Background: an optimization exercise with open tools, aiming at small area and a short achievable clock period. Do not read the settings as production practice. At most, simulation tests tie the RTL to the original design; equivalence was not proved. The series may have gaps, and a smaller design here may also do less where the tests do not look. The RTL of runs 2 to 9 was laid out without a check of its function. No activity file was given, so power comes from the tool's default toggle rates.

==> flow/config.mk <==
export PLATFORM = sky130hd
export DESIGN_NAME = multiplier
export DESIGN_NICKNAME = multiplier
export VERILOG_FILES = /design/flow/design.v
export SDC_FILE = /design/flow/constraint.sdc
export NUM_CORES = 4
export LEC_CHECK = 0
export CAP_MARGIN = 20
export CORE_MARGIN = 2
export CORE_UTILIZATION = 40
export SLEW_MARGIN = 20
==> flow/constraint.sdc <==
create_clock -name core_clock -period 3.6 [get_ports {CLK}]
set_input_delay 0.7200 -clock core_clock [delete_from_list [all_inputs] [get_ports {CLK}]]
set_output_delay 0.7200 -clock core_clock [all_outputs]
set_load 0.01 [all_outputs]
==> flow/design.v <==
module multiplier #(parameter N = 32) (
    input logic CLK, EN_mult, EN_blockRead, rst_n,
    input logic [15:0] mult_input0, 
    input logic [15:0] mult_input1,
    input logic [N - 1:0] readMem_val,
    output logic RDY_mult, EN_readMem, EN_writeMem, VALID_memVal,
    output logic [N - 1:0] writeMem_val, memVal_data,
    output logic [5:0] writeMem_addr, readMem_addr
    );
    typedef enum logic [1:0]{
        INIT,
        IDLE_WRITE,
        FULL,
        READ
    } state_t;
    state_t curr_state, next_state;
    logic [5:0] write_addr_reg, read_addr_reg;
    logic mem_full_flag;
	logic [7:0] p0r0, p0r1, p0r2, p0r3, p0r4, p0r5, p0r6, p0r7;
	logic [7:0] p0r8, p0r9, p0r10, p0r11, p0r12, p0r13, p0r14, p0r15;
	logic [19:0] p1sum0, p1sum1, p1sum2, p1sum3;
	logic [31:0] p2sum0, p2sum1;
	logic [31:0] p3out;
    logic pipe0_en, pipe1_en, pipe2_en, pipe3_en;
    logic valid_read_reg;
    assign memVal_data = readMem_val;
    always_ff @(posedge CLK) begin
		if (!rst_n) begin
			curr_state <= INIT;
			pipe0_en <= 0;
			pipe1_en <= 0;
			pipe2_en <= 0;
			pipe3_en <= 0;
			mem_full_flag <= 1'b0;
			write_addr_reg <= 6'b0;
			read_addr_reg <= 6'b0;
			valid_read_reg <= 1'b0;
		end else begin
			curr_state <= next_state;
			pipe0_en <= EN_mult;
			pipe1_en <= pipe0_en;
			pipe2_en <= pipe1_en;
			pipe3_en <= pipe2_en;
			p0r0 <= mult_input0[3:0]  * mult_input1[3:0];
			p0r1 <= mult_input0[3:0]  * mult_input1[7:4];
			p0r2 <= mult_input0[3:0]  * mult_input1[11:8];
			p0r3 <= mult_input0[3:0]  * mult_input1[15:12];
			p0r4 <= mult_input0[7:4]  * mult_input1[3:0];
			p0r5 <= mult_input0[7:4]  * mult_input1[7:4];
			p0r6 <= mult_input0[7:4]  * mult_input1[11:8];
			p0r7 <= mult_input0[7:4]  * mult_input1[15:12];
			p0r8 <= mult_input0[11:8]  * mult_input1[3:0];
			p0r9 <= mult_input0[11:8]  * mult_input1[7:4];
			p0r10 <= mult_input0[11:8]  * mult_input1[11:8];
			p0r11 <= mult_input0[11:8]  * mult_input1[15:12];
			p0r12 <= mult_input0[15:12]  * mult_input1[3:0];
			p0r13 <= mult_input0[15:12]  * mult_input1[7:4];
			p0r14 <= mult_input0[15:12]  * mult_input1[11:8];
			p0r15 <= mult_input0[15:12]  * mult_input1[15:12];
			p1sum0 <= {12'b0, p0r0} +
					  {8'b0, p0r1, 4'b0} +
					  {4'b0, p0r2, 8'b0} +
					  {p0r3, 12'b0};
			p1sum1 <= {12'b0, p0r4} +
					  {8'b0, p0r5, 4'b0} +
					  {4'b0, p0r6, 8'b0} +
					  {p0r7, 12'b0};
			p1sum2 <= {12'b0, p0r8} +
					  {8'b0, p0r9, 4'b0} +
					  {4'b0, p0r10, 8'b0} +
					  {p0r11, 12'b0};
			p1sum3 <= {12'b0, p0r12} +
					  {8'b0, p0r13, 4'b0} +
					  {4'b0, p0r14, 8'b0} +
					  {p0r15, 12'b0};
			p2sum0 <= {8'b0, ({4'b0, p1sum0} + {p1sum1, 4'b0})};
			p2sum1 <= ({4'b0, p1sum2} + {p1sum3, 4'b0}) << 8;
			p3out <= p2sum0 + p2sum1;
			valid_read_reg <= 1'b0;
			case (curr_state)
				INIT: begin
					valid_read_reg <= 1'b0;
					write_addr_reg <= 6'b0;
					read_addr_reg <= 6'b0;
					mem_full_flag <= 1'b0;
				end
				IDLE_WRITE: begin
					valid_read_reg <= 1'b0;
					if (pipe3_en && ~mem_full_flag) begin
						write_addr_reg <= write_addr_reg + 1;
						if (write_addr_reg == 6'h3f) begin
							read_addr_reg <= 6'b0;
							mem_full_flag <= 1'b1;
						end
					end
				end
				FULL: begin
					write_addr_reg <= 6'b0;
				end
				READ: begin
					valid_read_reg <= 1'b1;
					if (read_addr_reg == 6'h3f) begin
						write_addr_reg <= 6'b0;
						mem_full_flag <= 1'b0;
					end else begin
						read_addr_reg <= read_addr_reg + 1;
					end
				end
				default: begin
				end
			endcase 
		end
    end
    always_comb begin
        next_state = curr_state;
        RDY_mult = 1'b0;
        EN_writeMem = 1'b0;
        EN_readMem = 1'b0;
        writeMem_val = p3out;
        writeMem_addr = write_addr_reg;
        readMem_addr = read_addr_reg;
        VALID_memVal = valid_read_reg;
        case (curr_state)
            INIT: begin
                RDY_mult = 1'b0;
                if (~mem_full_flag)
                    next_state = IDLE_WRITE;
            end
            IDLE_WRITE: begin
                RDY_mult = 1'b1;
                if (pipe3_en && ~mem_full_flag)
                    EN_writeMem = 1'b1;
                if (mem_full_flag) begin 
                    RDY_mult = 1'b0;
                    next_state = FULL;
                end
            end
            FULL: begin
                RDY_mult = 1'b0;
                if (EN_blockRead && mem_full_flag)
                    next_state = READ;
            end
            READ: begin
                RDY_mult = 1'b0;
                EN_readMem = 1'b1;
                if (read_addr_reg == 6'h3f)
                    next_state = IDLE_WRITE;
            end
            default:
                next_state = INIT;
        endcase
    end
endmodule
==> flow/run.sh <==
#!/bin/bash
# synth_recipe.tcl (not shown) runs the flow's synth.tcl, then flattens the netlist and writes it again
# the make line also repeats each setting of config.mk as NAME=value (left out here)
make -C /OpenROAD-flow-scripts/flow DESIGN_CONFIG=/design/flow/config.mk WORK_HOME=/design/flow/orfs CLKGATE_MAP_FILE= SYNTH_SCRIPT=/design/flow/synth_recipe.tcl finish
**Run 1: PDN straps and rails**

Pins as bars on the die edge. Tap cells in grey.
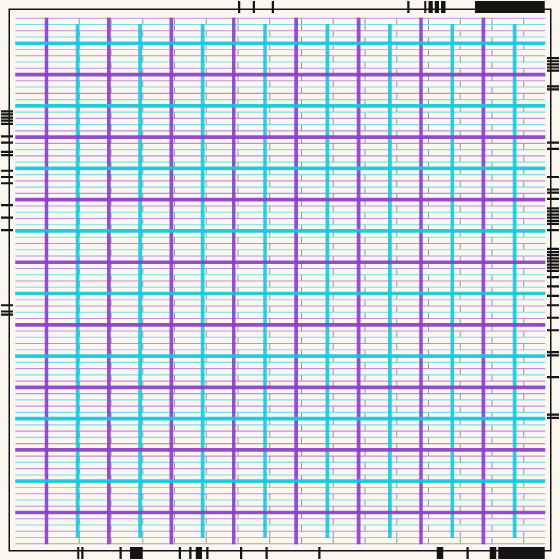
legend:
  VSS:
    colour: purple
  VDD:
    colour: cyan
met1 rails: 85
signal pins: 148
tap cells: 688
met5 straps: 16
core area: 52700 um2
maximum vdd drop: 291 uV

**Run 1: cells coloured by class**

Fill, decap, tap and diode cells in grey.
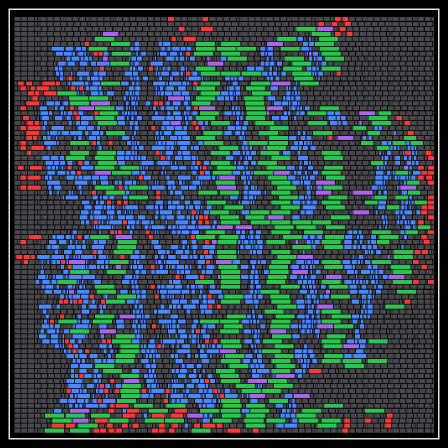
legend:
  remaining buffers and delay cells:
    colour: red
    cells: 218
    share_of_their_area: 8.8%
  clock drivers and dummy loads:
    colour: purple
    cells: 65
    share_of_their_area: 5.4%
  remaining logic cells:
    colour: blue
    cells: 1501
    share_of_their_area: 49%
  registers:
    colour: green
    cells: 308
    share_of_their_area: 37%
sequential share of cell area: 35.8%
Cell Rows: 84
fin util: 47.9%

**Run 1: clock wires, drivers and flops**

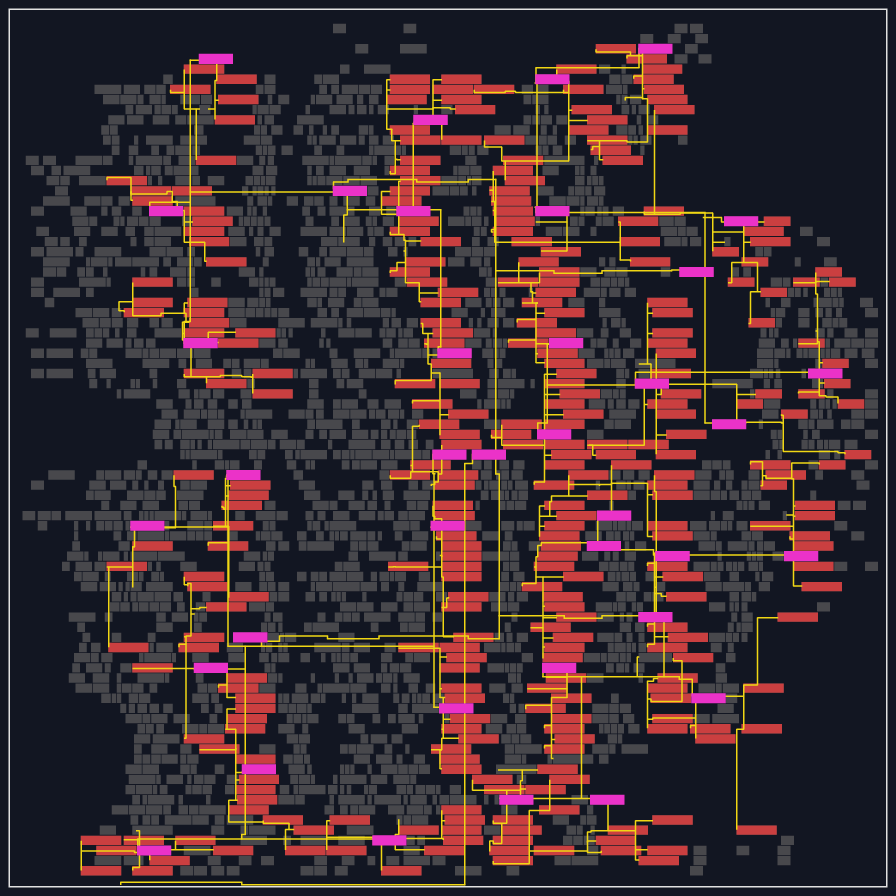
legend:
  clock-net drivers:
    colour: magenta
    count: 37
  flip-flops:
    colour: red
    count: 308
  clock wires:
    colour: yellow
    length: 4130 um
flops lie: widely spread
routed clock nets: 38
power in the clock group: 3.97 mW
Clk network pwr share: 25.6%

==> run 1: per-stage QoR <==
stage / util, % / setup TNS (ns) / power, mW / worst slack (ns)
after floorplan: - / 0 / 9.78 / 0.222
after global placement: 45.5 / -7.66 / 11.5 / -0.241
after detailed placement: 45.5 / -10.30 / 11.6 / -0.331
after CTS: 47.9 / 0 / 15.7 / 0.240
after global routing: 47.9 / 0 / 16.7 / 0.0656
final: 47.9 / 0 / 15.5 / 0.193
==> run 1: power breakdown <==
| part | total, mW | switching, mW | internal [mW] |
|---|---|---|---|
| registers | 5.57 | 0.357 | 5.21 |
| clock network | 3.97 | 1.46 | 2.51 |
| logic | 5.98 | 3.21 | 2.77 |
| total | 15.5 | 5.03 | 10.5 |
==> run 1: placed cells by master, fill, tap and decap left out, drive strengths merged, types with 20 or more instances in the layout <==
| cell | instances |
|---|---|
| a21oi | 138 |
| ha | 295 |
| a21o | 52 |
| and2 | 202 |
| edfxtp | 288 |
| o21bai | 27 |
| xor2 | 38 |
| o21ai | 49 |
| dfxtp | 20 |
| fa | 71 |
| xnor2 | 125 |
| nor2 | 62 |
| clkdlybuf4s50 | 82 |
| inv | 132 |
| nand2 | 128 |
| buf | 136 |
| clkbuf | 43 |
==> run 1: cell type report <==
| cell class | count | area [um2] |
|---|---|---|
| Clock buffer | 43 | 970 |
| Inverter | 130 | 488 |
| Fill cell | 4664 | 27400 |
| Multi-Input combinational cell | 1371 | 11400 |
| Tap cell | 688 | 861 |
| Clock inverter | 22 | 337 |
| Timing Repair Buffer | 218 | 2150 |
| Sequential cell | 308 | 9050 |
==> run 1: how the worst max path moves through the flow <==
stage / to / cells after the start / startpoint
2_1_floorplan: p0r8[7] / 11 / mult_input1[3]
3_3_place_gp: p0r2[7] / 12 / mult_input0[0]
3_5_place_dp: p0r10[7] / 12 / mult_input1[11]
4_1_cts: p0r10[7] / 12 / mult_input1[11]
5_1_grt: p0r10[7] / 12 / mult_input1[11]
6_report: p0r10[7] / 12 / mult_input1[11]
==> run 1: routing by layer <==
layer	part of all wire, %	wire [um]	vias to the layer above	track usage, %
met1	50	20700	6371	21.5
met3	3.8	1600	53	3.02
met2	44	18400	224	24.4
li1	-	-	7027	-
met5	0	0	-	0
met4	2.4	1000	0	4.41
==> run 1: logic make-up after synthesis <==
kind of cell,count (synthesis)
and+or+nand+nor,479
DFF,308
buffers and inverters,199
adders and majority gates,366
xor gates and xnor gates,163
muxes,1
AOI/OAI and AO/OA,362
==> run 1: critical path, stage by stage <==
cell	delay (ns)
clkdlybuf4s50_1	0.50
buf_12	0.16
nand2_1	0.09
fa_1	0.54
inv_1	0.06
fa_1	0.53
ha_1	0.32
a21o_1	0.17
a21oi_1	0.21
o21bai_1	0.10
a21oi_1	0.20
xnor2_1	0.09
==> metrics.md, run 1 <==
| Metric | Value |
|---|---|
| CTS tree | built |
| Post-Synth XOR/XNOR Area | under 10% |
| Largest register FFs | 32 |
| Synth area leader | edfxtp_1 |
| Synth Warn # | 1 |
| Crit end category | flip-flop |
| P_leak | between 10 and 15 nW |
| Share of the synthesized area in the top cell type | 40.6% |
| FFs w/ async S/R, synth | 0% |
| Synth area leaders | edfxtp_1 41%, ha_1 17%, fa_1 6.7% |
| Post-Route WL | ~42000 um |
| Final hold violations | 0 |
| Hold Path Class | flip-flop to flip-flop |
| Outcome | complete, no violations |
| Avg WL per Cell | ~15 um |
| Post-DP HPWL | 32100 um |
| Hold Path Stages | 0 |
| Clock skew | approximately 0.025 ns |
| Inserted Diodes | 0 |
| CTS buffer count | 37 |
| Initial Util | ~40% |
| Max-cap violations | 0 |
| Post-synthesis mux area share | less than 1% |
| Period minus WS final | between 3 and 4 ns |
| Worst R2R End | p3out[30] |
| Synth Area in Adders | 24.0% |
| P&R area growth vs syn | 18.5% |
| Die height | 235 um |
| Maximum buffer depth of the clock tree | 3 |
| Worst hold path endpoint | p1sum1[1] |
| Die width | around 230 um |
--- run 2 (changed files replaced; the others as in run 1) ---
==> flow/design.v <==
module multiplier #(parameter N = 32) (
    input logic CLK, EN_mult, EN_blockRead, rst_n,
    input logic [15:0] mult_input0,
    input logic [15:0] mult_input1,
    input logic [N - 1:0] readMem_val,
    output logic RDY_mult, EN_readMem, EN_writeMem, VALID_memVal,
    output logic [N - 1:0] writeMem_val, memVal_data,
    output logic [5:0] writeMem_addr, readMem_addr
    );
    logic st_init, st_w, st_wf, st_f, st_r;
    logic [3:0] pipe_en;
    logic [5:0] wa, ra;
    logic vld;
    wire wr = st_w & pipe_en[3];
    always_ff @(posedge CLK) begin
        if (!rst_n) begin
            st_init <= 1'b1; st_w <= 1'b0; st_wf <= 1'b0; st_f <= 1'b0; st_r <= 1'b0;
            pipe_en <= 4'b0;
            wa <= 6'd0;
            ra <= 6'd0;
            vld <= 1'b0;
        end else begin
            pipe_en <= {pipe_en[2:0], EN_mult};
            st_init <= 1'b0;
            st_w  <= st_init | (st_w & ~(pipe_en[3] & (&wa))) | (st_r & (&ra));
            st_wf <= wr & (&wa);
            st_f  <= st_wf | (st_f & ~EN_blockRead);
            st_r  <= (st_f & EN_blockRead) | (st_r & ~(&ra));
            if (wr) wa <= wa + 6'd1;
            if (st_r) ra <= ra + 6'd1;
            vld <= st_r;
        end
    end
    assign RDY_mult = st_w;
    assign EN_writeMem = wr;
    assign EN_readMem = st_r;
    assign VALID_memVal = vld;
    assign writeMem_addr = wa;
    assign readMem_addr = ra;
    assign memVal_data = readMem_val;
    logic pp1;
    logic pp2;
    logic pp3;
    logic pp4;
    logic pp5;
    logic pp6;
    logic pp7;
    logic pp8;
    logic pp9;
    logic pp10;
    logic pp11;
    logic pp12;
    logic pp13;
    logic pp14;
    logic pp15;
    logic pp16;
    logic pp17;
    logic pp18;
    logic pp19;
    logic pp20;
    logic pp21;
    logic pp22;
    logic pp23;
    logic pp24;
    logic pp25;
    logic pp26;
    logic pp27;
    logic pp28;
    logic pp29;
    logic pp30;
    logic pp31;
    logic pp32;
    logic pp33;
    logic pp34;
    logic pp35;
    logic pp36;
    logic pp37;
    logic pp38;
    logic pp39;
    logic pp40;
    logic pp41;
    logic pp42;
    logic pp43;
    logic pp44;
    logic pp45;
    logic pp46;
    logic pp47;
    logic pp48;
    logic pp49;
    logic pp50;
    logic pp51;
    logic pp52;
    logic pp53;
    logic pp54;
    logic pp55;
    logic pp56;
    logic pp57;
    logic pp58;
    logic pp59;
    logic pp60;
    logic pp61;
    logic pp62;
    logic pp63;
    logic pp64;
    logic pp65;
    logic pp66;
    logic pp67;
    logic pp68;
    logic pp69;
    logic pp70;
    logic pp71;
    logic pp72;
    logic pp73;
    logic pp74;
    logic pp75;
    logic pp76;
    logic pp77;
    logic pp78;
    logic pp79;
    logic pp80;
    logic pp81;
    logic pp82;
    logic pp83;
    logic pp84;
    logic pp85;
    logic pp86;
    logic pp87;
    logic pp88;
    logic pp89;
    logic pp90;
    logic pp91;
    logic pp92;
    logic pp93;
    logic pp94;
    logic pp95;
    logic pp96;
    logic pp97;
    logic pp98;
    logic pp99;
    logic pp100;
    logic pp101;
    logic pp102;
    logic pp103;
    logic pp104;
    logic pp105;
    logic pp106;
    logic pp107;
    logic pp108;
    logic pp109;
    logic pp110;
    logic pp111;
    logic pp112;
    logic pp113;
    logic pp114;
    logic pp115;
    logic pp116;
    logic pp117;
    logic pp118;
    logic pp119;
    logic pp120;
    logic pp121;
    logic pp122;
    logic pp123;
    logic pp124;
    logic pp125;
    logic pp126;
    logic pp127;
    logic pp128;
    logic pp129;
    logic pp130;
    logic pp131;
    logic pp132;
    logic pp133;
    logic pp134;
    logic pp135;
    logic pp136;
    logic pp137;
    logic pp138;
    logic pp139;
    logic pp140;
    logic pp141;
    logic pp142;
    logic pp143;
    logic pp144;
    logic pp145;
    logic pp146;
    logic pp147;
    logic pp148;
    logic pp149;
    logic pp150;
    logic pp151;
    logic pp152;
    logic pp153;
    logic pp154;
    logic pp155;
    logic pp156;
    logic pp157;
    logic pp158;
    logic pp159;
    logic pp160;
    logic pp161;
    logic pp162;
    logic pp163;
    logic pp164;
    logic pp165;
    logic pp166;
    logic pp167;
    logic pp168;
    logic pp169;
    logic pp170;
    logic pp171;
    logic pp172;
    logic pp173;
    logic pp174;
    logic pp175;
    logic pp176;
    logic pp177;
    logic pp178;
    logic pp179;
    logic pp180;
    logic pp181;
    logic pp182;
    logic pp183;
    logic pp184;
    logic pp185;
    logic pp186;
    logic pp187;
    logic pp188;
    logic pp189;
    logic pp190;
    logic pp191;
    logic pp192;
    logic pp193;
    logic pp194;
    logic pp195;
    logic pp196;
    logic pp197;
    logic pp198;
    logic pp199;
    logic pp200;
    logic pp201;
    logic pp202;
    logic pp203;
    logic pp204;
    logic pp205;
    logic pp206;
    logic pp207;
    logic pp208;
    logic pp209;
    logic pp210;
    logic pp211;
    logic pp212;
    logic pp213;
    logic pp214;
    logic pp215;
    logic pp216;
    logic pp217;
    logic pp218;
    logic pp219;
    logic pp220;
    logic pp221;
    logic pp222;
    logic pp223;
    logic pp224;
    logic pp225;
    logic pp226;
    logic pp227;
    logic pp228;
    logic pp229;
    logic pp230;
    logic pp231;
    logic pp232;
    logic pp233;
    logic pp234;
    logic pp235;
    logic pp236;
    logic pp237;
    logic pp238;
    logic pp239;
    logic pp240;
    logic pp241;
    logic pp242;
    logic pp243;
    logic pp244;
    logic pp245;
    logic pp246;
    logic pp247;
    logic pp248;
    logic pp249;
    logic pp250;
    logic pp251;
    logic pp252;
    logic pp253;
    logic pp254;
    logic pp255;
    logic pp256;
    logic hs257;
    logic hc258;
    logic fs259;
    logic fc260;
    logic hs261;
    logic hc262;
    logic fs263;
    logic fc264;
    logic fs265;
    logic fc266;
    logic hs267;
    logic hc268;
    logic fs269;
    logic fc270;
    logic fs271;
    logic fc272;
    logic hs273;
    logic hc274;
    logic fs275;
    logic fc276;
    logic fs277;
    logic fc278;
    logic fs279;
    logic fc280;
    logic hs281;
    logic hc282;
    logic fs283;
    logic fc284;
    logic hs285;
    logic hc286;
    logic fs287;
    logic fc288;
    logic fs289;
    logic fc290;
    logic hs291;
    logic hc292;
    logic fs293;
    logic fc294;
    logic fs295;
    logic fc296;
    logic fs297;
    logic fc298;
    logic hs299;
    logic hc300;
    logic fs301;
    logic fc302;
    logic fs303;
    logic fc304;
    logic fs305;
    logic fc306;
    logic fs307;
    logic fc308;
    logic fs309;
    logic fc310;
    logic fs311;
    logic fc312;
    logic fs313;
    logic fc314;
    logic fs315;
    logic fc316;
    logic fs317;
    logic fc318;
    logic fs319;
    logic fc320;
    logic fs321;
    logic fc322;
    logic fs323;
    logic fc324;
    logic fs325;
    logic fc326;
    logic fs327;
    logic fc328;
    logic fs329;
    logic fc330;
    logic fs331;
    logic fc332;
    logic fs333;
    logic fc334;
    logic fs335;
    logic fc336;
    logic fs337;
    logic fc338;
    logic fs339;
    logic fc340;
    logic fs341;
    logic fc342;
    logic fs343;
    logic fc344;
    logic fs345;
    logic fc346;
    logic fs347;
    logic fc348;
    logic fs349;
    logic fc350;
    logic fs351;
    logic fc352;
    logic fs353;
    logic fc354;
    logic fs355;
    logic fc356;
    logic fs357;
    logic fc358;
    logic fs359;
    logic fc360;
    logic fs361;
    logic fc362;
    logic fs363;
    logic fc364;
    logic fs365;
    logic fc366;
    logic fs367;
    logic fc368;
    logic hs369;
    logic hc370;
    logic fs371;
    logic fc372;
    logic hs373;
    logic hc374;
    logic fs375;
    logic fc376;
    logic fs377;
    logic fc378;
    logic hs379;
    logic hc380;
    logic fs381;
    logic fc382;
    logic fs383;
    logic fc384;
    logic fs385;
    logic fc386;
    logic fs387;
    logic fc388;
    logic fs389;
    logic fc390;
    logic fs391;
    logic fc392;
    logic fs393;
    logic fc394;
    logic fs395;
    logic fc396;
    logic fs397;
    logic fc398;
    logic fs399;
    logic fc400;
    logic fs401;
    logic fc402;
    logic fs403;
    logic fc404;
    logic fs405;
    logic fc406;
    logic fs407;
    logic fc408;
    logic fs409;
    logic fc410;
    logic fs411;
    logic fc412;
    logic fs413;
    logic fc414;
    logic fs415;
    logic fc416;
    logic fs417;
    logic fc418;
    logic fs419;
    logic fc420;
    logic fs421;
    logic fc422;
    logic fs423;
    logic fc424;
    logic fs425;
    logic fc426;
    logic fs427;
    logic fc428;
    logic fs429;
    logic fc430;
    logic fs431;
    logic fc432;
    logic fs433;
    logic fc434;
    logic fs435;
    logic fc436;
    logic fs437;
    logic fc438;
    logic fs439;
    logic fc440;
    logic fs441;
    logic fc442;
    logic fs443;
    logic fc444;
    logic fs445;
    logic fc446;
    logic fs447;
    logic fc448;
    logic fs449;
    logic fc450;
    logic fs451;
    logic fc452;
    logic fs453;
    logic fc454;
    logic fs455;
    logic fc456;
    logic fs457;
    logic fc458;
    logic fs459;
    logic fc460;
    logic fs461;
    logic fc462;
    logic fs463;
    logic fc464;
    logic fs465;
    logic fc466;
    logic fs467;
    logic fc468;
    logic fs469;
    logic fc470;
    logic fs471;
    logic fc472;
    logic fs473;
    logic fc474;
    logic fs475;
    logic fc476;
    logic hs477;
    logic hc478;
    logic fs479;
    logic fc480;
    logic hs481;
    logic hc482;
    logic fs483;
    logic fc484;
    logic fs485;
    logic fc486;
    logic fs487;
    logic fc488;
    logic fs489;
    logic fc490;
    logic fs491;
    logic fc492;
    logic fs493;
    logic fc494;
    logic fs495;
    logic fc496;
    logic fs497;
    logic fc498;
    logic fs499;
    logic fc500;
    logic fs501;
    logic fc502;
    logic fs503;
    logic fc504;
    logic fs505;
    logic fc506;
    logic fs507;
    logic fc508;
    logic fs509;
    logic fc510;
    logic fs511;
    logic fc512;
    logic fs513;
    logic fc514;
    logic fs515;
    logic fc516;
    logic fs517;
    logic fc518;
    logic fs519;
    logic fc520;
    logic fs521;
    logic fc522;
    logic fs523;
    logic fc524;
    logic fs525;
    logic fc526;
    logic fs527;
    logic fc528;
    logic fs529;
    logic fc530;
    logic fs531;
    logic fc532;
    logic fs533;
    logic fc534;
    logic fs535;
    logic fc536;
    logic fs537;
    logic fc538;
    logic fs539;
    logic fc540;
    logic fs541;
    logic fc542;
    logic fs543;
    logic fc544;
    logic fs545;
    logic fc546;
    logic fs547;
    logic fc548;
    logic fs549;
    logic fc550;
    logic fs551;
    logic fc552;
    logic fs553;
    logic fc554;
    logic fs555;
    logic fc556;
    logic fs557;
    logic fc558;
    logic fs559;
    logic fc560;
    logic fs561;
    logic fc562;
    logic fs563;
    logic fc564;
    logic fs565;
    logic fc566;
    logic fs567;
    logic fc568;
    logic hs569;
    logic hc570;
    logic fs571;
    logic fc572;
    logic fs573;
    logic fc574;
    logic fs575;
    logic fc576;
    logic fs577;
    logic fc578;
    logic fs579;
    logic fc580;
    logic fs581;
    logic fc582;
    logic fs583;
    logic fc584;
    logic fs585;
    logic fc586;
    logic fs587;
    logic fc588;
    logic fs589;
    logic fc590;
    logic fs591;
    logic fc592;
    logic fs593;
    logic fc594;
    logic fs595;
    logic fc596;
    logic fs597;
    logic fc598;
    logic fs599;
    logic fc600;
    logic fs601;
    logic fc602;
    logic fs603;
    logic fc604;
    logic fs605;
    logic fc606;
    logic fs607;
    logic fc608;
    logic fs609;
    logic fc610;
    logic fs611;
    logic fc612;
    logic fs613;
    logic fc614;
    logic fs615;
    logic fc616;
    logic fs617;
    logic fc618;
    logic fs619;
    logic fc620;
    logic s0_621;
    logic s0_622;
    logic s0_623;
    logic s0_624;
    logic s0_625;
    logic s0_626;
    logic s0_627;
    logic s0_628;
    logic s0_629;
    logic s0_630;
    logic s0_631;
    logic s0_632;
    logic s0_633;
    logic s0_634;
    logic s0_635;
    logic s0_636;
    logic s0_637;
    logic s0_638;
    logic s0_639;
    logic s0_640;
    logic s0_641;
    logic s0_642;
    logic s0_643;
    logic s0_644;
    logic s0_645;
    logic s0_646;
    logic s0_647;
    logic s0_648;
    logic s0_649;
    logic s0_650;
    logic s0_651;
    logic s0_652;
    logic s0_653;
    logic s0_654;
    logic s0_655;
    logic s0_656;
    logic s0_657;
    logic s0_658;
    logic s0_659;
    logic s0_660;
    logic s0_661;
    logic s0_662;
    logic s0_663;
    logic s0_664;
    logic s0_665;
    logic s0_666;
    logic s0_667;
    logic s0_668;
    logic s0_669;
    logic s0_670;
    logic s0_671;
    logic s0_672;
    logic s0_673;
    logic s0_674;
    logic s0_675;
    logic s0_676;
    logic s0_677;
    logic s0_678;
    logic s0_679;
    logic s0_680;
    logic s0_681;
    logic s0_682;
    logic s0_683;
    logic s0_684;
    logic s0_685;
    logic s0_686;
    logic s0_687;
    logic s0_688;
    logic s0_689;
    logic s0_690;
    logic s0_691;
    logic s0_692;
    logic s0_693;
    logic s0_694;
    logic s0_695;
    logic s0_696;
    logic s0_697;
    logic s0_698;
    logic s0_699;
    logic s0_700;
    logic s0_701;
    logic s0_702;
    logic s0_703;
    logic s0_704;
    logic s0_705;
    logic s0_706;
    logic s0_707;
    logic s0_708;
    logic hs709;
    logic hc710;
    logic fs711;
    logic fc712;
    logic fs713;
    logic fc714;
    logic fs715;
    logic fc716;
    logic fs717;
    logic fc718;
    logic fs719;
    logic fc720;
    logic fs721;
    logic fc722;
    logic fs723;
    logic fc724;
    logic fs725;
    logic fc726;
    logic fs727;
    logic fc728;
    logic fs729;
    logic fc730;
    logic fs731;
    logic fc732;
    logic fs733;
    logic fc734;
    logic fs735;
    logic fc736;
    logic fs737;
    logic fc738;
    logic fs739;
    logic fc740;
    logic fs741;
    logic fc742;
    logic fs743;
    logic fc744;
    logic fs745;
    logic fc746;
    logic fs747;
    logic fc748;
    logic fs749;
    logic fc750;
    logic fs751;
    logic fc752;
    logic fs753;
    logic fc754;
    logic fs755;
    logic fc756;
    logic fs757;
    logic fc758;
    logic fs759;
    logic fc760;
    logic fs761;
    logic fc762;
    logic fs763;
    logic fc764;
    logic s1_768;
    logic s1_769;
    logic s1_770;
    logic s1_771;
    logic s1_772;
    logic s1_773;
    logic s1_774;
    logic s1_775;
    logic s1_776;
    logic s1_777;
    logic s1_778;
    logic s1_779;
    logic s1_780;
    logic s1_781;
    logic s1_782;
    logic s1_783;
    logic s1_784;
    logic s1_785;
    logic s1_786;
    logic s1_787;
    logic s1_788;
    logic s1_789;
    logic s1_790;
    logic s1_791;
    logic s1_792;
    logic s1_793;
    logic s1_794;
    logic s1_795;
    logic s1_796;
    logic s1_797;
    logic s1_798;
    logic s1_799;
    logic s2_800;
    logic s2_801;
    logic s2_802;
    logic s2_803;
    logic s2_804;
    logic s2_805;
    logic s2_806;
    logic s2_807;
    logic s2_808;
    logic s2_809;
    logic s2_810;
    logic s2_811;
    logic s2_812;
    logic s2_813;
    logic s2_814;
    logic s2_815;
    logic s2_816;
    logic s2_817;
    logic s2_818;
    logic s2_819;
    logic s2_820;
    logic s2_821;
    logic s2_822;
    logic s2_823;
    logic s2_824;
    logic s2_825;
    logic s2_826;
    logic s2_827;
    logic s2_828;
    logic s2_829;
    logic s2_830;
    logic s2_831;
    logic s3_832;
    logic s3_833;
    logic s3_834;
    logic s3_835;
    logic s3_836;
    logic s3_837;
    logic s3_838;
    logic s3_839;
    logic s3_840;
    logic s3_841;
    logic s3_842;
    logic s3_843;
    logic s3_844;
    logic s3_845;
    logic s3_846;
    logic s3_847;
    logic s3_848;
    logic s3_849;
    logic s3_850;
    logic s3_851;
    logic s3_852;
    logic s3_853;
    logic s3_854;
    logic s3_855;
    logic s3_856;
    logic s3_857;
    logic s3_858;
    logic s3_859;
    logic s3_860;
    logic s3_861;
    logic s3_862;
    logic s3_863;
    logic [31:0] ra765;
    logic [31:0] rb766;
    logic [31:0] pr767;
    assign pp1 = mult_input0[0] & mult_input1[0];
    assign pp2 = mult_input0[0] & mult_input1[1];
    assign pp3 = mult_input0[0] & mult_input1[2];
    assign pp4 = mult_input0[0] & mult_input1[3];
    assign pp5 = mult_input0[0] & mult_input1[4];
    assign pp6 = mult_input0[0] & mult_input1[5];
    assign pp7 = mult_input0[0] & mult_input1[6];
    assign pp8 = mult_input0[0] & mult_input1[7];
    assign pp9 = mult_input0[0] & mult_input1[8];
    assign pp10 = mult_input0[0] & mult_input1[9];
    assign pp11 = mult_input0[0] & mult_input1[10];
    assign pp12 = mult_input0[0] & mult_input1[11];
    assign pp13 = mult_input0[0] & mult_input1[12];
    assign pp14 = mult_input0[0] & mult_input1[13];
    assign pp15 = mult_input0[0] & mult_input1[14];
    assign pp16 = mult_input0[0] & mult_input1[15];
    assign pp17 = mult_input0[1] & mult_input1[0];
    assign pp18 = mult_input0[1] & mult_input1[1];
    assign pp19 = mult_input0[1] & mult_input1[2];
    assign pp20 = mult_input0[1] & mult_input1[3];
    assign pp21 = mult_input0[1] & mult_input1[4];
    assign pp22 = mult_input0[1] & mult_input1[5];
    assign pp23 = mult_input0[1] & mult_input1[6];
    assign pp24 = mult_input0[1] & mult_input1[7];
    assign pp25 = mult_input0[1] & mult_input1[8];
    assign pp26 = mult_input0[1] & mult_input1[9];
    assign pp27 = mult_input0[1] & mult_input1[10];
    assign pp28 = mult_input0[1] & mult_input1[11];
    assign pp29 = mult_input0[1] & mult_input1[12];
    assign pp30 = mult_input0[1] & mult_input1[13];
    assign pp31 = mult_input0[1] & mult_input1[14];
    assign pp32 = mult_input0[1] & mult_input1[15];
    assign pp33 = mult_input0[2] & mult_input1[0];
    assign pp34 = mult_input0[2] & mult_input1[1];
    assign pp35 = mult_input0[2] & mult_input1[2];
    assign pp36 = mult_input0[2] & mult_input1[3];
    assign pp37 = mult_input0[2] & mult_input1[4];
    assign pp38 = mult_input0[2] & mult_input1[5];
    assign pp39 = mult_input0[2] & mult_input1[6];
    assign pp40 = mult_input0[2] & mult_input1[7];
    assign pp41 = mult_input0[2] & mult_input1[8];
    assign pp42 = mult_input0[2] & mult_input1[9];
    assign pp43 = mult_input0[2] & mult_input1[10];
    assign pp44 = mult_input0[2] & mult_input1[11];
    assign pp45 = mult_input0[2] & mult_input1[12];
    assign pp46 = mult_input0[2] & mult_input1[13];
    assign pp47 = mult_input0[2] & mult_input1[14];
    assign pp48 = mult_input0[2] & mult_input1[15];
    assign pp49 = mult_input0[3] & mult_input1[0];
    assign pp50 = mult_input0[3] & mult_input1[1];
    assign pp51 = mult_input0[3] & mult_input1[2];
    assign pp52 = mult_input0[3] & mult_input1[3];
    assign pp53 = mult_input0[3] & mult_input1[4];
    assign pp54 = mult_input0[3] & mult_input1[5];
    assign pp55 = mult_input0[3] & mult_input1[6];
    assign pp56 = mult_input0[3] & mult_input1[7];
    assign pp57 = mult_input0[3] & mult_input1[8];
    assign pp58 = mult_input0[3] & mult_input1[9];
    assign pp59 = mult_input0[3] & mult_input1[10];
    assign pp60 = mult_input0[3] & mult_input1[11];
    assign pp61 = mult_input0[3] & mult_input1[12];
    assign pp62 = mult_input0[3] & mult_input1[13];
    assign pp63 = mult_input0[3] & mult_input1[14];
    assign pp64 = mult_input0[3] & mult_input1[15];
    assign pp65 = mult_input0[4] & mult_input1[0];
    assign pp66 = mult_input0[4] & mult_input1[1];
    assign pp67 = mult_input0[4] & mult_input1[2];
    assign pp68 = mult_input0[4] & mult_input1[3];
    assign pp69 = mult_input0[4] & mult_input1[4];
    assign pp70 = mult_input0[4] & mult_input1[5];
    assign pp71 = mult_input0[4] & mult_input1[6];
    assign pp72 = mult_input0[4] & mult_input1[7];
    assign pp73 = mult_input0[4] & mult_input1[8];
    assign pp74 = mult_input0[4] & mult_input1[9];
    assign pp75 = mult_input0[4] & mult_input1[10];
    assign pp76 = mult_input0[4] & mult_input1[11];
    assign pp77 = mult_input0[4] & mult_input1[12];
    assign pp78 = mult_input0[4] & mult_input1[13];
    assign pp79 = mult_input0[4] & mult_input1[14];
    assign pp80 = mult_input0[4] & mult_input1[15];
    assign pp81 = mult_input0[5] & mult_input1[0];
    assign pp82 = mult_input0[5] & mult_input1[1];
    assign pp83 = mult_input0[5] & mult_input1[2];
    assign pp84 = mult_input0[5] & mult_input1[3];
    assign pp85 = mult_input0[5] & mult_input1[4];
    assign pp86 = mult_input0[5] & mult_input1[5];
    assign pp87 = mult_input0[5] & mult_input1[6];
    assign pp88 = mult_input0[5] & mult_input1[7];
    assign pp89 = mult_input0[5] & mult_input1[8];
    assign pp90 = mult_input0[5] & mult_input1[9];
    assign pp91 = mult_input0[5] & mult_input1[10];
    assign pp92 = mult_input0[5] & mult_input1[11];
    assign pp93 = mult_input0[5] & mult_input1[12];
    assign pp94 = mult_input0[5] & mult_input1[13];
    assign pp95 = mult_input0[5] & mult_input1[14];
    assign pp96 = mult_input0[5] & mult_input1[15];
    assign pp97 = mult_input0[6] & mult_input1[0];
    assign pp98 = mult_input0[6] & mult_input1[1];
    assign pp99 = mult_input0[6] & mult_input1[2];
    assign pp100 = mult_input0[6] & mult_input1[3];
    assign pp101 = mult_input0[6] & mult_input1[4];
    assign pp102 = mult_input0[6] & mult_input1[5];
    assign pp103 = mult_input0[6] & mult_input1[6];
    assign pp104 = mult_input0[6] & mult_input1[7];
    assign pp105 = mult_input0[6] & mult_input1[8];
    assign pp106 = mult_input0[6] & mult_input1[9];
    assign pp107 = mult_input0[6] & mult_input1[10];
    assign pp108 = mult_input0[6] & mult_input1[11];
    assign pp109 = mult_input0[6] & mult_input1[12];
    assign pp110 = mult_input0[6] & mult_input1[13];
    assign pp111 = mult_input0[6] & mult_input1[14];
    assign pp112 = mult_input0[6] & mult_input1[15];
    assign pp113 = mult_input0[7] & mult_input1[0];
    assign pp114 = mult_input0[7] & mult_input1[1];
    assign pp115 = mult_input0[7] & mult_input1[2];
    assign pp116 = mult_input0[7] & mult_input1[3];
    assign pp117 = mult_input0[7] & mult_input1[4];
    assign pp118 = mult_input0[7] & mult_input1[5];
    assign pp119 = mult_input0[7] & mult_input1[6];
    assign pp120 = mult_input0[7] & mult_input1[7];
    assign pp121 = mult_input0[7] & mult_input1[8];
    assign pp122 = mult_input0[7] & mult_input1[9];
    assign pp123 = mult_input0[7] & mult_input1[10];
    assign pp124 = mult_input0[7] & mult_input1[11];
    assign pp125 = mult_input0[7] & mult_input1[12];
    assign pp126 = mult_input0[7] & mult_input1[13];
    assign pp127 = mult_input0[7] & mult_input1[14];
    assign pp128 = mult_input0[7] & mult_input1[15];
    assign pp129 = mult_input0[8] & mult_input1[0];
    assign pp130 = mult_input0[8] & mult_input1[1];
    assign pp131 = mult_input0[8] & mult_input1[2];
    assign pp132 = mult_input0[8] & mult_input1[3];
    assign pp133 = mult_input0[8] & mult_input1[4];
    assign pp134 = mult_input0[8] & mult_input1[5];
    assign pp135 = mult_input0[8] & mult_input1[6];
    assign pp136 = mult_input0[8] & mult_input1[7];
    assign pp137 = mult_input0[8] & mult_input1[8];
    assign pp138 = mult_input0[8] & mult_input1[9];
    assign pp139 = mult_input0[8] & mult_input1[10];
    assign pp140 = mult_input0[8] & mult_input1[11];
    assign pp141 = mult_input0[8] & mult_input1[12];
    assign pp142 = mult_input0[8] & mult_input1[13];
    assign pp143 = mult_input0[8] & mult_input1[14];
    assign pp144 = mult_input0[8] & mult_input1[15];
    assign pp145 = mult_input0[9] & mult_input1[0];
    assign pp146 = mult_input0[9] & mult_input1[1];
    assign pp147 = mult_input0[9] & mult_input1[2];
    assign pp148 = mult_input0[9] & mult_input1[3];
    assign pp149 = mult_input0[9] & mult_input1[4];
    assign pp150 = mult_input0[9] & mult_input1[5];
    assign pp151 = mult_input0[9] & mult_input1[6];
    assign pp152 = mult_input0[9] & mult_input1[7];
    assign pp153 = mult_input0[9] & mult_input1[8];
    assign pp154 = mult_input0[9] & mult_input1[9];
    assign pp155 = mult_input0[9] & mult_input1[10];
    assign pp156 = mult_input0[9] & mult_input1[11];
    assign pp157 = mult_input0[9] & mult_input1[12];
    assign pp158 = mult_input0[9] & mult_input1[13];
    assign pp159 = mult_input0[9] & mult_input1[14];
    assign pp160 = mult_input0[9] & mult_input1[15];
    assign pp161 = mult_input0[10] & mult_input1[0];
    assign pp162 = mult_input0[10] & mult_input1[1];
    assign pp163 = mult_input0[10] & mult_input1[2];
    assign pp164 = mult_input0[10] & mult_input1[3];
    assign pp165 = mult_input0[10] & mult_input1[4];
    assign pp166 = mult_input0[10] & mult_input1[5];
    assign pp167 = mult_input0[10] & mult_input1[6];
    assign pp168 = mult_input0[10] & mult_input1[7];
    assign pp169 = mult_input0[10] & mult_input1[8];
    assign pp170 = mult_input0[10] & mult_input1[9];
    assign pp171 = mult_input0[10] & mult_input1[10];
    assign pp172 = mult_input0[10] & mult_input1[11];
    assign pp173 = mult_input0[10] & mult_input1[12];
    assign pp174 = mult_input0[10] & mult_input1[13];
    assign pp175 = mult_input0[10] & mult_input1[14];
    assign pp176 = mult_input0[10] & mult_input1[15];
    assign pp177 = mult_input0[11] & mult_input1[0];
    assign pp178 = mult_input0[11] & mult_input1[1];
    assign pp179 = mult_input0[11] & mult_input1[2];
    assign pp180 = mult_input0[11] & mult_input1[3];
    assign pp181 = mult_input0[11] & mult_input1[4];
    assign pp182 = mult_input0[11] & mult_input1[5];
    assign pp183 = mult_input0[11] & mult_input1[6];
    assign pp184 = mult_input0[11] & mult_input1[7];
    assign pp185 = mult_input0[11] & mult_input1[8];
    assign pp186 = mult_input0[11] & mult_input1[9];
    assign pp187 = mult_input0[11] & mult_input1[10];
    assign pp188 = mult_input0[11] & mult_input1[11];
    assign pp189 = mult_input0[11] & mult_input1[12];
    assign pp190 = mult_input0[11] & mult_input1[13];
    assign pp191 = mult_input0[11] & mult_input1[14];
    assign pp192 = mult_input0[11] & mult_input1[15];
    assign pp193 = mult_input0[12] & mult_input1[0];
    assign pp194 = mult_input0[12] & mult_input1[1];
    assign pp195 = mult_input0[12] & mult_input1[2];
    assign pp196 = mult_input0[12] & mult_input1[3];
    assign pp197 = mult_input0[12] & mult_input1[4];
    assign pp198 = mult_input0[12] & mult_input1[5];
    assign pp199 = mult_input0[12] & mult_input1[6];
    assign pp200 = mult_input0[12] & mult_input1[7];
    assign pp201 = mult_input0[12] & mult_input1[8];
    assign pp202 = mult_input0[12] & mult_input1[9];
    assign pp203 = mult_input0[12] & mult_input1[10];
    assign pp204 = mult_input0[12] & mult_input1[11];
    assign pp205 = mult_input0[12] & mult_input1[12];
    assign pp206 = mult_input0[12] & mult_input1[13];
    assign pp207 = mult_input0[12] & mult_input1[14];
    assign pp208 = mult_input0[12] & mult_input1[15];
    assign pp209 = mult_input0[13] & mult_input1[0];
    assign pp210 = mult_input0[13] & mult_input1[1];
    assign pp211 = mult_input0[13] & mult_input1[2];
    assign pp212 = mult_input0[13] & mult_input1[3];
    assign pp213 = mult_input0[13] & mult_input1[4];
    assign pp214 = mult_input0[13] & mult_input1[5];
    assign pp215 = mult_input0[13] & mult_input1[6];
    assign pp216 = mult_input0[13] & mult_input1[7];
    assign pp217 = mult_input0[13] & mult_input1[8];
    assign pp218 = mult_input0[13] & mult_input1[9];
    assign pp219 = mult_input0[13] & mult_input1[10];
    assign pp220 = mult_input0[13] & mult_input1[11];
    assign pp221 = mult_input0[13] & mult_input1[12];
    assign pp222 = mult_input0[13] & mult_input1[13];
    assign pp223 = mult_input0[13] & mult_input1[14];
    assign pp224 = mult_input0[13] & mult_input1[15];
    assign pp225 = mult_input0[14] & mult_input1[0];
    assign pp226 = mult_input0[14] & mult_input1[1];
    assign pp227 = mult_input0[14] & mult_input1[2];
    assign pp228 = mult_input0[14] & mult_input1[3];
    assign pp229 = mult_input0[14] & mult_input1[4];
    assign pp230 = mult_input0[14] & mult_input1[5];
    assign pp231 = mult_input0[14] & mult_input1[6];
    assign pp232 = mult_input0[14] & mult_input1[7];
    assign pp233 = mult_input0[14] & mult_input1[8];
    assign pp234 = mult_input0[14] & mult_input1[9];
    assign pp235 = mult_input0[14] & mult_input1[10];
    assign pp236 = mult_input0[14] & mult_input1[11];
    assign pp237 = mult_input0[14] & mult_input1[12];
    assign pp238 = mult_input0[14] & mult_input1[13];
    assign pp239 = mult_input0[14] & mult_input1[14];
    assign pp240 = mult_input0[14] & mult_input1[15];
    assign pp241 = mult_input0[15] & mult_input1[0];
    assign pp242 = mult_input0[15] & mult_input1[1];
    assign pp243 = mult_input0[15] & mult_input1[2];
    assign pp244 = mult_input0[15] & mult_input1[3];
    assign pp245 = mult_input0[15] & mult_input1[4];
    assign pp246 = mult_input0[15] & mult_input1[5];
    assign pp247 = mult_input0[15] & mult_input1[6];
    assign pp248 = mult_input0[15] & mult_input1[7];
    assign pp249 = mult_input0[15] & mult_input1[8];
    assign pp250 = mult_input0[15] & mult_input1[9];
    assign pp251 = mult_input0[15] & mult_input1[10];
    assign pp252 = mult_input0[15] & mult_input1[11];
    assign pp253 = mult_input0[15] & mult_input1[12];
    assign pp254 = mult_input0[15] & mult_input1[13];
    assign pp255 = mult_input0[15] & mult_input1[14];
    assign pp256 = mult_input0[15] & mult_input1[15];
    mul_ha u_hs257 (pp14, pp29, hs257, hc258);
    mul_fa u_fs259 (pp15, pp30, pp45, fs259, fc260);
    mul_ha u_hs261 (pp60, pp75, hs261, hc262);
    mul_fa u_fs263 (pp16, pp31, pp46, fs263, fc264);
    mul_fa u_fs265 (pp61, pp76, pp91, fs265, fc266);
    mul_ha u_hs267 (pp106, pp121, hs267, hc268);
    mul_fa u_fs269 (pp32, pp47, pp62, fs269, fc270);
    mul_fa u_fs271 (pp77, pp92, pp107, fs271, fc272);
    mul_ha u_hs273 (pp122, pp137, hs273, hc274);
    mul_fa u_fs275 (pp48, pp63, pp78, fs275, fc276);
    mul_fa u_fs277 (pp93, pp108, pp123, fs277, fc278);
    mul_fa u_fs279 (pp64, pp79, pp94, fs279, fc280);
    mul_ha u_hs281 (pp10, pp25, hs281, hc282);
    mul_fa u_fs283 (pp11, pp26, pp41, fs283, fc284);
    mul_ha u_hs285 (pp56, pp71, hs285, hc286);
    mul_fa u_fs287 (pp12, pp27, pp42, fs287, fc288);
    mul_fa u_fs289 (pp57, pp72, pp87, fs289, fc290);
    mul_ha u_hs291 (pp102, pp117, hs291, hc292);
    mul_fa u_fs293 (pp13, pp28, pp43, fs293, fc294);
    mul_fa u_fs295 (pp58, pp73, pp88, fs295, fc296);
    mul_fa u_fs297 (pp103, pp118, pp133, fs297, fc298);
    mul_ha u_hs299 (pp148, pp163, hs299, hc300);
    mul_fa u_fs301 (pp44, pp59, pp74, fs301, fc302);
    mul_fa u_fs303 (pp89, pp104, pp119, fs303, fc304);
    mul_fa u_fs305 (pp134, pp149, pp164, fs305, fc306);
    mul_fa u_fs307 (pp179, pp194, pp209, fs307, fc308);
    mul_fa u_fs309 (pp90, pp105, pp120, fs309, fc310);
    mul_fa u_fs311 (pp135, pp150, pp165, fs311, fc312);
    mul_fa u_fs313 (pp180, pp195, pp210, fs313, fc314);
    mul_fa u_fs315 (pp225, hc258, fs259, fs315, fc316);
    mul_fa u_fs317 (pp136, pp151, pp166, fs317, fc318);
    mul_fa u_fs319 (pp181, pp196, pp211, fs319, fc320);
    mul_fa u_fs321 (pp226, pp241, fc260, fs321, fc322);
    mul_fa u_fs323 (hc262, fs263, fs265, fs323, fc324);
    mul_fa u_fs325 (pp152, pp167, pp182, fs325, fc326);
    mul_fa u_fs327 (pp197, pp212, pp227, fs327, fc328);
    mul_fa u_fs329 (pp242, fc264, fc266, fs329, fc330);
    mul_fa u_fs331 (hc268, fs269, fs271, fs331, fc332);
    mul_fa u_fs333 (pp138, pp153, pp168, fs333, fc334);
    mul_fa u_fs335 (pp183, pp198, pp213, fs335, fc336);
    mul_fa u_fs337 (pp228, pp243, fc270, fs337, fc338);
    mul_fa u_fs339 (fc272, hc274, fs275, fs339, fc340);
    mul_fa u_fs341 (pp109, pp124, pp139, fs341, fc342);
    mul_fa u_fs343 (pp154, pp169, pp184, fs343, fc344);
    mul_fa u_fs345 (pp199, pp214, pp229, fs345, fc346);
    mul_fa u_fs347 (pp244, fc276, fc278, fs347, fc348);
    mul_fa u_fs349 (pp80, pp95, pp110, fs349, fc350);
    mul_fa u_fs351 (pp125, pp140, pp155, fs351, fc352);
    mul_fa u_fs353 (pp170, pp185, pp200, fs353, fc354);
    mul_fa u_fs355 (pp215, pp230, pp245, fs355, fc356);
    mul_fa u_fs357 (pp96, pp111, pp126, fs357, fc358);
    mul_fa u_fs359 (pp141, pp156, pp171, fs359, fc360);
    mul_fa u_fs361 (pp186, pp201, pp216, fs361, fc362);
    mul_fa u_fs363 (pp112, pp127, pp142, fs363, fc364);
    mul_fa u_fs365 (pp157, pp172, pp187, fs365, fc366);
    mul_fa u_fs367 (pp128, pp143, pp158, fs367, fc368);
    mul_ha u_hs369 (pp7, pp22, hs369, hc370);
    mul_fa u_fs371 (pp8, pp23, pp38, fs371, fc372);
    mul_ha u_hs373 (pp53, pp68, hs373, hc374);
    mul_fa u_fs375 (pp9, pp24, pp39, fs375, fc376);
    mul_fa u_fs377 (pp54, pp69, pp84, fs377, fc378);
    mul_ha u_hs379 (pp99, pp114, hs379, hc380);
    mul_fa u_fs381 (pp40, pp55, pp70, fs381, fc382);
    mul_fa u_fs383 (pp85, pp100, pp115, fs383, fc384);
    mul_fa u_fs385 (pp130, pp145, hs281, fs385, fc386);
    mul_fa u_fs387 (pp86, pp101, pp116, fs387, fc388);
    mul_fa u_fs389 (pp131, pp146, pp161, fs389, fc390);
    mul_fa u_fs391 (hc282, fs283, hs285, fs391, fc392);
    mul_fa u_fs393 (pp132, pp147, pp162, fs393, fc394);
    mul_fa u_fs395 (pp177, fc284, hc286, fs395, fc396);
    mul_fa u_fs397 (fs287, fs289, hs291, fs397, fc398);
    mul_fa u_fs399 (pp178, pp193, fc288, fs399, fc400);
    mul_fa u_fs401 (fc290, hc292, fs293, fs401, fc402);
    mul_fa u_fs403 (fs295, fs297, hs299, fs403, fc404);
    mul_fa u_fs405 (hs257, fc294, fc296, fs405, fc406);
    mul_fa u_fs407 (fc298, hc300, fs301, fs407, fc408);
    mul_fa u_fs409 (fs303, fs305, fs307, fs409, fc410);
    mul_fa u_fs411 (hs261, fc302, fc304, fs411, fc412);
    mul_fa u_fs413 (fc306, fc308, fs309, fs413, fc414);
    mul_fa u_fs415 (fs311, fs313, fs315, fs415, fc416);
    mul_fa u_fs417 (hs267, fc310, fc312, fs417, fc418);
    mul_fa u_fs419 (fc314, fc316, fs317, fs419, fc420);
    mul_fa u_fs421 (fs319, fs321, fs323, fs421, fc422);
    mul_fa u_fs423 (hs273, fc318, fc320, fs423, fc424);
    mul_fa u_fs425 (fc322, fc324, fs325, fs425, fc426);
    mul_fa u_fs427 (fs327, fs329, fs331, fs427, fc428);
    mul_fa u_fs429 (fs277, fc326, fc328, fs429, fc430);
    mul_fa u_fs431 (fc330, fc332, fs333, fs431, fc432);
    mul_fa u_fs433 (fs335, fs337, fs339, fs433, fc434);
    mul_fa u_fs435 (fs279, fc334, fc336, fs435, fc436);
    mul_fa u_fs437 (fc338, fc340, fs341, fs437, fc438);
    mul_fa u_fs439 (fs343, fs345, fs347, fs439, fc440);
    mul_fa u_fs441 (fc280, fc342, fc344, fs441, fc442);
    mul_fa u_fs443 (fc346, fc348, fs349, fs443, fc444);
    mul_fa u_fs445 (fs351, fs353, fs355, fs445, fc446);
    mul_fa u_fs447 (pp231, pp246, fc350, fs447, fc448);
    mul_fa u_fs449 (fc352, fc354, fc356, fs449, fc450);
    mul_fa u_fs451 (fs357, fs359, fs361, fs451, fc452);
    mul_fa u_fs453 (pp202, pp217, pp232, fs453, fc454);
    mul_fa u_fs455 (pp247, fc358, fc360, fs455, fc456);
    mul_fa u_fs457 (fc362, fs363, fs365, fs457, fc458);
    mul_fa u_fs459 (pp173, pp188, pp203, fs459, fc460);
    mul_fa u_fs461 (pp218, pp233, pp248, fs461, fc462);
    mul_fa u_fs463 (fc364, fc366, fs367, fs463, fc464);
    mul_fa u_fs465 (pp144, pp159, pp174, fs465, fc466);
    mul_fa u_fs467 (pp189, pp204, pp219, fs467, fc468);
    mul_fa u_fs469 (pp234, pp249, fc368, fs469, fc470);
    mul_fa u_fs471 (pp160, pp175, pp190, fs471, fc472);
    mul_fa u_fs473 (pp205, pp220, pp235, fs473, fc474);
    mul_fa u_fs475 (pp176, pp191, pp206, fs475, fc476);
    mul_ha u_hs477 (pp5, pp20, hs477, hc478);
    mul_fa u_fs479 (pp6, pp21, pp36, fs479, fc480);
    mul_ha u_hs481 (pp51, pp66, hs481, hc482);
    mul_fa u_fs483 (pp37, pp52, pp67, fs483, fc484);
    mul_fa u_fs485 (pp82, pp97, hs369, fs485, fc486);
    mul_fa u_fs487 (pp83, pp98, pp113, fs487, fc488);
    mul_fa u_fs489 (hc370, fs371, hs373, fs489, fc490);
    mul_fa u_fs491 (pp129, fc372, hc374, fs491, fc492);
    mul_fa u_fs493 (fs375, fs377, hs379, fs493, fc494);
    mul_fa u_fs495 (fc376, fc378, hc380, fs495, fc496);
    mul_fa u_fs497 (fs381, fs383, fs385, fs497, fc498);
    mul_fa u_fs499 (fc382, fc384, fc386, fs499, fc500);
    mul_fa u_fs501 (fs387, fs389, fs391, fs501, fc502);
    mul_fa u_fs503 (fc388, fc390, fc392, fs503, fc504);
    mul_fa u_fs505 (fs393, fs395, fs397, fs505, fc506);
    mul_fa u_fs507 (fc394, fc396, fc398, fs507, fc508);
    mul_fa u_fs509 (fs399, fs401, fs403, fs509, fc510);
    mul_fa u_fs511 (fc400, fc402, fc404, fs511, fc512);
    mul_fa u_fs513 (fs405, fs407, fs409, fs513, fc514);
    mul_fa u_fs515 (fc406, fc408, fc410, fs515, fc516);
    mul_fa u_fs517 (fs411, fs413, fs415, fs517, fc518);
    mul_fa u_fs519 (fc412, fc414, fc416, fs519, fc520);
    mul_fa u_fs521 (fs417, fs419, fs421, fs521, fc522);
    mul_fa u_fs523 (fc418, fc420, fc422, fs523, fc524);
    mul_fa u_fs525 (fs423, fs425, fs427, fs525, fc526);
    mul_fa u_fs527 (fc424, fc426, fc428, fs527, fc528);
    mul_fa u_fs529 (fs429, fs431, fs433, fs529, fc530);
    mul_fa u_fs531 (fc430, fc432, fc434, fs531, fc532);
    mul_fa u_fs533 (fs435, fs437, fs439, fs533, fc534);
    mul_fa u_fs535 (fc436, fc438, fc440, fs535, fc536);
    mul_fa u_fs537 (fs441, fs443, fs445, fs537, fc538);
    mul_fa u_fs539 (fc442, fc444, fc446, fs539, fc540);
    mul_fa u_fs541 (fs447, fs449, fs451, fs541, fc542);
    mul_fa u_fs543 (fc448, fc450, fc452, fs543, fc544);
    mul_fa u_fs545 (fs453, fs455, fs457, fs545, fc546);
    mul_fa u_fs547 (fc454, fc456, fc458, fs547, fc548);
    mul_fa u_fs549 (fs459, fs461, fs463, fs549, fc550);
    mul_fa u_fs551 (fc460, fc462, fc464, fs551, fc552);
    mul_fa u_fs553 (fs465, fs467, fs469, fs553, fc554);
    mul_fa u_fs555 (pp250, fc466, fc468, fs555, fc556);
    mul_fa u_fs557 (fc470, fs471, fs473, fs557, fc558);
    mul_fa u_fs559 (pp221, pp236, pp251, fs559, fc560);
    mul_fa u_fs561 (fc472, fc474, fs475, fs561, fc562);
    mul_fa u_fs563 (pp192, pp207, pp222, fs563, fc564);
    mul_fa u_fs565 (pp237, pp252, fc476, fs565, fc566);
    mul_fa u_fs567 (pp208, pp223, pp238, fs567, fc568);
    mul_ha u_hs569 (pp4, pp19, hs569, hc570);
    mul_fa u_fs571 (pp35, pp50, pp65, fs571, fc572);
    mul_fa u_fs573 (pp81, hc478, fs479, fs573, fc574);
    mul_fa u_fs575 (fc480, hc482, fs483, fs575, fc576);
    mul_fa u_fs577 (fc484, fc486, fs487, fs577, fc578);
    mul_fa u_fs579 (fc488, fc490, fs491, fs579, fc580);
    mul_fa u_fs581 (fc492, fc494, fs495, fs581, fc582);
    mul_fa u_fs583 (fc496, fc498, fs499, fs583, fc584);
    mul_fa u_fs585 (fc500, fc502, fs503, fs585, fc586);
    mul_fa u_fs587 (fc504, fc506, fs507, fs587, fc588);
    mul_fa u_fs589 (fc508, fc510, fs511, fs589, fc590);
    mul_fa u_fs591 (fc512, fc514, fs515, fs591, fc592);
    mul_fa u_fs593 (fc516, fc518, fs519, fs593, fc594);
    mul_fa u_fs595 (fc520, fc522, fs523, fs595, fc596);
    mul_fa u_fs597 (fc524, fc526, fs527, fs597, fc598);
    mul_fa u_fs599 (fc528, fc530, fs531, fs599, fc600);
    mul_fa u_fs601 (fc532, fc534, fs535, fs601, fc602);
    mul_fa u_fs603 (fc536, fc538, fs539, fs603, fc604);
    mul_fa u_fs605 (fc540, fc542, fs543, fs605, fc606);
    mul_fa u_fs607 (fc544, fc546, fs547, fs607, fc608);
    mul_fa u_fs609 (fc548, fc550, fs551, fs609, fc610);
    mul_fa u_fs611 (fc552, fc554, fs555, fs611, fc612);
    mul_fa u_fs613 (fc556, fc558, fs559, fs613, fc614);
    mul_fa u_fs615 (fc560, fc562, fs563, fs615, fc616);
    mul_fa u_fs617 (pp253, fc564, fc566, fs617, fc618);
    mul_fa u_fs619 (pp224, pp239, pp254, fs619, fc620);
    mul_ha u_hs709 (s0_624, s0_625, hs709, hc710);
    mul_fa u_fs711 (s0_627, s0_628, s0_629, fs711, fc712);
    mul_fa u_fs713 (s0_630, s0_631, s0_632, fs713, fc714);
    mul_fa u_fs715 (s0_633, s0_634, s0_635, fs715, fc716);
    mul_fa u_fs717 (s0_636, s0_637, s0_638, fs717, fc718);
    mul_fa u_fs719 (s0_639, s0_640, s0_641, fs719, fc720);
    mul_fa u_fs721 (s0_642, s0_643, s0_644, fs721, fc722);
    mul_fa u_fs723 (s0_645, s0_646, s0_647, fs723, fc724);
    mul_fa u_fs725 (s0_648, s0_649, s0_650, fs725, fc726);
    mul_fa u_fs727 (s0_651, s0_652, s0_653, fs727, fc728);
    mul_fa u_fs729 (s0_654, s0_655, s0_656, fs729, fc730);
    mul_fa u_fs731 (s0_657, s0_658, s0_659, fs731, fc732);
    mul_fa u_fs733 (s0_660, s0_661, s0_662, fs733, fc734);
    mul_fa u_fs735 (s0_663, s0_664, s0_665, fs735, fc736);
    mul_fa u_fs737 (s0_666, s0_667, s0_668, fs737, fc738);
    mul_fa u_fs739 (s0_669, s0_670, s0_671, fs739, fc740);
    mul_fa u_fs741 (s0_672, s0_673, s0_674, fs741, fc742);
    mul_fa u_fs743 (s0_675, s0_676, s0_677, fs743, fc744);
    mul_fa u_fs745 (s0_678, s0_679, s0_680, fs745, fc746);
    mul_fa u_fs747 (s0_681, s0_682, s0_683, fs747, fc748);
    mul_fa u_fs749 (s0_684, s0_685, s0_686, fs749, fc750);
    mul_fa u_fs751 (s0_687, s0_688, s0_689, fs751, fc752);
    mul_fa u_fs753 (s0_690, s0_691, s0_692, fs753, fc754);
    mul_fa u_fs755 (s0_693, s0_694, s0_695, fs755, fc756);
    mul_fa u_fs757 (s0_696, s0_697, s0_698, fs757, fc758);
    mul_fa u_fs759 (s0_699, s0_700, s0_701, fs759, fc760);
    mul_fa u_fs761 (s0_702, s0_703, s0_704, fs761, fc762);
    mul_fa u_fs763 (s0_705, s0_706, s0_707, fs763, fc764);
    assign ra765 = {1'b0, s0_708, fc762, fc760, fc758, fc756, fc754, fc752, fc750, fc748, fc746, fc744, fc742, fc740, fc738, fc736, fc734, fc732, fc730, fc728, fc726, fc724, fc722, fc720, fc718, fc716, fc714, fc712, hc710, s0_626, s0_622, s0_621};
    assign rb766 = {1'b0, fc764, fs763, fs761, fs759, fs757, fs755, fs753, fs751, fs749, fs747, fs745, fs743, fs741, fs739, fs737, fs735, fs733, fs731, fs729, fs727, fs725, fs723, fs721, fs719, fs717, fs715, fs713, fs711, hs709, s0_623, 1'b0};
    assign pr767 = ra765 + rb766;
    always_ff @(posedge CLK) begin
        s0_621 <= pp1;
        s0_622 <= pp2;
        s0_623 <= pp17;
        s0_624 <= pp3;
        s0_625 <= pp18;
        s0_626 <= pp33;
        s0_627 <= pp34;
        s0_628 <= pp49;
        s0_629 <= hs569;
        s0_630 <= hs477;
        s0_631 <= hc570;
        s0_632 <= fs571;
        s0_633 <= hs481;
        s0_634 <= fc572;
        s0_635 <= fs573;
        s0_636 <= fs485;
        s0_637 <= fc574;
        s0_638 <= fs575;
        s0_639 <= fs489;
        s0_640 <= fc576;
        s0_641 <= fs577;
        s0_642 <= fs493;
        s0_643 <= fc578;
        s0_644 <= fs579;
        s0_645 <= fs497;
        s0_646 <= fc580;
        s0_647 <= fs581;
        s0_648 <= fs501;
        s0_649 <= fc582;
        s0_650 <= fs583;
        s0_651 <= fs505;
        s0_652 <= fc584;
        s0_653 <= fs585;
        s0_654 <= fs509;
        s0_655 <= fc586;
        s0_656 <= fs587;
        s0_657 <= fs513;
        s0_658 <= fc588;
        s0_659 <= fs589;
        s0_660 <= fs517;
        s0_661 <= fc590;
        s0_662 <= fs591;
        s0_663 <= fs521;
        s0_664 <= fc592;
        s0_665 <= fs593;
        s0_666 <= fs525;
        s0_667 <= fc594;
        s0_668 <= fs595;
        s0_669 <= fs529;
        s0_670 <= fc596;
        s0_671 <= fs597;
        s0_672 <= fs533;
        s0_673 <= fc598;
        s0_674 <= fs599;
        s0_675 <= fs537;
        s0_676 <= fc600;
        s0_677 <= fs601;
        s0_678 <= fs541;
        s0_679 <= fc602;
        s0_680 <= fs603;
        s0_681 <= fs545;
        s0_682 <= fc604;
        s0_683 <= fs605;
        s0_684 <= fs549;
        s0_685 <= fc606;
        s0_686 <= fs607;
        s0_687 <= fs553;
        s0_688 <= fc608;
        s0_689 <= fs609;
        s0_690 <= fs557;
        s0_691 <= fc610;
        s0_692 <= fs611;
        s0_693 <= fs561;
        s0_694 <= fc612;
        s0_695 <= fs613;
        s0_696 <= fs565;
        s0_697 <= fc614;
        s0_698 <= fs615;
        s0_699 <= fs567;
        s0_700 <= fc616;
        s0_701 <= fs617;
        s0_702 <= fc568;
        s0_703 <= fc618;
        s0_704 <= fs619;
        s0_705 <= pp240;
        s0_706 <= pp255;
        s0_707 <= fc620;
        s0_708 <= pp256;
        s1_768 <= pr767[0];
        s1_769 <= pr767[1];
        s1_770 <= pr767[2];
        s1_771 <= pr767[3];
        s1_772 <= pr767[4];
        s1_773 <= pr767[5];
        s1_774 <= pr767[6];
        s1_775 <= pr767[7];
        s1_776 <= pr767[8];
        s1_777 <= pr767[9];
        s1_778 <= pr767[10];
        s1_779 <= pr767[11];
        s1_780 <= pr767[12];
        s1_781 <= pr767[13];
        s1_782 <= pr767[14];
        s1_783 <= pr767[15];
        s1_784 <= pr767[16];
        s1_785 <= pr767[17];
        s1_786 <= pr767[18];
        s1_787 <= pr767[19];
        s1_788 <= pr767[20];
        s1_789 <= pr767[21];
        s1_790 <= pr767[22];
        s1_791 <= pr767[23];
        s1_792 <= pr767[24];
        s1_793 <= pr767[25];
        s1_794 <= pr767[26];
        s1_795 <= pr767[27];
        s1_796 <= pr767[28];
        s1_797 <= pr767[29];
        s1_798 <= pr767[30];
        s1_799 <= pr767[31];
        s2_800 <= s1_768;
        s2_801 <= s1_769;
        s2_802 <= s1_770;
        s2_803 <= s1_771;
        s2_804 <= s1_772;
        s2_805 <= s1_773;
        s2_806 <= s1_774;
        s2_807 <= s1_775;
        s2_808 <= s1_776;
        s2_809 <= s1_777;
        s2_810 <= s1_778;
        s2_811 <= s1_779;
        s2_812 <= s1_780;
        s2_813 <= s1_781;
        s2_814 <= s1_782;
        s2_815 <= s1_783;
        s2_816 <= s1_784;
        s2_817 <= s1_785;
        s2_818 <= s1_786;
        s2_819 <= s1_787;
        s2_820 <= s1_788;
        s2_821 <= s1_789;
        s2_822 <= s1_790;
        s2_823 <= s1_791;
        s2_824 <= s1_792;
        s2_825 <= s1_793;
        s2_826 <= s1_794;
        s2_827 <= s1_795;
        s2_828 <= s1_796;
        s2_829 <= s1_797;
        s2_830 <= s1_798;
        s2_831 <= s1_799;
        s3_832 <= s2_800;
        s3_833 <= s2_801;
        s3_834 <= s2_802;
        s3_835 <= s2_803;
        s3_836 <= s2_804;
        s3_837 <= s2_805;
        s3_838 <= s2_806;
        s3_839 <= s2_807;
        s3_840 <= s2_808;
        s3_841 <= s2_809;
        s3_842 <= s2_810;
        s3_843 <= s2_811;
        s3_844 <= s2_812;
        s3_845 <= s2_813;
        s3_846 <= s2_814;
        s3_847 <= s2_815;
        s3_848 <= s2_816;
        s3_849 <= s2_817;
        s3_850 <= s2_818;
        s3_851 <= s2_819;
        s3_852 <= s2_820;
        s3_853 <= s2_821;
        s3_854 <= s2_822;
        s3_855 <= s2_823;
        s3_856 <= s2_824;
        s3_857 <= s2_825;
        s3_858 <= s2_826;
        s3_859 <= s2_827;
        s3_860 <= s2_828;
        s3_861 <= s2_829;
        s3_862 <= s2_830;
        s3_863 <= s2_831;
    end
    assign writeMem_val = {s3_863, s3_862, s3_861, s3_860, s3_859, s3_858, s3_857, s3_856, s3_855, s3_854, s3_853, s3_852, s3_851, s3_850, s3_849, s3_848, s3_847, s3_846, s3_845, s3_844, s3_843, s3_842, s3_841, s3_840, s3_839, s3_838, s3_837, s3_836, s3_835, s3_834, s3_833, s3_832};
endmodule
module mul_fa (input logic a, b, c, output logic s, co);
    assign s = a ^ b ^ c;
    assign co = (a & b) | (a & c) | (b & c);
endmodule
module mul_ha (input logic a, b, output logic s, co);
    assign s = a ^ b;
    assign co = a & b;
endmodule
==> flow/config.mk <==
export PLATFORM = sky130hd
export DESIGN_NAME = multiplier
export DESIGN_NICKNAME = multiplier
export VERILOG_FILES = /design/flow/design.v
export SDC_FILE = /design/flow/constraint.sdc
export NUM_CORES = 4
export LEC_CHECK = 0
export CAP_MARGIN = 20
export CORE_MARGIN = 2
export CORE_UTILIZATION = 40
export SLEW_MARGIN = 20
export SYNTH_HIERARCHICAL = 1
export SYNTH_MINIMUM_KEEP_SIZE = 0
==> run 2 against run 1 <==
Net effect:
- sequential power decreased by 37%
- die area decreased by 41%
- first-iteration DRC count decreased by 63%
- design area decreased by 43%
- combinational power decreased by 4.5%
- final cell count decreased by 46%
- still clean
- clock-buffer cell count decreased by 16
- register-to-register slack got worse by 0.03 ns
- hold slack got worse by 0.092 ns
- utilization decreased by 1.1 points
==> metrics.md, run 2 <==
| Metric | Value |
|---|---|
| Outcome | complete, no violations |
| Slew margin rel. | between 60% and 70% |
| Post-DP HPWL | 19700 um |
| CTS tree | built |
| IO buf count | 83 |
| Initial Util | between 40% and 50% |
| Synth area leaders | dfxtp_1 33%, fa_1 32%, and2_1 13% |
| FFs w/ async S/R, synth | 0% |
| First-pass DRT Iterations | 4 |
| Clock skew | approximately 0.012 ns |
| P_leak | between 6 and 7 nW |
| Cell Rows | 64 |
| Core area | 30500 um2 |
| Finished Layout Cells | between 1500 and 2000 |
| Max H-tree Level | 1 |
| Maximum buffer depth of the clock tree | 3 |
| Synth area leader | dfxtp_1 |
| Crit end category | flip-flop |
| Period minus WS final | roughly 3.4 ns |
| Synth Warn # | 7 |
| Sequential-to-total area share from yosys stat | between 30% and 40% |
| Post-Syn Nets | about 1400 |
| Fin util | 46.8% |
| Hold Path Class | flip-flop to flip-flop |
| Worst setup margin | around 0.18 ns |
| Share of the synthesized area in the top cell type | around a third |
| Inserted Diodes | 0 |
| Setup TNS Final | 0 ns |
| Buf/Inv on CP | 1 |
| Placement Setup Slack | -0.338 ns |
| Family with the most delay on the worst path | adder cells |
| Most frequent cells in the layout | 264 x and2_1, 206 x dfxtp_1, 196 x fa_1 |
| Max-cap violations | 0 |
| Maximum vdd drop | 467 uV |
| Post-route DRC | 0 |
| Post-DRT Antenna Nets | 0 |
| CP max-delay cell | fa_1 |
| Largest registers | ra: 6 flops, wa: 6 flops, pipe_en: 4 flops |
| Top cell by count, worst path | fa_1 |
| Max incr delay on CP | between 0.5 and 0.6 ns |
| Final hold violations | 0 |
| P&R area growth vs syn | 15.8% |
| Worst-path cell chain | clkdlybuf4s50_1 -> and2_1 -> fa_1 -> fa_1 -> fa_1 -> fa_1 -> fa_1 |
| Most common cell after layout, fill and taps aside | and2_1 |
[run 2: cell families (layout without fill, tap and decap cells)]
kind of cell	count (synthesis)	in the layout	synth area share [%]
buffers and inverters	115	178	5.48
multiplexers	2	2	0.162
XOR/XNOR	28	28	1.99
AND/OR/NAND/NOR	356	356	16.8
adder cells (fa/ha/maj)	243	243	36.6
AO/OA/AOI/OAI	99	99	5.60
flip-flops	206	206	33.4
[run 2: modules after synthesis, one instance, submodules excluded]
module	flip-flops and latches	area, um2
multiplier	206	8250
mul_fa	0	20.0
mul_ha	0	12.5
[run 2: layer usage]
layer	routed length [um]	up-vias	GRT usage [%]
met3	1340	35	2.71
met5	0	-	0
met1	12200	3490	22.8
li1	-	3398	-
met4	463	0	4.72
met2	11300	177	25.6
[run 2: power breakdown]
group / internal [mW] / switching, mW
sequential: 3.20 / 0.291
clock: 1.53 / 0.906
combinational: 2.64 / 3.06
[run 2: per-stage QoR]
step	cell area [um2]	hold WS, ns	power, mW
after floorplan	12300	0.310	7.88
after detailed placement	13500	0.312	9.27
final	14300	0.323	11.6
after global placement	13500	0.310	9.19
after global routing	14300	0.328	12.6
after CTS	14300	0.323	11.8
[run 2: final timing paths]
| kind | from | endpoint | slack [ns] | cells after the start |
|---|---|---|---|---|
| max | mult_input0[4] | s0_671 | 0.18 | 7 |
| min | s1_775 | s2_807 | 0.32 | 0 |
| min reg2reg | s1_775 | s2_807 | 0.32 | 0 |
| max reg2reg | s0_645 | s1_798 | 0.65 | 9 |
[run 2: cell type report]
class	count	area [um2]
Clock buffer	27	591
Clock inverter	12	200
Fill cell	2807	16200
Inverter	12	45.0
Multi-Input combinational cell	728	7540
Sequential cell	206	4120
Tap cell	396	495
Timing Repair Buffer	127	1300
**Run 2: PDN straps and rails**

Pins as bars on the die edge. Tap cells in grey.
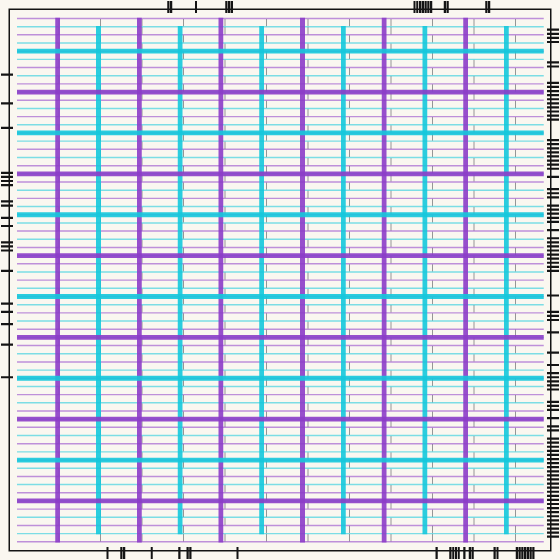
legend:
  VDD:
    colour: cyan
  VSS:
    colour: purple
met4 straps: 12
met1 rails: 65
signal pins: 148
die height: 180 um
die width: 180 um

**Run 2: clock wiring as the flow saved it**

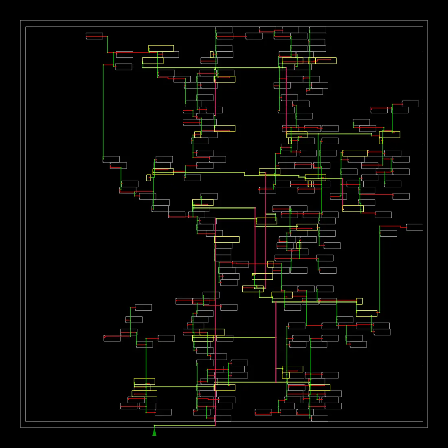
sequential cells: 206
# clock sinks: 206
CTS buffer count: 22

**Run 2: metal layers overlaid**

Two of the layers only.
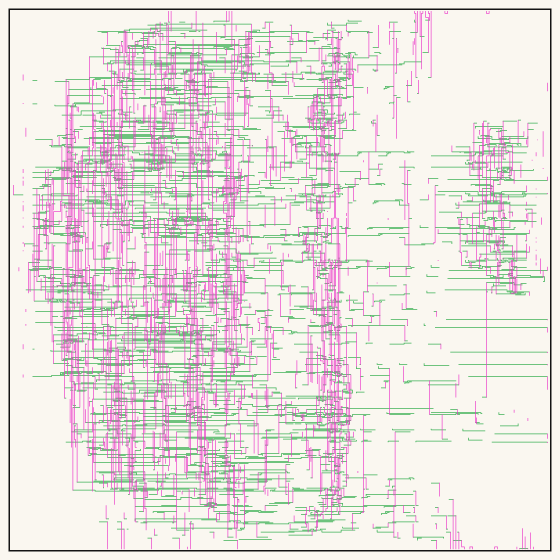
legend:
  M2:
    colour: magenta
    wire_length: 11300 um
  M1:
    colour: green
    wire_length: 12200 um
Post-Route WL: 25300 um
via count: 7100
GRT Resource Usage Total: 16.1%
Avg WL per Cell: 16.8 um

## Run 3: large edit since run 2, in outline
flow/design.v: 1568 -> 1764 lines; modules unchanged: 2
  multiplier: edited, 1560 -> 1756 lines
**Run 3: clock wiring as the flow saved it**

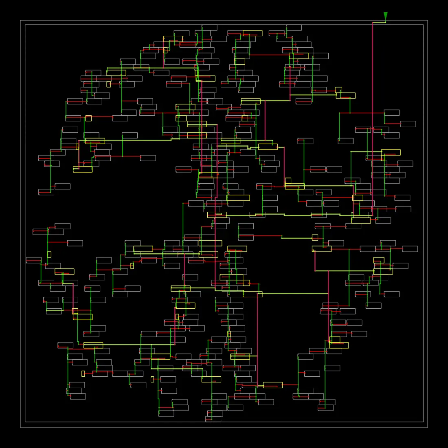
clk latency of the worst-skew pair: 0.50 ns
power in the clock group: 3.47 mW

**Run 3: cells coloured by class**

Fill, decap, tap and diode cells in grey.
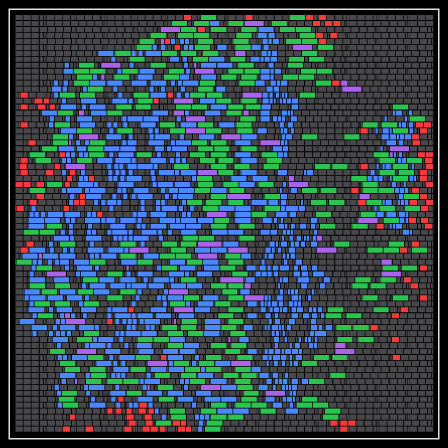
fin util: 46.0%
post-route cell area: 16700 um2

==> run 3 against run 2 <==
Net effect:
- utilization down 0.84 points
- total power up 11%
- register-to-register slack better by 0.51 ns
- hold slack better by 0.00073 ns
- die area up 18%
- critical path type unchanged
- largest cell class unchanged
- largest power group unchanged
==> metrics.md, run 3 <==
| Metric | Value |
|---|---|
| Synth area leader | dfxtp_1 |
| CTS buffer count | 34 |
| Final hold violations | 0 |
| Max-cap violations | 0 |
| Post-DP HPWL | around 24000 um |
| HP Start | s2_912 |
| Post-route DRC | 0 |
| Worst hold path endpoint | s3_944 |
| CTS tree | built |
| FFs w/ async S/R, synth | 0% |
| IO buf count | 83 |
| Most common cell after layout, fill and taps aside | dfxtp_1 |
| Placement Setup Slack | around 0.37 ns |
| Cell Rows | 70 |
| Crit end category | flip-flop |
| Synth Warn # | 7 |
| Die height | a little under 200 um |
| Maximum vdd drop | 284 uV |
| Maximum buffer depth of the clock tree | 3 |
| Worst R2R End | s2_927 |
| P_leak | approximately 7.0 nW |
| Reg2reg path depth | 8 |
| Core area | 36300 um2 |
| Post-DRT Antenna Nets | 0 |
| Post-Route WL | around 32000 um |
| Outcome | complete, no violations |
| Crit path from | mult_input1[14] |
| Sequential-to-total area share from yosys stat | 41.6% |
**Run 3: metal layers overlaid**

Two of the layers only.
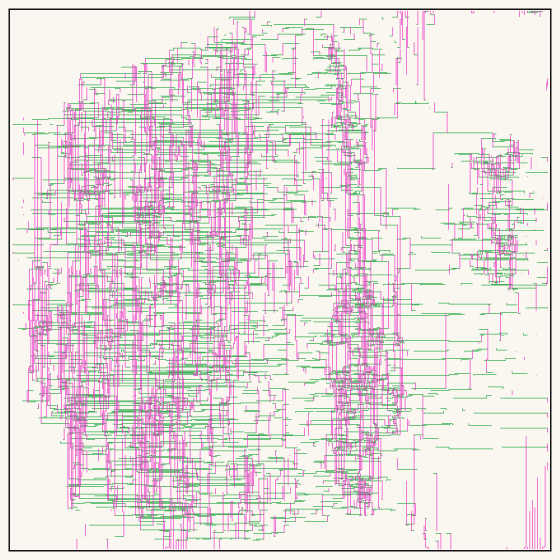
legend:
  M2:
    colour: magenta
    wire_length: 14900 um
  M1:
    colour: green
    wire_length: 15200 um
GRT Resource Usage Total: 17.4%
via count: 8273
Avg WL per Cell: 18.6 um

[run 3: changes by cell type in the layout (fill, tap and decap cells not counted), sizes merged, moves of 5 or more]
| cell | delta |
|---|---|
| clkbuf | +20 |
| dfxtp | +98 |
| a21oi | +18 |
| nor2 | -5 |
| o21a | +5 |
| buf | -15 |
| nand2 | +5 |
[run 3: cell families (layout without fill, tap and decap cells)]
group                      count (synthesis)  after routing  share of synthesized area, %
AOI/OAI and AO/OA                        129            129                          6.08
xor gates and xnor gates                  31             31                          1.86
adders and majority gates                243            243                          30.9
buffers and inverters                    123            187                          4.95
DFF                                      304            304                          41.6
muxes                                      2              2                         0.137
and+or+nand+nor                          362            362                          14.5
[run 3: cell type report]
class | instances | area (um2)
clock buffers | 47 | 971
clock inverters | 14 | 165
fillers | 3303 | 19600
inverters | 14 | 52.6
multi-input cells | 767 | 7810
flip-flops and latches | 304 | 6090
well taps | 468 | 586
repair buffers | 112 | 1050
[run 3: routing by layer]
| metal | up-vias | track usage (%) | part of all wire, % |
|---|---|---|---|
| met5 | - | 0 | 0 |
| met4 | 0 | 4.44 | 1.8 |
| met3 | 48 | 2.92 | 4.3 |
| met2 | 203 | 28.7 | 47 |
| met1 | 4161 | 24.0 | 47 |
| li1 | 3861 | - | - |
[run 3: report_power, final]
group	switching, mW	internal (mW)	total [mW]
Sequential	0.304	4.31	4.61
Combinational	2.71	2.14	4.85
Clock	1.35	2.11	3.47
[run 3: worst max path at each step]
stage | to | slack (ns)
after CTS | s0_557 | 0.89
after global routing | s0_557 | 0.84
after detailed placement | s0_557 | 0.37
final | s0_557 | 0.84
after floorplan | s0_563 | 1.05
after global placement | s0_551 | 0.40
[run 3: critical path: stages]
cell	delay, ns
clkdlybuf4s50_1	0.75
and2_1	0.24
fa_1	0.45
fa_1	0.56
fa_1	0.42
[run 3: per-module statistics from Yosys, one instance, submodules excluded]
module | copies in the design | flip-flops and latches | cells inside | area (um2)
multiplier | 1 | 304 | 984 | 10500
mul_fa | 195 | 0 | 1 | 20.0
mul_ha | 15 | 0 | 1 | 12.5
[run 3: stage by stage]
stage / power (mW) / area, um2 / instances / util (%) / hold slack [ns]
2_1_floorplan: 8.18 / 14600 / 1194 / - / 0.310
3_3_place_gp: 9.46 / 15600 / 1665 / 42.9 / 0.311
3_5_place_dp: 9.55 / 15600 / 1665 / 42.9 / 0.312
4_1_cts: 13.1 / 16700 / 1726 / 46.0 / 0.319
5_1_grt: 13.9 / 16700 / 1726 / 46.0 / 0.331
6_report: 12.9 / 16700 / 1726 / 46.0 / 0.323
--- run 4 (diff from run 3) ---
--- a/flow/config.mk
+++ b/flow/config.mk
@@ -10,2 +10,3 @@
 export CORE_UTILIZATION = 40
+export SETUP_SLACK_MARGIN = 1.5
 export SLEW_MARGIN = 20
**Run 4: clock wires, drivers and flops**

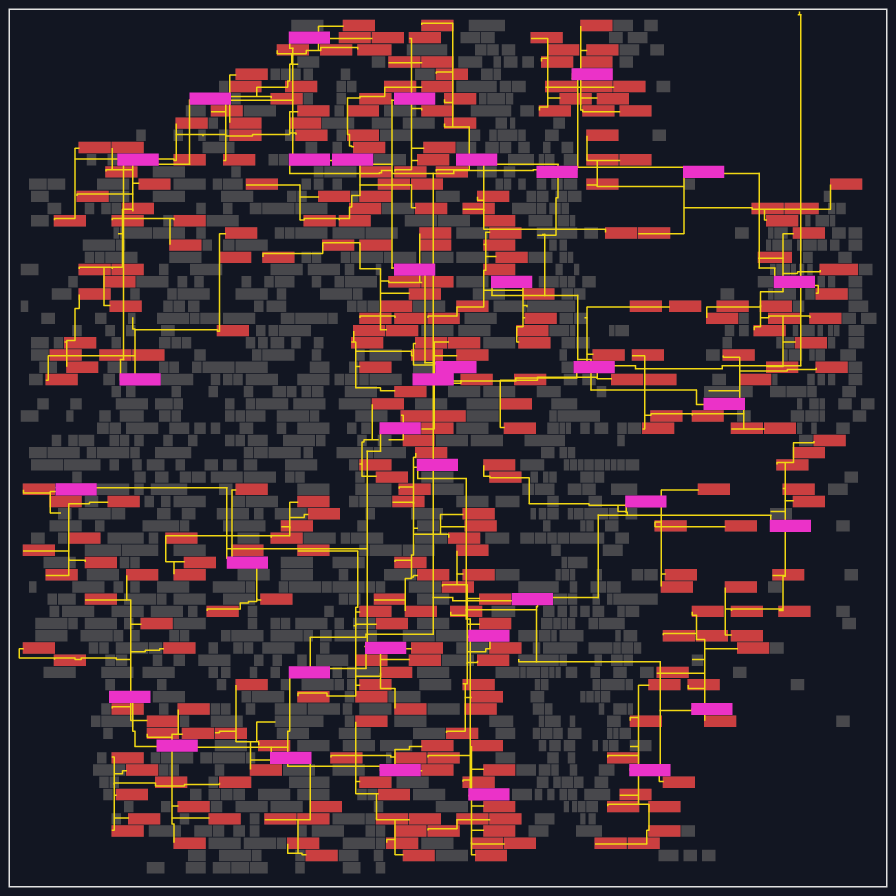
legend:
  clock wires:
    colour: yellow
    length: 3930 um
  flip-flops:
    colour: red
    count: 304
  clock-net drivers:
    colour: magenta
    count: 35
flops lie: widely spread
routed clock nets: 36
clk latency of the worst-skew pair: 0.52 ns
Clk network pwr share: 27.4%

**Run 4: clock wiring as the flow saved it**

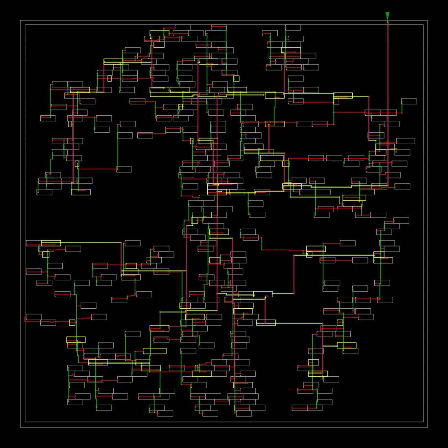
sequential cells: 304
CTS buffer count: 35
power in the clock group: 3.68 mW

**Run 4: cells coloured by class**

Fill, decap, tap and diode cells in grey.
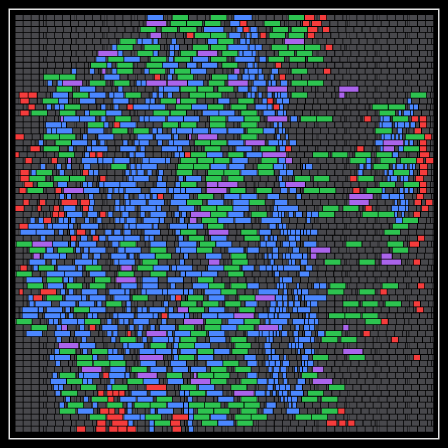
legend:
  remaining logic cells:
    colour: blue
    cells: 781
    share_of_their_area: 49%
  registers:
    colour: green
    cells: 304
    share_of_their_area: 36%
  remaining buffers and delay cells:
    colour: red
    cells: 127
    share_of_their_area: 7.3%
  clock drivers and dummy loads:
    colour: purple
    cells: 62
    share_of_their_area: 7.3%
Cell Rows: 70
post-route cell area: 17300 um2
sequential share of cell area: 35.3%
fin util: 47.6%
core area: 36300 um2

==> run 4 against run 3 <==
Net effect:
- total power increased by 3.9%
- non-clock buffer count grew 15
- clock-buffer cell count up 1
- clock skew is 0.0043 ns lower
- area after synthesis unchanged
- largest cell class unchanged
- fmax up 30%
- still clean on timing, DRC and antenna
- sequential power about the same
- synthesized cell count stayed put
- critical endpoint is now s2_927
- hold slack gained 0.00084 ns
- critical path depth grew 3
- critical path type is now flip-flop to flip-flop
- clock power is 6.1% higher
- die area stayed put
==> metrics.md, run 4 <==
| Metric | Value |
|---|---|
| Sw Ratio | between 30% and 40% |
| Synth area leaders | dfxtp_1 42%, fa_1 27%, and2_1 11% |
| Most frequent cells in the layout | 300 x dfxtp_1, 243 x and2_1, 186 x fa_1 |
| First-pass DRT Iterations | 5 |
| Placement Setup Slack | 0.370 ns |
| Power Internal | 8.83 mW |
| Post-Syn Nets | approximately 1500 |
| Inserted Diodes | 0 |
| Hold Path Class | flip-flop to flip-flop |
| Storage element area | around 6100 um2 |
| Max-cap violations | 0 |
| Largest registers | ra: 6 flops, wa: 6 flops, pipe_en: 4 flops |
| Synth area leader | dfxtp_1 |
| P_leak | 7.43 nW |
| FFs w/ async S/R, synth | 0% |
| Sequential share of power | roughly 35% |
| Post-DRT Antenna Nets | 0 |
| GRT Resource Usage Total | 17.5% |
| Slew margin rel. | 48.6% |
| Via count | 8310 |
| P&R area growth vs syn | 18.2% |
| Outcome | complete, no violations |
| Reg2reg path depth | 8 |
| Combinational fraction of design power | between 30% and 40% |
| CP max-delay cell | fa_2 |
| Max H-tree Level | 2 |
| Crit path from | s1_836 |
| NetSw | between 4 and 5 mW |
| Clock skew | between 0.009 and 0.01 ns |
| Fill cell count | between 3000 and 4000 |
| Avg WL per Cell | ~19 um |
| Initial Util | 40.2% |
run 4: cell counts after synthesis:
Identical to the previous run, type by type.
run 4: logic make-up after synthesis:
kind of cell | after synthesis | synth area share, %
AND/OR/NAND/NOR | 362 | 14.5
flip-flops | 304 | 41.6
adder cells (fa/ha/maj) | 243 | 30.9
AO/OA/AOI/OAI | 129 | 6.08
buffers and inverters | 123 | 4.95
XOR/XNOR | 31 | 1.86
multiplexers | 2 | 0.137
run 4: cell type report:
class / count / area share, %
clock buffers: 48 / 6.06
clock inverters: 14 / 0.977
inverters: 14 / 0.304
multi-input cells: 767 / 47.0
flip-flops and latches: 304 / 35.3
well taps: 468 / 3.39
repair buffers: 127 / 7.01
run 4: critical path: cells and delay by family (launching register included):
family	cells	cell delay, ns
AND/OR/NAND/NOR	1	0.22
AO/OA/AOI/OAI	5	0.95
adder cells (fa/ha/maj)	2	0.53
flip-flops	1	0.33
run 4: per-module statistics from Yosys (local to each module, per instance):
module,times used,flip-flops and latches
multiplier,1,304
mul_ha,15,0
mul_fa,195,0
run 4: layer usage:
layer	vias to the layer above	track usage, %	routed length [um]
li1	3896	-	-
met1	4135	23.9	15200
met2	217	28.0	14800
met3	62	3.02	1630
met4	0	6.62	910
met5	-	0	0
run 4: what timing repair did:
item                                   in CTS  in global routing
endpoints found under the hold margin       0                  0
setup endpoints to repair                 124                 38
pin swaps                                  19                 27
buffers inserted                            8                  7
resized for setup                         179                 73
gates cloned                                0                  2
run 4: power by group through the flow:
stage,Clock (mW),Sequential (mW),Combinational (mW)
finish,3.68,4.63,5.13
global route,3.91,4.73,5.76
CTS,3.78,4.63,4.93
detailed placement,0,4.70,4.83
global placement,0,4.69,4.77
floorplan,0,4.60,3.60
run 4: worst min-delay path by stage:
stage,from,end,slack [ns],cells after the start
CTS,s2_922,s3_954,0.32,0
global placement,s2_899,s3_931,0.31,0
finish,s2_922,s3_954,0.32,0
floorplan,s0_477,s1_834,0.31,0
detailed placement,s2_909,s3_941,0.31,0
global route,s2_912,s3_944,0.33,0
run 4: stage by stage:
step	std cells	area (um2)	util, %
3_3_place_gp	1663	15600	43.0
6_report	1742	17300	47.6
5_1_grt	1742	17300	47.6
3_5_place_dp	1663	15600	43.0
2_1_floorplan	1194	14700	-
4_1_cts	1733	17000	46.7
--- run 5 (diff from run 4) ---
--- a/flow/config.mk
+++ b/flow/config.mk
@@ -10,3 +10,3 @@
 export CORE_UTILIZATION = 40
-export SETUP_SLACK_MARGIN = 1.5
+export SETUP_SLACK_MARGIN = 1.0
 export SLEW_MARGIN = 20
**Run 5: metal layers overlaid**

Two of the layers only.
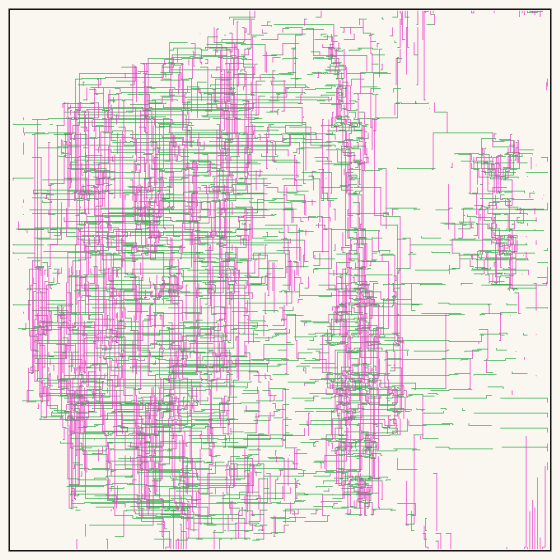
via count: 8276
Post-Route WL: 32000 um
GRT Resource Usage Total: 17.4%

**Run 5: cells coloured by class**

Fill, decap, tap and diode cells in grey.
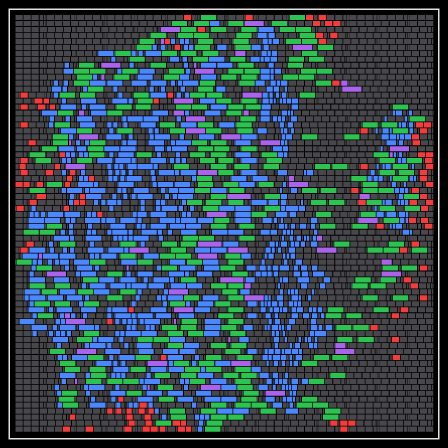
legend:
  remaining logic cells:
    colour: blue
    cells: 781
    share_of_their_area: 49%
  clock drivers and dummy loads:
    colour: purple
    cells: 61
    share_of_their_area: 7.0%
  remaining buffers and delay cells:
    colour: red
    cells: 112
    share_of_their_area: 6.5%
  registers:
    colour: green
    cells: 304
    share_of_their_area: 38%
post-route cell area: 16700 um2
sequential share of cell area: 36.4%
fin util: 46.0%

**Run 5: clock wires, drivers and flops**

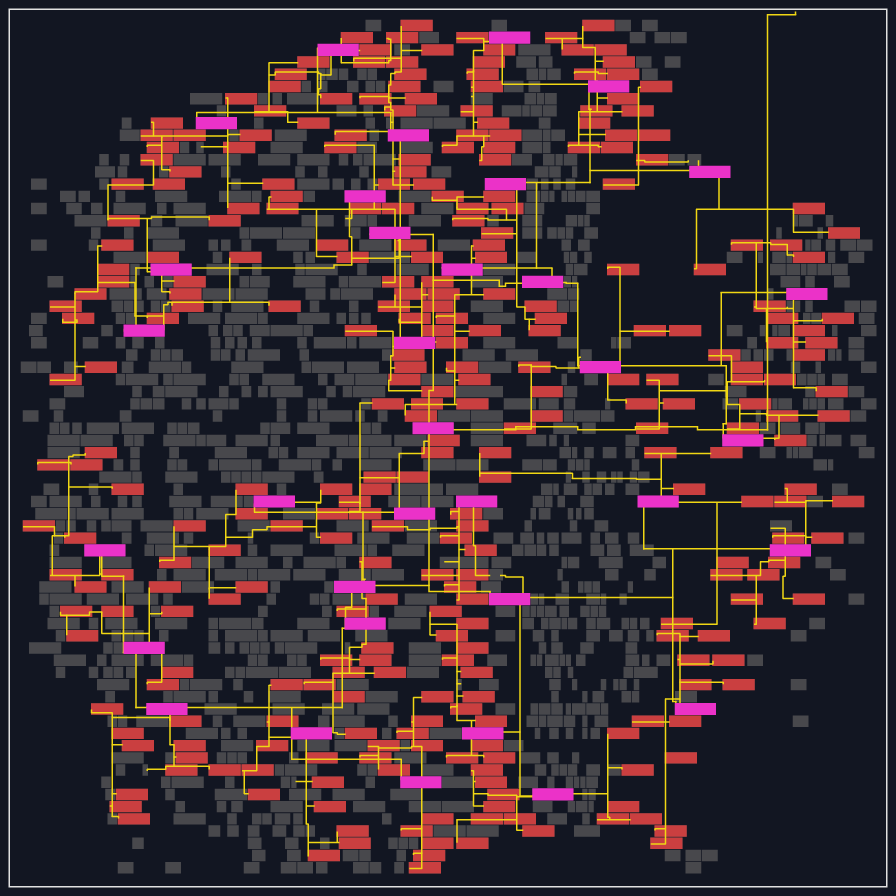
legend:
  clock wires:
    colour: yellow
    length: 3720 um
  flip-flops:
    colour: red
    count: 304
  clock-net drivers:
    colour: magenta
    count: 34
routed clock nets: 35
power in the clock group: 3.47 mW
clk latency of the worst-skew pair: 0.50 ns
clock skew: 0.0139 ns

==> run 5 against run 4 <==
Net effect:
- still clean
- total power is 3.7% lower
- area after synthesis stayed put
- sequential power hardly changed
- clock-buffer cell count is 1 lower
- highest routed layer unchanged
==> metrics.md, run 5 <==
| Metric | Value |
|---|---|
| Outcome | complete, no violations |
| P&R area growth vs syn | 14.3% |
| Max H-tree Level | 2 |
| P_leak | between 7 and 8 nW |
| IO buf count | slightly above 80 |
| Synth Warn # | 7 |
| Inserted Diodes | 0 |
| Sequential-to-total area share from yosys stat | about two fifths |
| Synth Area in Adders | about 30% |
| Post-synthesis mux area share | 0.137% |
| Core area | 36300 um2 |
| Period minus WS final | between 2 and 3 ns |
| Most frequent cells in the layout | 304 x dfxtp_1, 264 x and2_1, 196 x fa_1 |
| CTS buffer count | 34 |
| Most common cell after layout, fill and taps aside | dfxtp_1 |
| Post-Syn Nets | 1505 |
| Largest registers | ra: 6 flops, wa: 6 flops, pipe_en: 4 flops |
| Compound-gate portion of the synthesized area | around 6% |
| Crit end category | flip-flop |
| Die width | slightly below 200 um |
| First-pass DRT Iterations | 4 |
| Synth area leaders | dfxtp_1 42%, fa_1 27%, and2_1 11% |
| Synth area leader | dfxtp_1 |
| Slew margin rel. | a little under half |
| Post-DRT Antenna Nets | 0 |
| Initial Util | between 40% and 50% |
| Share of the synthesized area in the top cell type | a little over two fifths |
| FFs w/ async S/R, synth | 0% |
| Cell Rows | 70 |
| Max-cap violations | 0 |
| Final hold violations | 0 |
| Die height | slightly below 200 um |
| Post-Synth Simple-Gate Area | 14.5% |
| Setup TNS Final | 0 ns |
| Avg WL per Cell | approximately 19 um |
| Largest family of logic cells by synthesized area | adder cells |
==> run 5: logic make-up after synthesis <==
group	count (synthesis)
AOI/OAI and AO/OA	129
xor gates and xnor gates	31
adders and majority gates	243
buffers and inverters	123
DFF	304
muxes	2
and+or+nand+nor	362
==> run 5: final cells by class <==
class | instances | area, um2
fill | 3312 | 19600
inverter | 14 | 52.6
clock buffer | 47 | 971
multi-input combinational | 767 | 7820
sequential | 304 | 6090
tap | 468 | 586
timing repair buffer | 112 | 1040
clock inverter | 14 | 165
==> run 5: critical path: stages <==
cell and delay (ns):
clkdlybuf4s50_1 0.53, and2_1 0.22, fa_1 0.50, fa_1 0.56, fa_1 0.42
==> run 5: worst paths after layout <==
check	start	endpoint	slack, ns	cells past startpoint
worst max-delay path	mult_input0[0]	s0_557	1.03	5
worst min-delay path	s2_912	s3_944	0.32	0
worst max register to register	s1_835	s2_927	1.26	8
worst min register to register	s2_912	s3_944	0.32	0
==> run 5: repair_timing <==
item,4_1_cts,5_1_grt
setup buffers,0,0
endpoints found under the setup margin,10,7
resized for setup,8,2
hold buffers,0,0
==> run 5: per-layer routing <==
layer | vias up | routed length [um] | track usage (%) | part of all wire [%]
li1 | 3862 | - | - | -
met1 | 4159 | 15200 | 24.0 | 48
met2 | 205 | 14900 | 28.7 | 46
met3 | 50 | 1330 | 2.92 | 4.2
met4 | 0 | 584 | 4.44 | 1.8
met5 | - | 0 | 0 | 0
==> run 5: where the power goes <==
group	internal [mW]	total, mW	switching (mW)
sequential	4.31	4.61	0.304
combinational	2.14	4.85	2.71
clock	2.11	3.47	1.35
total	8.56	12.9	4.37
==> run 5: Yosys stat by module (local to each module, per instance) <==
module,flops+latches,cells,cell area [um2]
mul_fa,0,1,20.0
mul_ha,0,1,12.5
multiplier,304,984,10500
==> run 5: through the flow <==
stage	setup slack (ns)	power (mW)	hold WS [ns]	area [um2]	instances
final	1.03	12.9	0.323	16700	1726
after global routing	0.991	13.9	0.331	16700	1726
after CTS	1.01	13.1	0.319	16700	1726
after detailed placement	0.373	9.55	0.312	15600	1665
after global placement	0.396	9.46	0.311	15600	1665
after floorplan	1.05	8.18	0.310	14600	1194
--- run 6 (diff from run 5) ---
--- a/flow/config.mk
+++ b/flow/config.mk
@@ -10,3 +10,3 @@
 export CORE_UTILIZATION = 40
-export SETUP_SLACK_MARGIN = 1.0
+export SETUP_SLACK_MARGIN = 2.0
 export SLEW_MARGIN = 20
**Run 6: clock wires, drivers and flops**

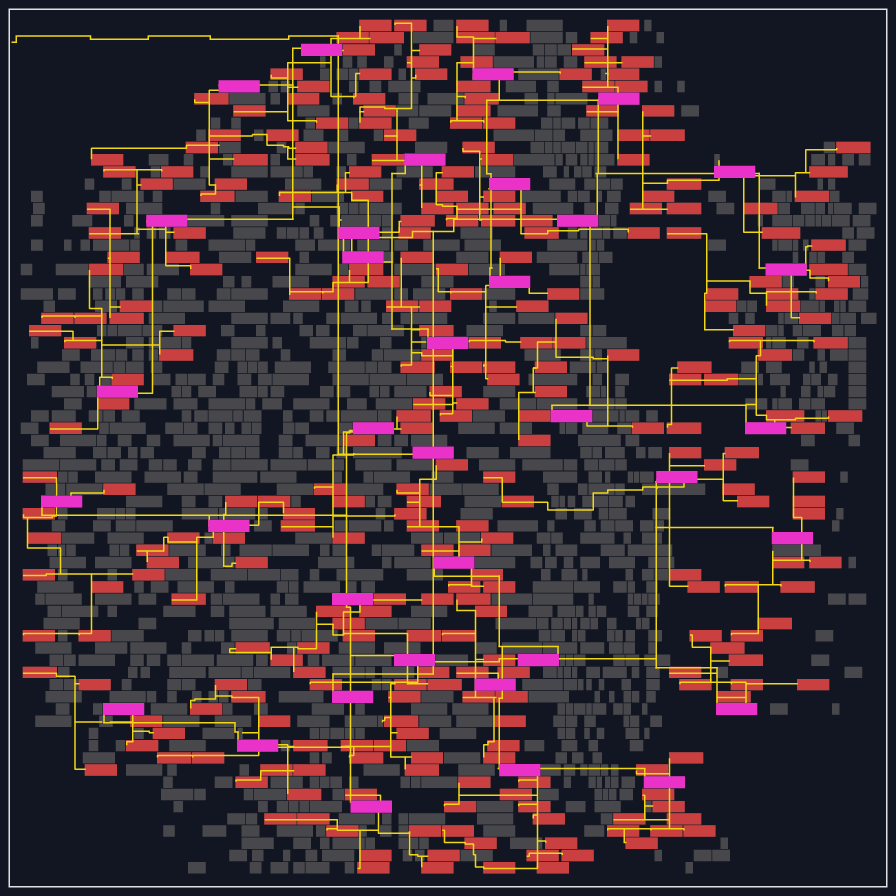
power in the clock group: 3.68 mW
clock skew: 0.0142 ns
clk latency of the worst-skew pair: 0.52 ns

**Run 6: PDN straps and rails**

Pins as bars on the die edge. Tap cells in grey.
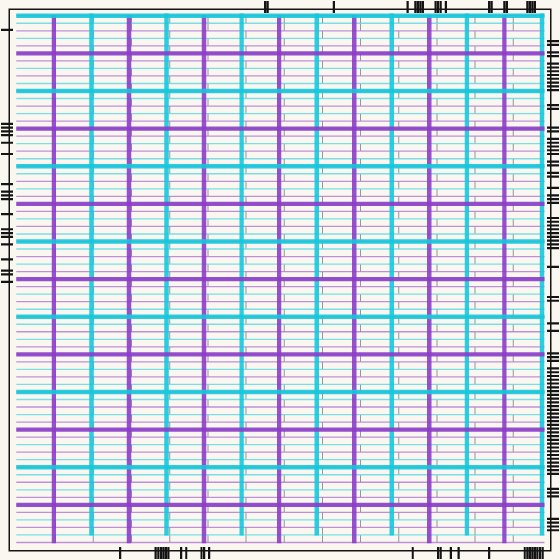
legend:
  VDD:
    colour: cyan
  VSS:
    colour: purple
tap cells: 468
met4 straps: 14
met5 straps: 14
rows: 70
die height: 195 um
die width: 195 um
maximum vdd drop: 364 uV

**Run 6: cells coloured by class**

Fill, decap, tap and diode cells in grey.
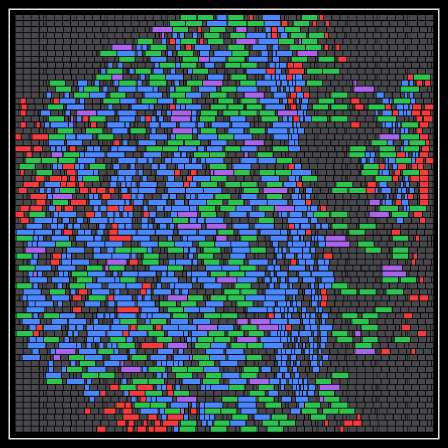
legend:
  clock drivers and dummy loads:
    colour: purple
    cells: 62
    share_of_their_area: 6.6%
  remaining logic cells:
    colour: blue
    cells: 781
    share_of_their_area: 49%
  remaining buffers and delay cells:
    colour: red
    cells: 196
    share_of_their_area: 10%
  registers:
    colour: green
    cells: 304
    share_of_their_area: 34%
sequential share of cell area: 32.6%
post-route cell area: 19000 um2

==> run 6 against run 5 <==
Net effect:
- clock skew about the same
- die area unchanged
- clock-buffer cell count up 4
- non-clock buffer count up 84
- fmax up 22%
- combinational power up about 30%
- via count up 6.1%
- first-iteration DRC count down 3.8%
- sequential power up 4%
- area after synthesis unchanged
==> metrics.md, run 6 <==
| Metric | Value |
|---|---|
| Outcome | complete, no violations |
| Post-DP HPWL | around 25000 um |
| Combinational fraction of design power | a little over two fifths |
| First-pass DRT Iterations | 4 |
| Finished Layout Cells | between 1500 and 2000 |
| FFs w/ async S/R, synth | 0% |
| Post-CTS Hold Buffers | 0 |
| Avg WL per Cell | 19.3 um |
| Clk network pwr share | between 20% and 30% |
| Core area | about 36000 um2 |
| Most frequent cells in the layout | 233 x dfxtp_1, 188 x and2_1, 131 x fa_2 |
| Via count | between 8000 and 9000 |
| Post-route DRC | 0 |
| GRT Resource Usage Total | 18.7% |
| Hold Path Class | flip-flop to flip-flop |
| CTS tree | built |
| Synth area leader | dfxtp_1 |
| Inserted Diodes | 0 |
| Synth Warn # | 7 |
| # clock sinks | roughly 300 |
| CP max-delay cell | fa_2 |
| P_leak | between 7 and 8 nW |
| Slew margin rel. | between 50% and 60% |
| IO buf count | just over 80 |
| Largest registers | ra: 6 flops, wa: 6 flops, pipe_en: 4 flops |
==> run 6: stage by stage <==
step,total power [mW],hold slack [ns],worst slack [ns]
2_1_floorplan,8.83,0.310,1.09
3_3_place_gp,10.1,0.312,0.378
3_5_place_dp,10.2,0.312,0.358
4_1_cts,14.5,0.321,1.46
5_1_grt,15.8,0.324,1.44
6_report,14.8,0.320,1.50
==> run 6: power by group through the flow <==
stage	Combinational [mW]	Sequential [mW]	Clock, mW
after global placement	5.33	4.73	0
final	6.30	4.79	3.68
after global routing	6.97	4.87	3.92
after CTS	5.95	4.76	3.79
after floorplan	4.19	4.65	0
after detailed placement	5.41	4.75	0
==> run 6: layout make-up <==
class | count | area, um2 | share of cell area (%)
well taps | 468 | 586 | 3.09
clock inverters | 11 | 161 | 0.852
multi-input cells | 767 | 8990 | 47.4
inverters | 14 | 52.6 | 0.277
repair buffers | 196 | 1920 | 10.2
flip-flops and latches | 304 | 6190 | 32.6
clock buffers | 51 | 1050 | 5.53
==> run 6: worst paths after layout <==
kind / from / endpoint / slack [ns] / cells after the start
setup / recovery: s1_835 / s2_927 / 1.50 / 8
hold / removal: s2_905 / s3_937 / 0.32 / 0
setup reg to reg: s1_835 / s2_927 / 1.50 / 8
hold reg to reg: s2_905 / s3_937 / 0.32 / 0
==> run 6: metal layers <==
metal / global-route usage, % / share of wire [%] / vias up
met5: 0 / 0 / -
met4: 7.69 / 3.6 / 0
met3: 3.82 / 5.6 / 83
met2: 29.1 / 45 / 254
met1: 25.6 / 46 / 4409
li1: - / - / 4038
==> run 6: timing repair <==
item | CTS | global route
setup buffers | 55 | 21
gates resized for setup | 605 | 67
pin swaps | 78 | 66
setup endpoints to repair | 226 | 177
cloned | 4 | 0
==> run 6: critical path: cells and delay by family (launching register included) <==
kind                       cells  cell delay (ns)
AOI/OAI and AO/OA              5             0.94
adders and majority gates      2             0.53
DFF                            1             0.33
and+or+nand+nor                1             0.18
==> run 6: logic make-up after synthesis <==
family	synth area share [%]
flip-flops	41.6
buffers and inverters	4.95
AND/OR/NAND/NOR	14.5
adder cells (fa/ha/maj)	30.9
XOR/XNOR	1.86
AO/OA/AOI/OAI	6.08
multiplexers	0.137
==> run 6: Yosys stat by module (local to each module, per instance) <==
module	cells inside	flops+latches	cell area, um2
mul_ha	1	0	12.5
mul_fa	1	0	20.0
multiplier	984	304	10500
**Run 6: metal layers overlaid**

Two of the layers only.
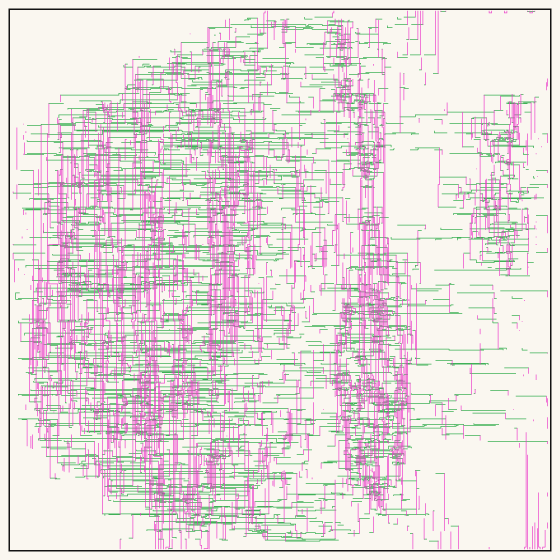

==> run 7: too many edits to list; what changed since run 6 <==
flow/design.v: 1764 -> 2028 lines; modules unchanged: 2
  multiplier: edited, 1756 -> 2020 lines
--- a/flow/config.mk
+++ b/flow/config.mk
@@ -9,5 +9,4 @@
 export CORE_MARGIN = 2
 export CORE_UTILIZATION = 40
-export SETUP_SLACK_MARGIN = 2.0
 export SLEW_MARGIN = 20
 export SYNTH_HIERARCHICAL = 1
**Run 7: metal layers overlaid**

Two of the layers only.
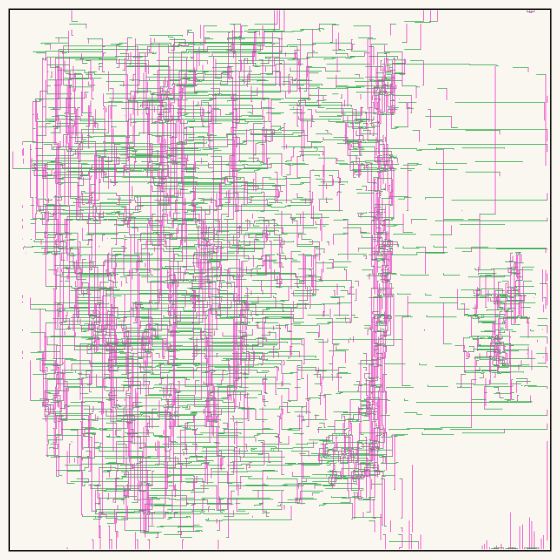
legend:
  M1:
    colour: green
    wire_length: 17500 um
  M2:
    colour: magenta
    wire_length: 14900 um
Avg WL per Cell: 18.6 um
via count: 8723

**Run 7: cells coloured by class**

Fill, decap, tap and diode cells in grey.
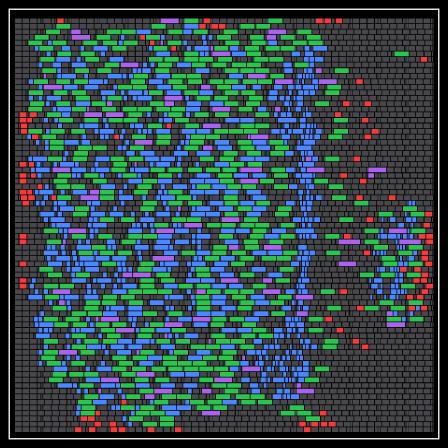
sequential share of cell area: 44.5%
Cell Rows: 75
core area: 42000 um2
post-route cell area: 19600 um2
fin util: 46.7%

**Run 7: clock wires, drivers and flops**

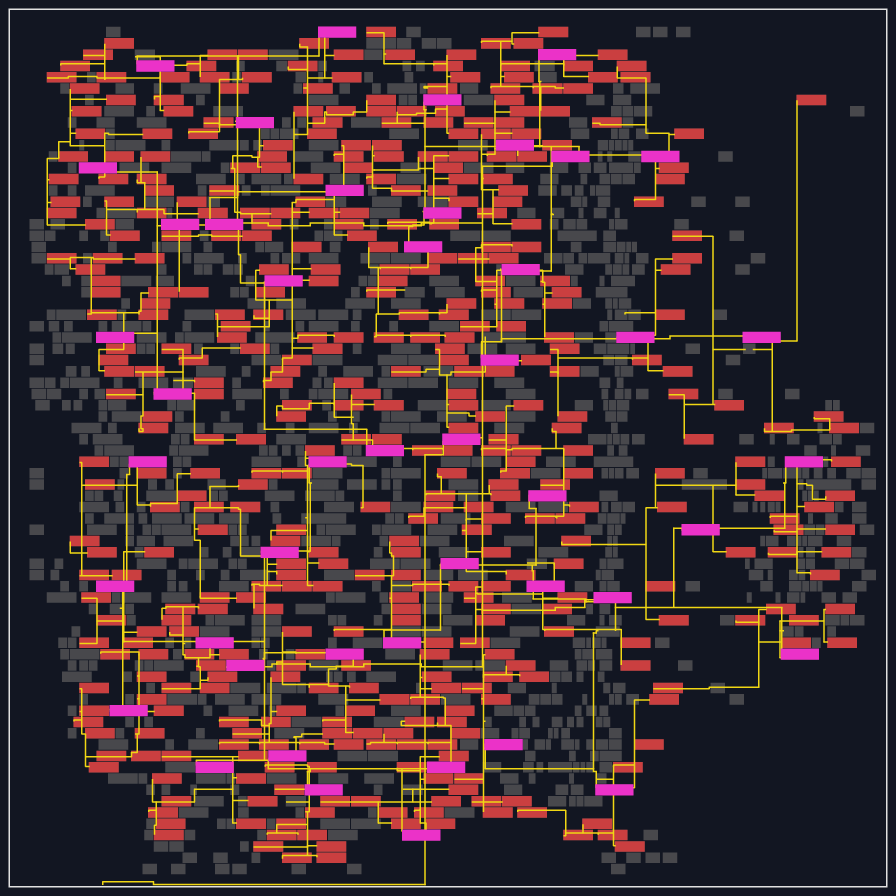
legend:
  clock-net drivers:
    colour: magenta
    count: 46
  clock wires:
    colour: yellow
    length: 5190 um
  flip-flops:
    colour: red
    count: 436
routed clock nets: 47
clk latency of the worst-skew pair: 0.57 ns
Clk network pwr share: 31.5%

==> run 7 against run 6 <==
Net effect:
- design area is 3.6% higher
- highest routed layer unchanged
- area after synthesis increased by 17%
- non-clock buffer count decreased by 100
- clock power is 32% higher
- critical endpoint is now s3_1079
- synthesized cell count rose by 7.5%
- wire length up 0.97%
==> metrics.md, run 7 <==
| Metric | Value |
|---|---|
| # clock sinks | about 440 |
| Setup TNS Final | 0 ns |
| Slew margin rel. | about 46% |
| Post-CTS setup buffer count | 0 |
| Inserted Diodes | 0 |
| DP Area | approximately 18000 um2 |
| Max H-tree Level | 2 |
| Period minus WS final | about 2.7 ns |
| Pwr Total | 15.4 mW |
| Synth area leaders | dfxtp_1 51%, fa_1 23%, and2_1 9.7% |
| Crit path from | s2_999 |
| Crit end category | flip-flop |
| Maximum vdd drop | 377 uV |
| Sequential share of power | roughly two fifths |
| Post-Syn Nets | around 1600 |
| Reg2reg path depth | 9 |
| Critical Path Stages | 9 |
| P&R area growth vs syn | 14.9% |
| Sequential-to-total area share from yosys stat | about half |
| Post-DRT Antenna Nets | 0 |
| Worst r2r src | s2_999 |
| Most common cell after layout, fill and taps aside | dfxtp_1 |
| Share of the synthesized area in the top cell type | slightly above 50% |
| CP max-delay cell | a311oi_1 |
| Post-CTS Hold Buffers | 0 |
| Die width | about 210 um |
| R2R Setup Slk | between 0.9 and 1 ns |
| NetSw | between 4 and 5 mW |
| Outcome | complete, no violations |
| Post-route DRC | 0 |
| Hold Slack | ~0.32 ns |
| Most frequent cells in the layout | 436 x dfxtp_1, 264 x and2_1, 196 x fa_1 |
| Power Internal | approximately 11 mW |
| CTS buffer count | 46 |
| Post-Route WL | roughly 35000 um |
| Initial Util | between 40% and 50% |
| GRT Resource Usage Total | roughly 16% |
| Worst R2R End | s3_1079 |
| Maximum buffer depth of the clock tree | 3 |
| Post-DP HPWL | 25600 um |
| Final hold violations | 0 |
| Buf/Inv on CP | 0 |
| First-pass DRT Iterations | 4 |
[run 7: how the worst min path moves through the flow]
stage	cells after the start	end	from
global placement	0	s1_784	s0_376
detailed placement	0	s1_883	s0_571
CTS	0	s1_883	s0_571
global route	0	s2_1057	s1_889
finish	0	s2_998	s1_777
floorplan	0	s1_777	s0_369
[run 7: stage by stage]
stage | setup slack [ns] | util (%)
floorplan | 1.21 | -
global placement | 0.742 | 42.9
detailed placement | 0.661 | 42.9
CTS | 0.931 | 46.7
global route | 0.832 | 46.7
finish | 0.943 | 46.7
[run 7: cell type report]
| class | count | area (um2) |
|---|---|---|
| Fill cell | 3734 | 22400 |
| Sequential cell | 436 | 8730 |
| Multi-Input combinational cell | 729 | 7670 |
| Clock buffer | 64 | 1340 |
| Timing Repair Buffer | 96 | 928 |
| Tap cell | 539 | 674 |
| Clock inverter | 21 | 245 |
| Inverter | 12 | 45.0 |
[run 7: per-module statistics from Yosys (local to each module, per instance)]
module	flops+latches	cell area, um2	copies in the design
mul_fa	0	20.0	195
mul_ha	0	12.5	15
multiplier	436	13000	1
[run 7: per-layer routing]
layer / up-vias / GRT usage [%] / part of all wire, %
met2: 228 / 24.3 / 42
met1: 4339 / 23.9 / 50
met4: 0 / 4.74 / 2.1
met3: 59 / 4.27 / 6.0
met5: - / 0 / 0
li1: 4097 / - / -
[run 7: kinds of logic (layout without fill, tap and decap cells)]
logic type	Yosys count	count (layout)	synth area share (%)
DFF	436	436	51.1
and+or+nand+nor	348	348	12.1
adders and majority gates	243	243	26.4
buffers and inverters	119	193	4.03
AOI/OAI and AO/OA	103	103	4.60
xor gates and xnor gates	33	33	1.69
muxes	2	2	0.117
[run 7: power by group through the flow]
stage | Combinational [mW] | Sequential [mW] | Clock, mW
floorplan | 3.15 | 6.25 | 0
global placement | 4.28 | 6.35 | 0
detailed placement | 4.33 | 6.37 | 0
CTS | 4.34 | 6.27 | 4.99
global route | 4.85 | 6.36 | 5.17
finish | 4.28 | 6.25 | 4.84
--- run 8 (diff from run 7) ---
--- a/flow/config.mk
+++ b/flow/config.mk
@@ -10,2 +10,3 @@
 export CORE_UTILIZATION = 40
+export SETUP_SLACK_MARGIN = 2.0
 export SLEW_MARGIN = 20
**Run 8: clock wires, drivers and flops**

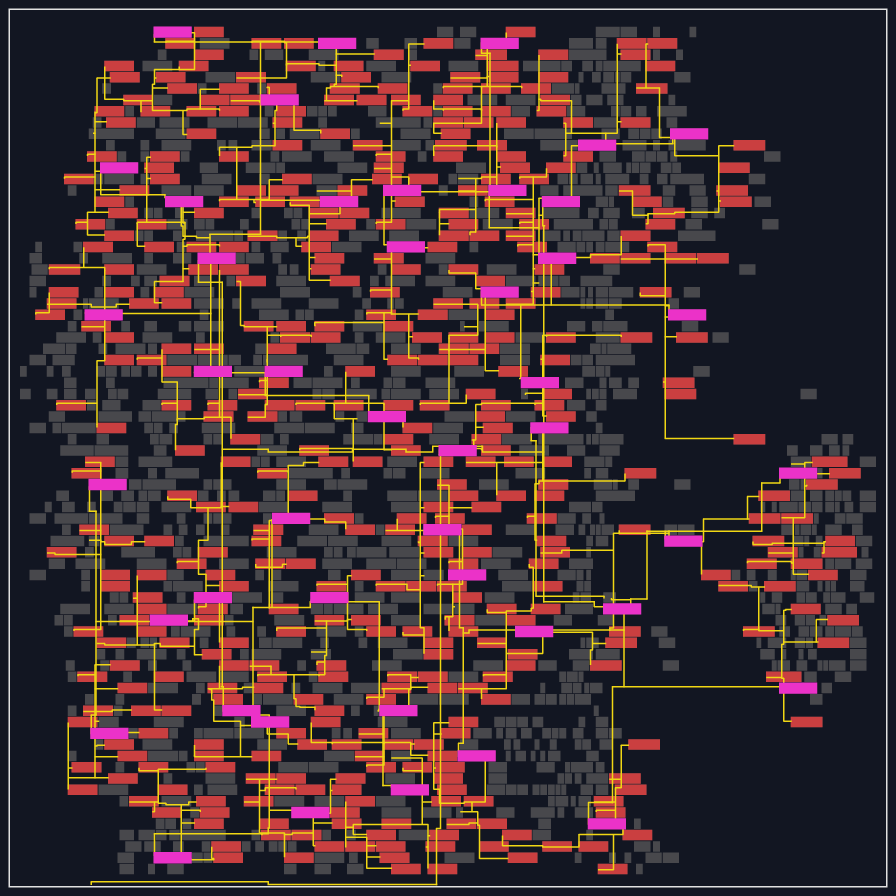
legend:
  flip-flops:
    colour: red
    count: 436
  clock-net drivers:
    colour: magenta
    count: 45
  clock wires:
    colour: yellow
    length: 5260 um
routed clock nets: 46
clock skew: 0.0166 ns
power in the clock group: 5.13 mW

**Run 8: cells coloured by class**

Fill, decap, tap and diode cells in grey.
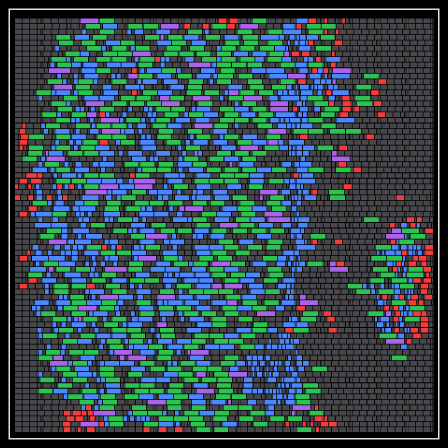
post-route cell area: 20600 um2
fin util: 49.1%
sequential share of cell area: 42.6%

==> run 8 against run 7 <==
Net effect:
- largest cell class unchanged
- total power rose by 7.3%
- still clean
- combinational power rose by 18%
- die area did not move
- critical path type unchanged
==> metrics.md, run 8 <==
| Metric | Value |
|---|---|
| P_leak | 8.95 nW |
| Post-Route WL | roughly 36000 um |
| Core area | between 40000 and 50000 um2 |
| Uppermost layer routed | met4 |
| Placement Setup Slack | 0.580 ns |
| Period minus WS final | 2.32 ns |
| Via count | about 9000 |
| Setup TNS Final | 0 ns |
| Die width | around 210 um |
| Post-Syn Nets | 1595 |
| Most common cell after layout, fill and taps aside | dfxtp_1 |
| Post-route DRC | 0 |
| GRT Resource Usage Total | about 17% |
| FFs w/ async S/R, synth | 0% |
| Combinational fraction of design power | between 30% and 40% |
| Outcome | complete, no violations |
| Post-CTS Hold Buffers | 0 |
| CTS tree | built |
| First-pass DRT Iterations | 4 |
| CTS buffer count | 45 |
| P&R area growth vs syn | 20.8% |
| Sw Ratio | 30.5% |
| Largest registers | ra: 6 flops, wa: 6 flops, pipe_en: 4 flops |
| Sequential share of power | roughly two fifths |
| Hold Path Class | flip-flop to flip-flop |
| Synth Warn # | 7 |
| IO buf count | 83 |
| Post-DP HPWL | between 20000 and 30000 um |
| Avg WL per Cell | 18.4 um |
| Slew margin rel. | between 60% and 70% |
| Share of the synthesized area in the top cell type | about half |
| Die height | ~210 um |
| Maximum vdd drop | ~340 uV |
| Crit end category | flip-flop |
| Post-DRT Antenna Nets | 0 |
| Sequential-to-total area share from yosys stat | between 50% and 60% |
| Cell Rows | 75 |
**Run 8: clock wiring as the flow saved it**

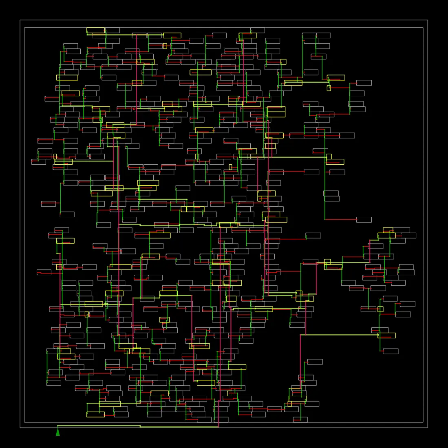
# clock sinks: 436
clk_buf instances: 61
sequential cells: 436

run 8: cell types whose count changed in the layout (fill, tap and decap cells not counted), sizes merged:
cell	before	now
clkdlybuf4s50	83	5
clkinvlp	1	6
clkinv	12	7
inv	16	14
clkdlybuf4s15	0	10
clkbuf	64	63
dlygate4sd2	0	4
buf	13	126
bufinv	4	8
run 8: final timing paths:
check | to | slack (ns) | cells past startpoint | from
max | s3_1088 | 1.28 | 13 | s2_1000
min | s1_885 | 0.32 | 0 | s0_573
max reg2reg | s3_1088 | 1.28 | 13 | s2_1000
min reg2reg | s1_885 | 0.32 | 0 | s0_573
run 8: Yosys stat by module (local to each module, per instance):
module / cells / flops+latches / copies in the design / area, um2
multiplier: 1074 / 436 / 1 / 13000
mul_ha: 1 / 0 / 15 / 12.5
mul_fa: 1 / 0 / 195 / 20.0
run 8: stage by stage:
| step | hold slack [ns] | cells | cell area [um2] |
|---|---|---|---|
| final | 0.324 | 1947 | 20600 |
| after global placement | 0.311 | 1816 | 18200 |
| after CTS | 0.324 | 1930 | 20300 |
| after detailed placement | 0.312 | 1816 | 18200 |
| after global routing | 0.330 | 1947 | 20600 |
| after floorplan | 0.310 | 1284 | 17300 |
run 8: what timing repair did:
item / in CTS / in global routing
pin swaps: 34 / 24
setup endpoints to repair: 164 / 86
resized for setup: 415 / 59
buffers inserted: 30 / 17
run 8: worst max-delay path: stages, from the launching register on:
cell and delay [ns]:
dfxtp_1 0.32, ha_4 0.16, buf_4 0.13, buf_6 0.10, buf_6 0.10, buf_6 0.10, buf_6 0.11, a211oi_4 0.25
o21ai_2 0.11, nand4_1 0.14, o211ai_4 0.16, a21oi_4 0.25, o31ai_2 0.09, xor2_1 0.17
run 8: final cells by class:
class	count	area (um2)
fill	3696	21400
sequential	436	8790
multi-input combinational	729	8120
timing repair buffer	147	1340
clock buffer	61	1340
tap	539	674
clock inverter	23	338
inverter	12	45.0
run 8: logic make-up (layout without fill, tap and decap cells):
group | count (synthesis) | in the layout | share of synthesized area (%)
flip-flops | 436 | 436 | 51.1
AND/OR/NAND/NOR | 348 | 348 | 12.1
adder cells (fa/ha/maj) | 243 | 243 | 26.4
buffers and inverters | 119 | 243 | 4.03
AO/OA/AOI/OAI | 103 | 103 | 4.60
XOR/XNOR | 33 | 33 | 1.69
multiplexers | 2 | 2 | 0.117
run 8: layer usage:
metal | vias up | global-route usage (%)
met5 | - | 0
met3 | 61 | 3.29
met4 | 0 | 5.63
li1 | 4197 | -
met1 | 4486 | 23.6
met2 | 214 | 25.5
run 8: power by group through the flow:
stage               registers (mW)  clock network (mW)  logic (mW)
floorplan                     6.26                   0        3.24
global placement              6.35                   0        4.38
detailed placement            6.38                   0        4.42
CTS                           6.31                5.26        4.77
global route                  6.41                5.45        5.59
finish                        6.31                5.13        5.05
## Run 9: large edit since run 8, in outline
flow/design.v: 2028 -> 1640 lines; modules unchanged: 2
  multiplier: edited, 2020 -> 1632 lines
--- a/flow/config.mk
+++ b/flow/config.mk
@@ -8,6 +8,6 @@
 export CAP_MARGIN = 20
 export CORE_MARGIN = 2
-export CORE_UTILIZATION = 40
-export SETUP_SLACK_MARGIN = 2.0
+export CORE_UTILIZATION = 65
+export SETUP_SLACK_MARGIN = 1.3
 export SLEW_MARGIN = 20
 export SYNTH_HIERARCHICAL = 1
**Run 9: cells coloured by class**

Fill, decap, tap and diode cells in grey.
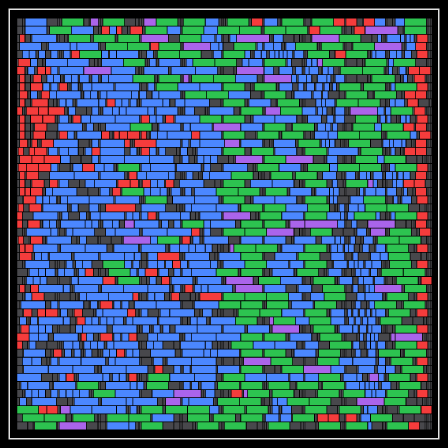
legend:
  registers:
    colour: green
    cells: 240
    share_of_their_area: 32%
  remaining logic cells:
    colour: blue
    cells: 702
    share_of_their_area: 52%
  remaining buffers and delay cells:
    colour: red
    cells: 170
    share_of_their_area: 10%
  clock drivers and dummy loads:
    colour: purple
    cells: 45
    share_of_their_area: 5.7%
Cell Rows: 51
core area: 19400 um2
sequential share of cell area: 31.4%

**Run 9: metal layers overlaid**

Two of the layers only.
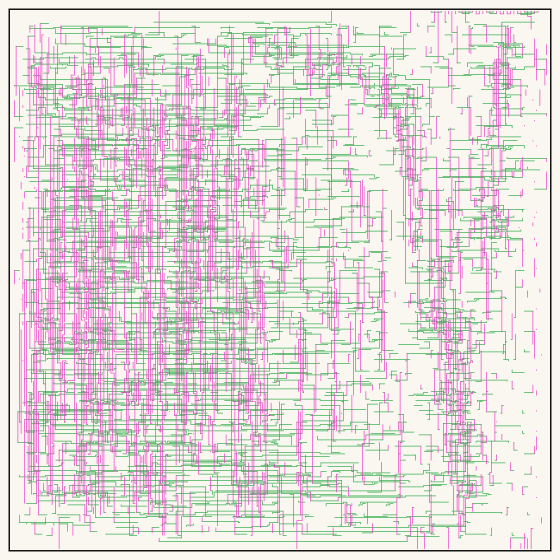
legend:
  M2:
    colour: magenta
    wire_length: 12500 um
  M1:
    colour: green
    wire_length: 12600 um
Avg WL per Cell: 20.4 um
via count: 7676
GRT Resource Usage Total: 29.1%

==> run 9 against run 8 <==
Net effect:
- first-iteration DRC count grew 6.3%
- largest power group is now combinational cells
- combinational power is 18% lower
- die area decreased by 53%
- register-to-register slack better by 0.13 ns
- area after synthesis fell by 25%
==> metrics.md, run 9 <==
| Metric | Value |
|---|---|
| Die height | about 140 um |
| CTS buffer count | 25 |
| Max H-tree Level | 1 |
| Largest family of logic cells by synthesized area | adder cells |
| Post-Synth XOR/XNOR Area | under 10% |
| Hold Path Class | flip-flop to flip-flop |
| P_leak | ~6.5 nW |
| CP max-delay cell | fa_2 |
| Fin util | ~79% |
| IO buf count | 83 |
| Power Internal | between 7 and 8 mW |
| Post-route DRC | 0 |
| Synth area leader | dfxtp_1 |
| Outcome | complete, no violations |
| First-pass DRT Iterations | 5 |
| Post-CTS Hold Buffers | 0 |
| Worst-path cell chain | buf_2 -> buf_6 -> and2_4 -> fa_1 -> fa_2 -> fa_2 |
| Combinational fraction of design power | approximately two fifths |
| Storage element area | between 4000 and 5000 um2 |
| Post-synthesis mux area share | less than 1% |
| Finished Layout Cells | 1422 |
| Sequential-to-total area share from yosys stat | 37.6% |
| Multi-input gate area | approximately 7800 um2 |
| Inserted Diodes | 0 |
| Post-Syn Nets | 1347 |
| Post-DP HPWL | 18600 um |
| Final hold violations | 0 |
| Initial Util | 65.8% |
| Family with the most delay on the worst path | adder cells |
| Synth Area in Adders | 35.0% |
| M1 GR Usage | about two fifths |
| Max-cap violations | 0 |
| Synth area leaders | dfxtp_1 38%, fa_1 32%, and2_1 13% |
| Maximum buffer depth of the clock tree | 3 |
| Die width | 144 um |
| P&R area growth vs syn | 19.9% |
| Synth Warn # | 7 |
| FFs w/ async S/R, synth | 0% |
| Post-Route WL | between 20000 and 30000 um |
| Most frequent cells in the layout | 238 x dfxtp_1, 204 x and2_1, 105 x fa_2 |
| Sw Ratio | between 30% and 40% |
| Maximum vdd drop | about 460 uV |
| Top cell by count, worst path | fa_2 |
| Share of the synthesized area in the top cell type | between 30% and 40% |
**Run 9: clock wires, drivers and flops**

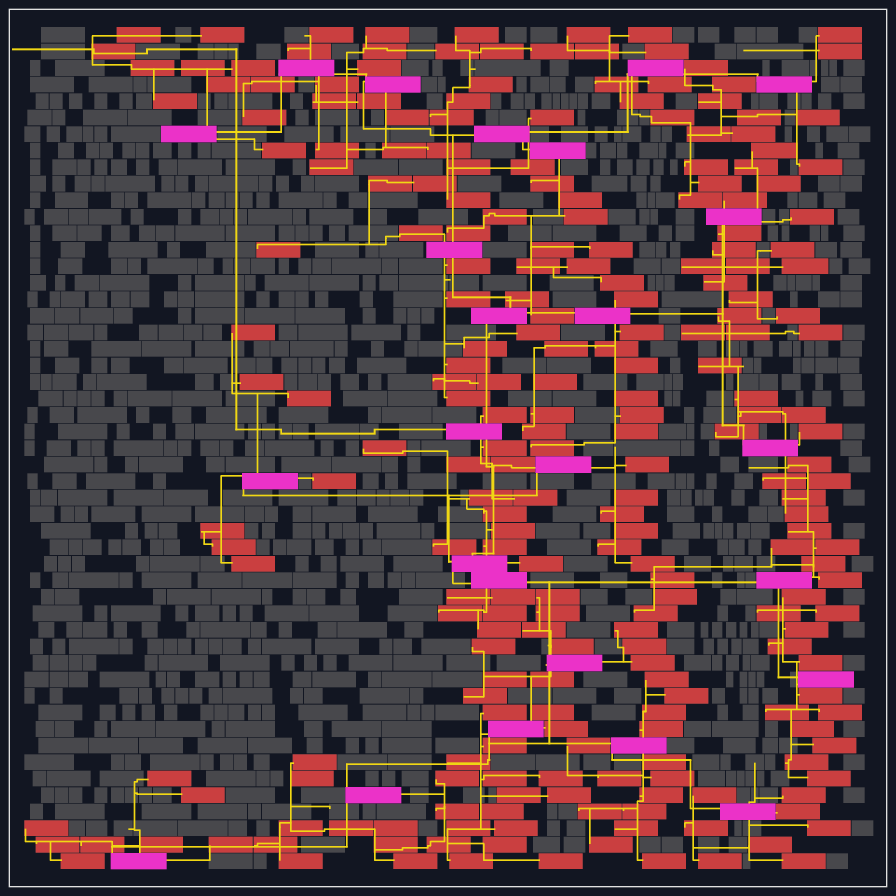
clk latency of the worst-skew pair: 0.50 ns
power in the clock group: 2.60 mW
clock skew: 0.0116 ns
Clk network pwr share: 24.2%

[run 9: cell types whose count changed in the layout (fill, tap and decap cells not counted), sizes merged, moves of 5 or more]
cell and delta:
ha -11, dfxtp -196, bufinv -5, clkbuf -25
clkinvlp -5, inv -7, clkdlybuf4s50 +46, buf -14
fa +5, clkdlybuf4s15 -8, a21o -12
[run 9: worst paths after layout]
path	start	endpoint	slack, ns	depth (start not counted)
worst max-delay path	mult_input0[2]	s0_621	1.29	6
worst min-delay path	s0_665	s1_825	0.32	0
worst max register to register	s1_787	s2_863	1.41	8
worst min register to register	s0_665	s1_825	0.32	0
[run 9: cell families after synthesis]
family	Yosys count
mux	2
flops	240
fa+ha+maj	237
compound gates	70
simple gates	352
buf+inv	106
xor+xnor	35
[run 9: per-stage QoR]
stage,hold WS (ns),worst slack [ns]
floorplan,0.310,1.04
global placement,0.309,0.214
detailed placement,0.312,0.205
CTS,0.325,1.30
global route,0.329,1.27
finish,0.322,1.29
[run 9: per-module statistics from Yosys (local to each module, per instance)]
module,copies in the design,area (um2),cells inside
mul_ha,9,12.5,1
multiplier,1,8640,832
mul_fa,201,20.0,1
[run 9: power by group through the flow]
stage,Combinational [mW],Sequential [mW],Clock (mW)
after floorplan,3.00,3.98,0
after global placement,3.86,4.06,0
after detailed placement,3.97,4.09,0
after CTS,4.10,4.04,2.66
after global routing,4.72,4.12,2.77
final,4.15,4.03,2.60
[run 9: per-layer routing]
layer / share of wire, % / up-vias
li1: - / 3428
met1: 43 / 3792
met2: 43 / 376
met3: 10 / 80
met4: 3.2 / 0
met5: 0 / -
[run 9: repair_timing]
action	in CTS	in global routing
gates resized for setup	193	20
pin swaps	30	20
setup buffers	42	0
endpoints found under the setup margin	86	16
gates cloned	17	0
[run 9: area by class of cell]
class,instances,area share (%)
multi-input cells,696,50.7
clock buffers,34,4.63
flip-flops and latches,240,31.4
clock inverters,11,0.980
inverters,6,0.147
repair buffers,170,10.0
well taps,265,2.16
[run 9: worst register-to-register path, stage by stage (launching register included)]
cell and delay, ns:
dfxtp_1 0.30, ha_1 0.37, a221oi_2 0.35, o31ai_4 0.14, a21oi_4 0.21, o211a_1 0.24, o21ai_4 0.10, o31ai_2 0.24
xnor2_1 0.16

## separate check: timing with driven ports
In the flow no input, the clock included, has a driving cell. The finished layouts below were timed again as built, in two steps.
Step 1, drivers: a clkbuf_16 drives CLK and a buf_2 each remaining input, both assumed.
Step 2 times the ports against the registers' clock, not the clock port: input delays grow and output delays shrink by t, the midpoint of the rising clock arrivals with the driver on.
Slacks: no drivers / after step 1 / after step 2; pairs: no drivers / after step 1.
| run | t (ns) | setup slack, ns | worst setup path after step 2 | latest minus earliest clock arrival (ns) | worst slew at a driven data input, ns |
|---|---|---|---|---|---|
| run 1 | 0.595 | 0.193 / 0.217 / -0.377 | input to register | 0.026 / 0.025 | 0.08 |
| run 2 | 0.542 | 0.180 / 0.204 / -0.338 | input to register | 0.014 / 0.013 | 0.07 |
| run 3 | 0.548 | 0.837 / 0.855 / 0.306 | input to register | 0.018 / 0.019 | 0.08 |
| run 4 | 0.564 | 1.480 / 1.480 / 0.950 | input to register | 0.013 / 0.013 | 0.08 |
| run 5 | 0.548 | 1.030 / 1.050 / 0.502 | input to register | 0.018 / 0.018 | 0.08 |
| run 6 | 0.566 | 1.498 / 1.498 / 0.954 | input to register | 0.017 / 0.017 | 0.09 |
| run 7 | 0.611 | 0.943 / 0.943 / 0.682 | input to register | 0.023 / 0.022 | 0.09 |
| run 8 | 0.609 | 1.279 / 1.279 / 1.279 | register to register | 0.022 / 0.022 | 0.08 |
| run 9 | 0.547 | 1.292 / 1.321 / 0.775 | input to register | 0.014 / 0.014 | 0.06 |
Met with ideal ports but missed after step 2: setup timing in run 1 and run 2. For run 1, which loses most, drivers alone change the setup slack by +0.024 ns; drivers and shift together by -0.570 ns.
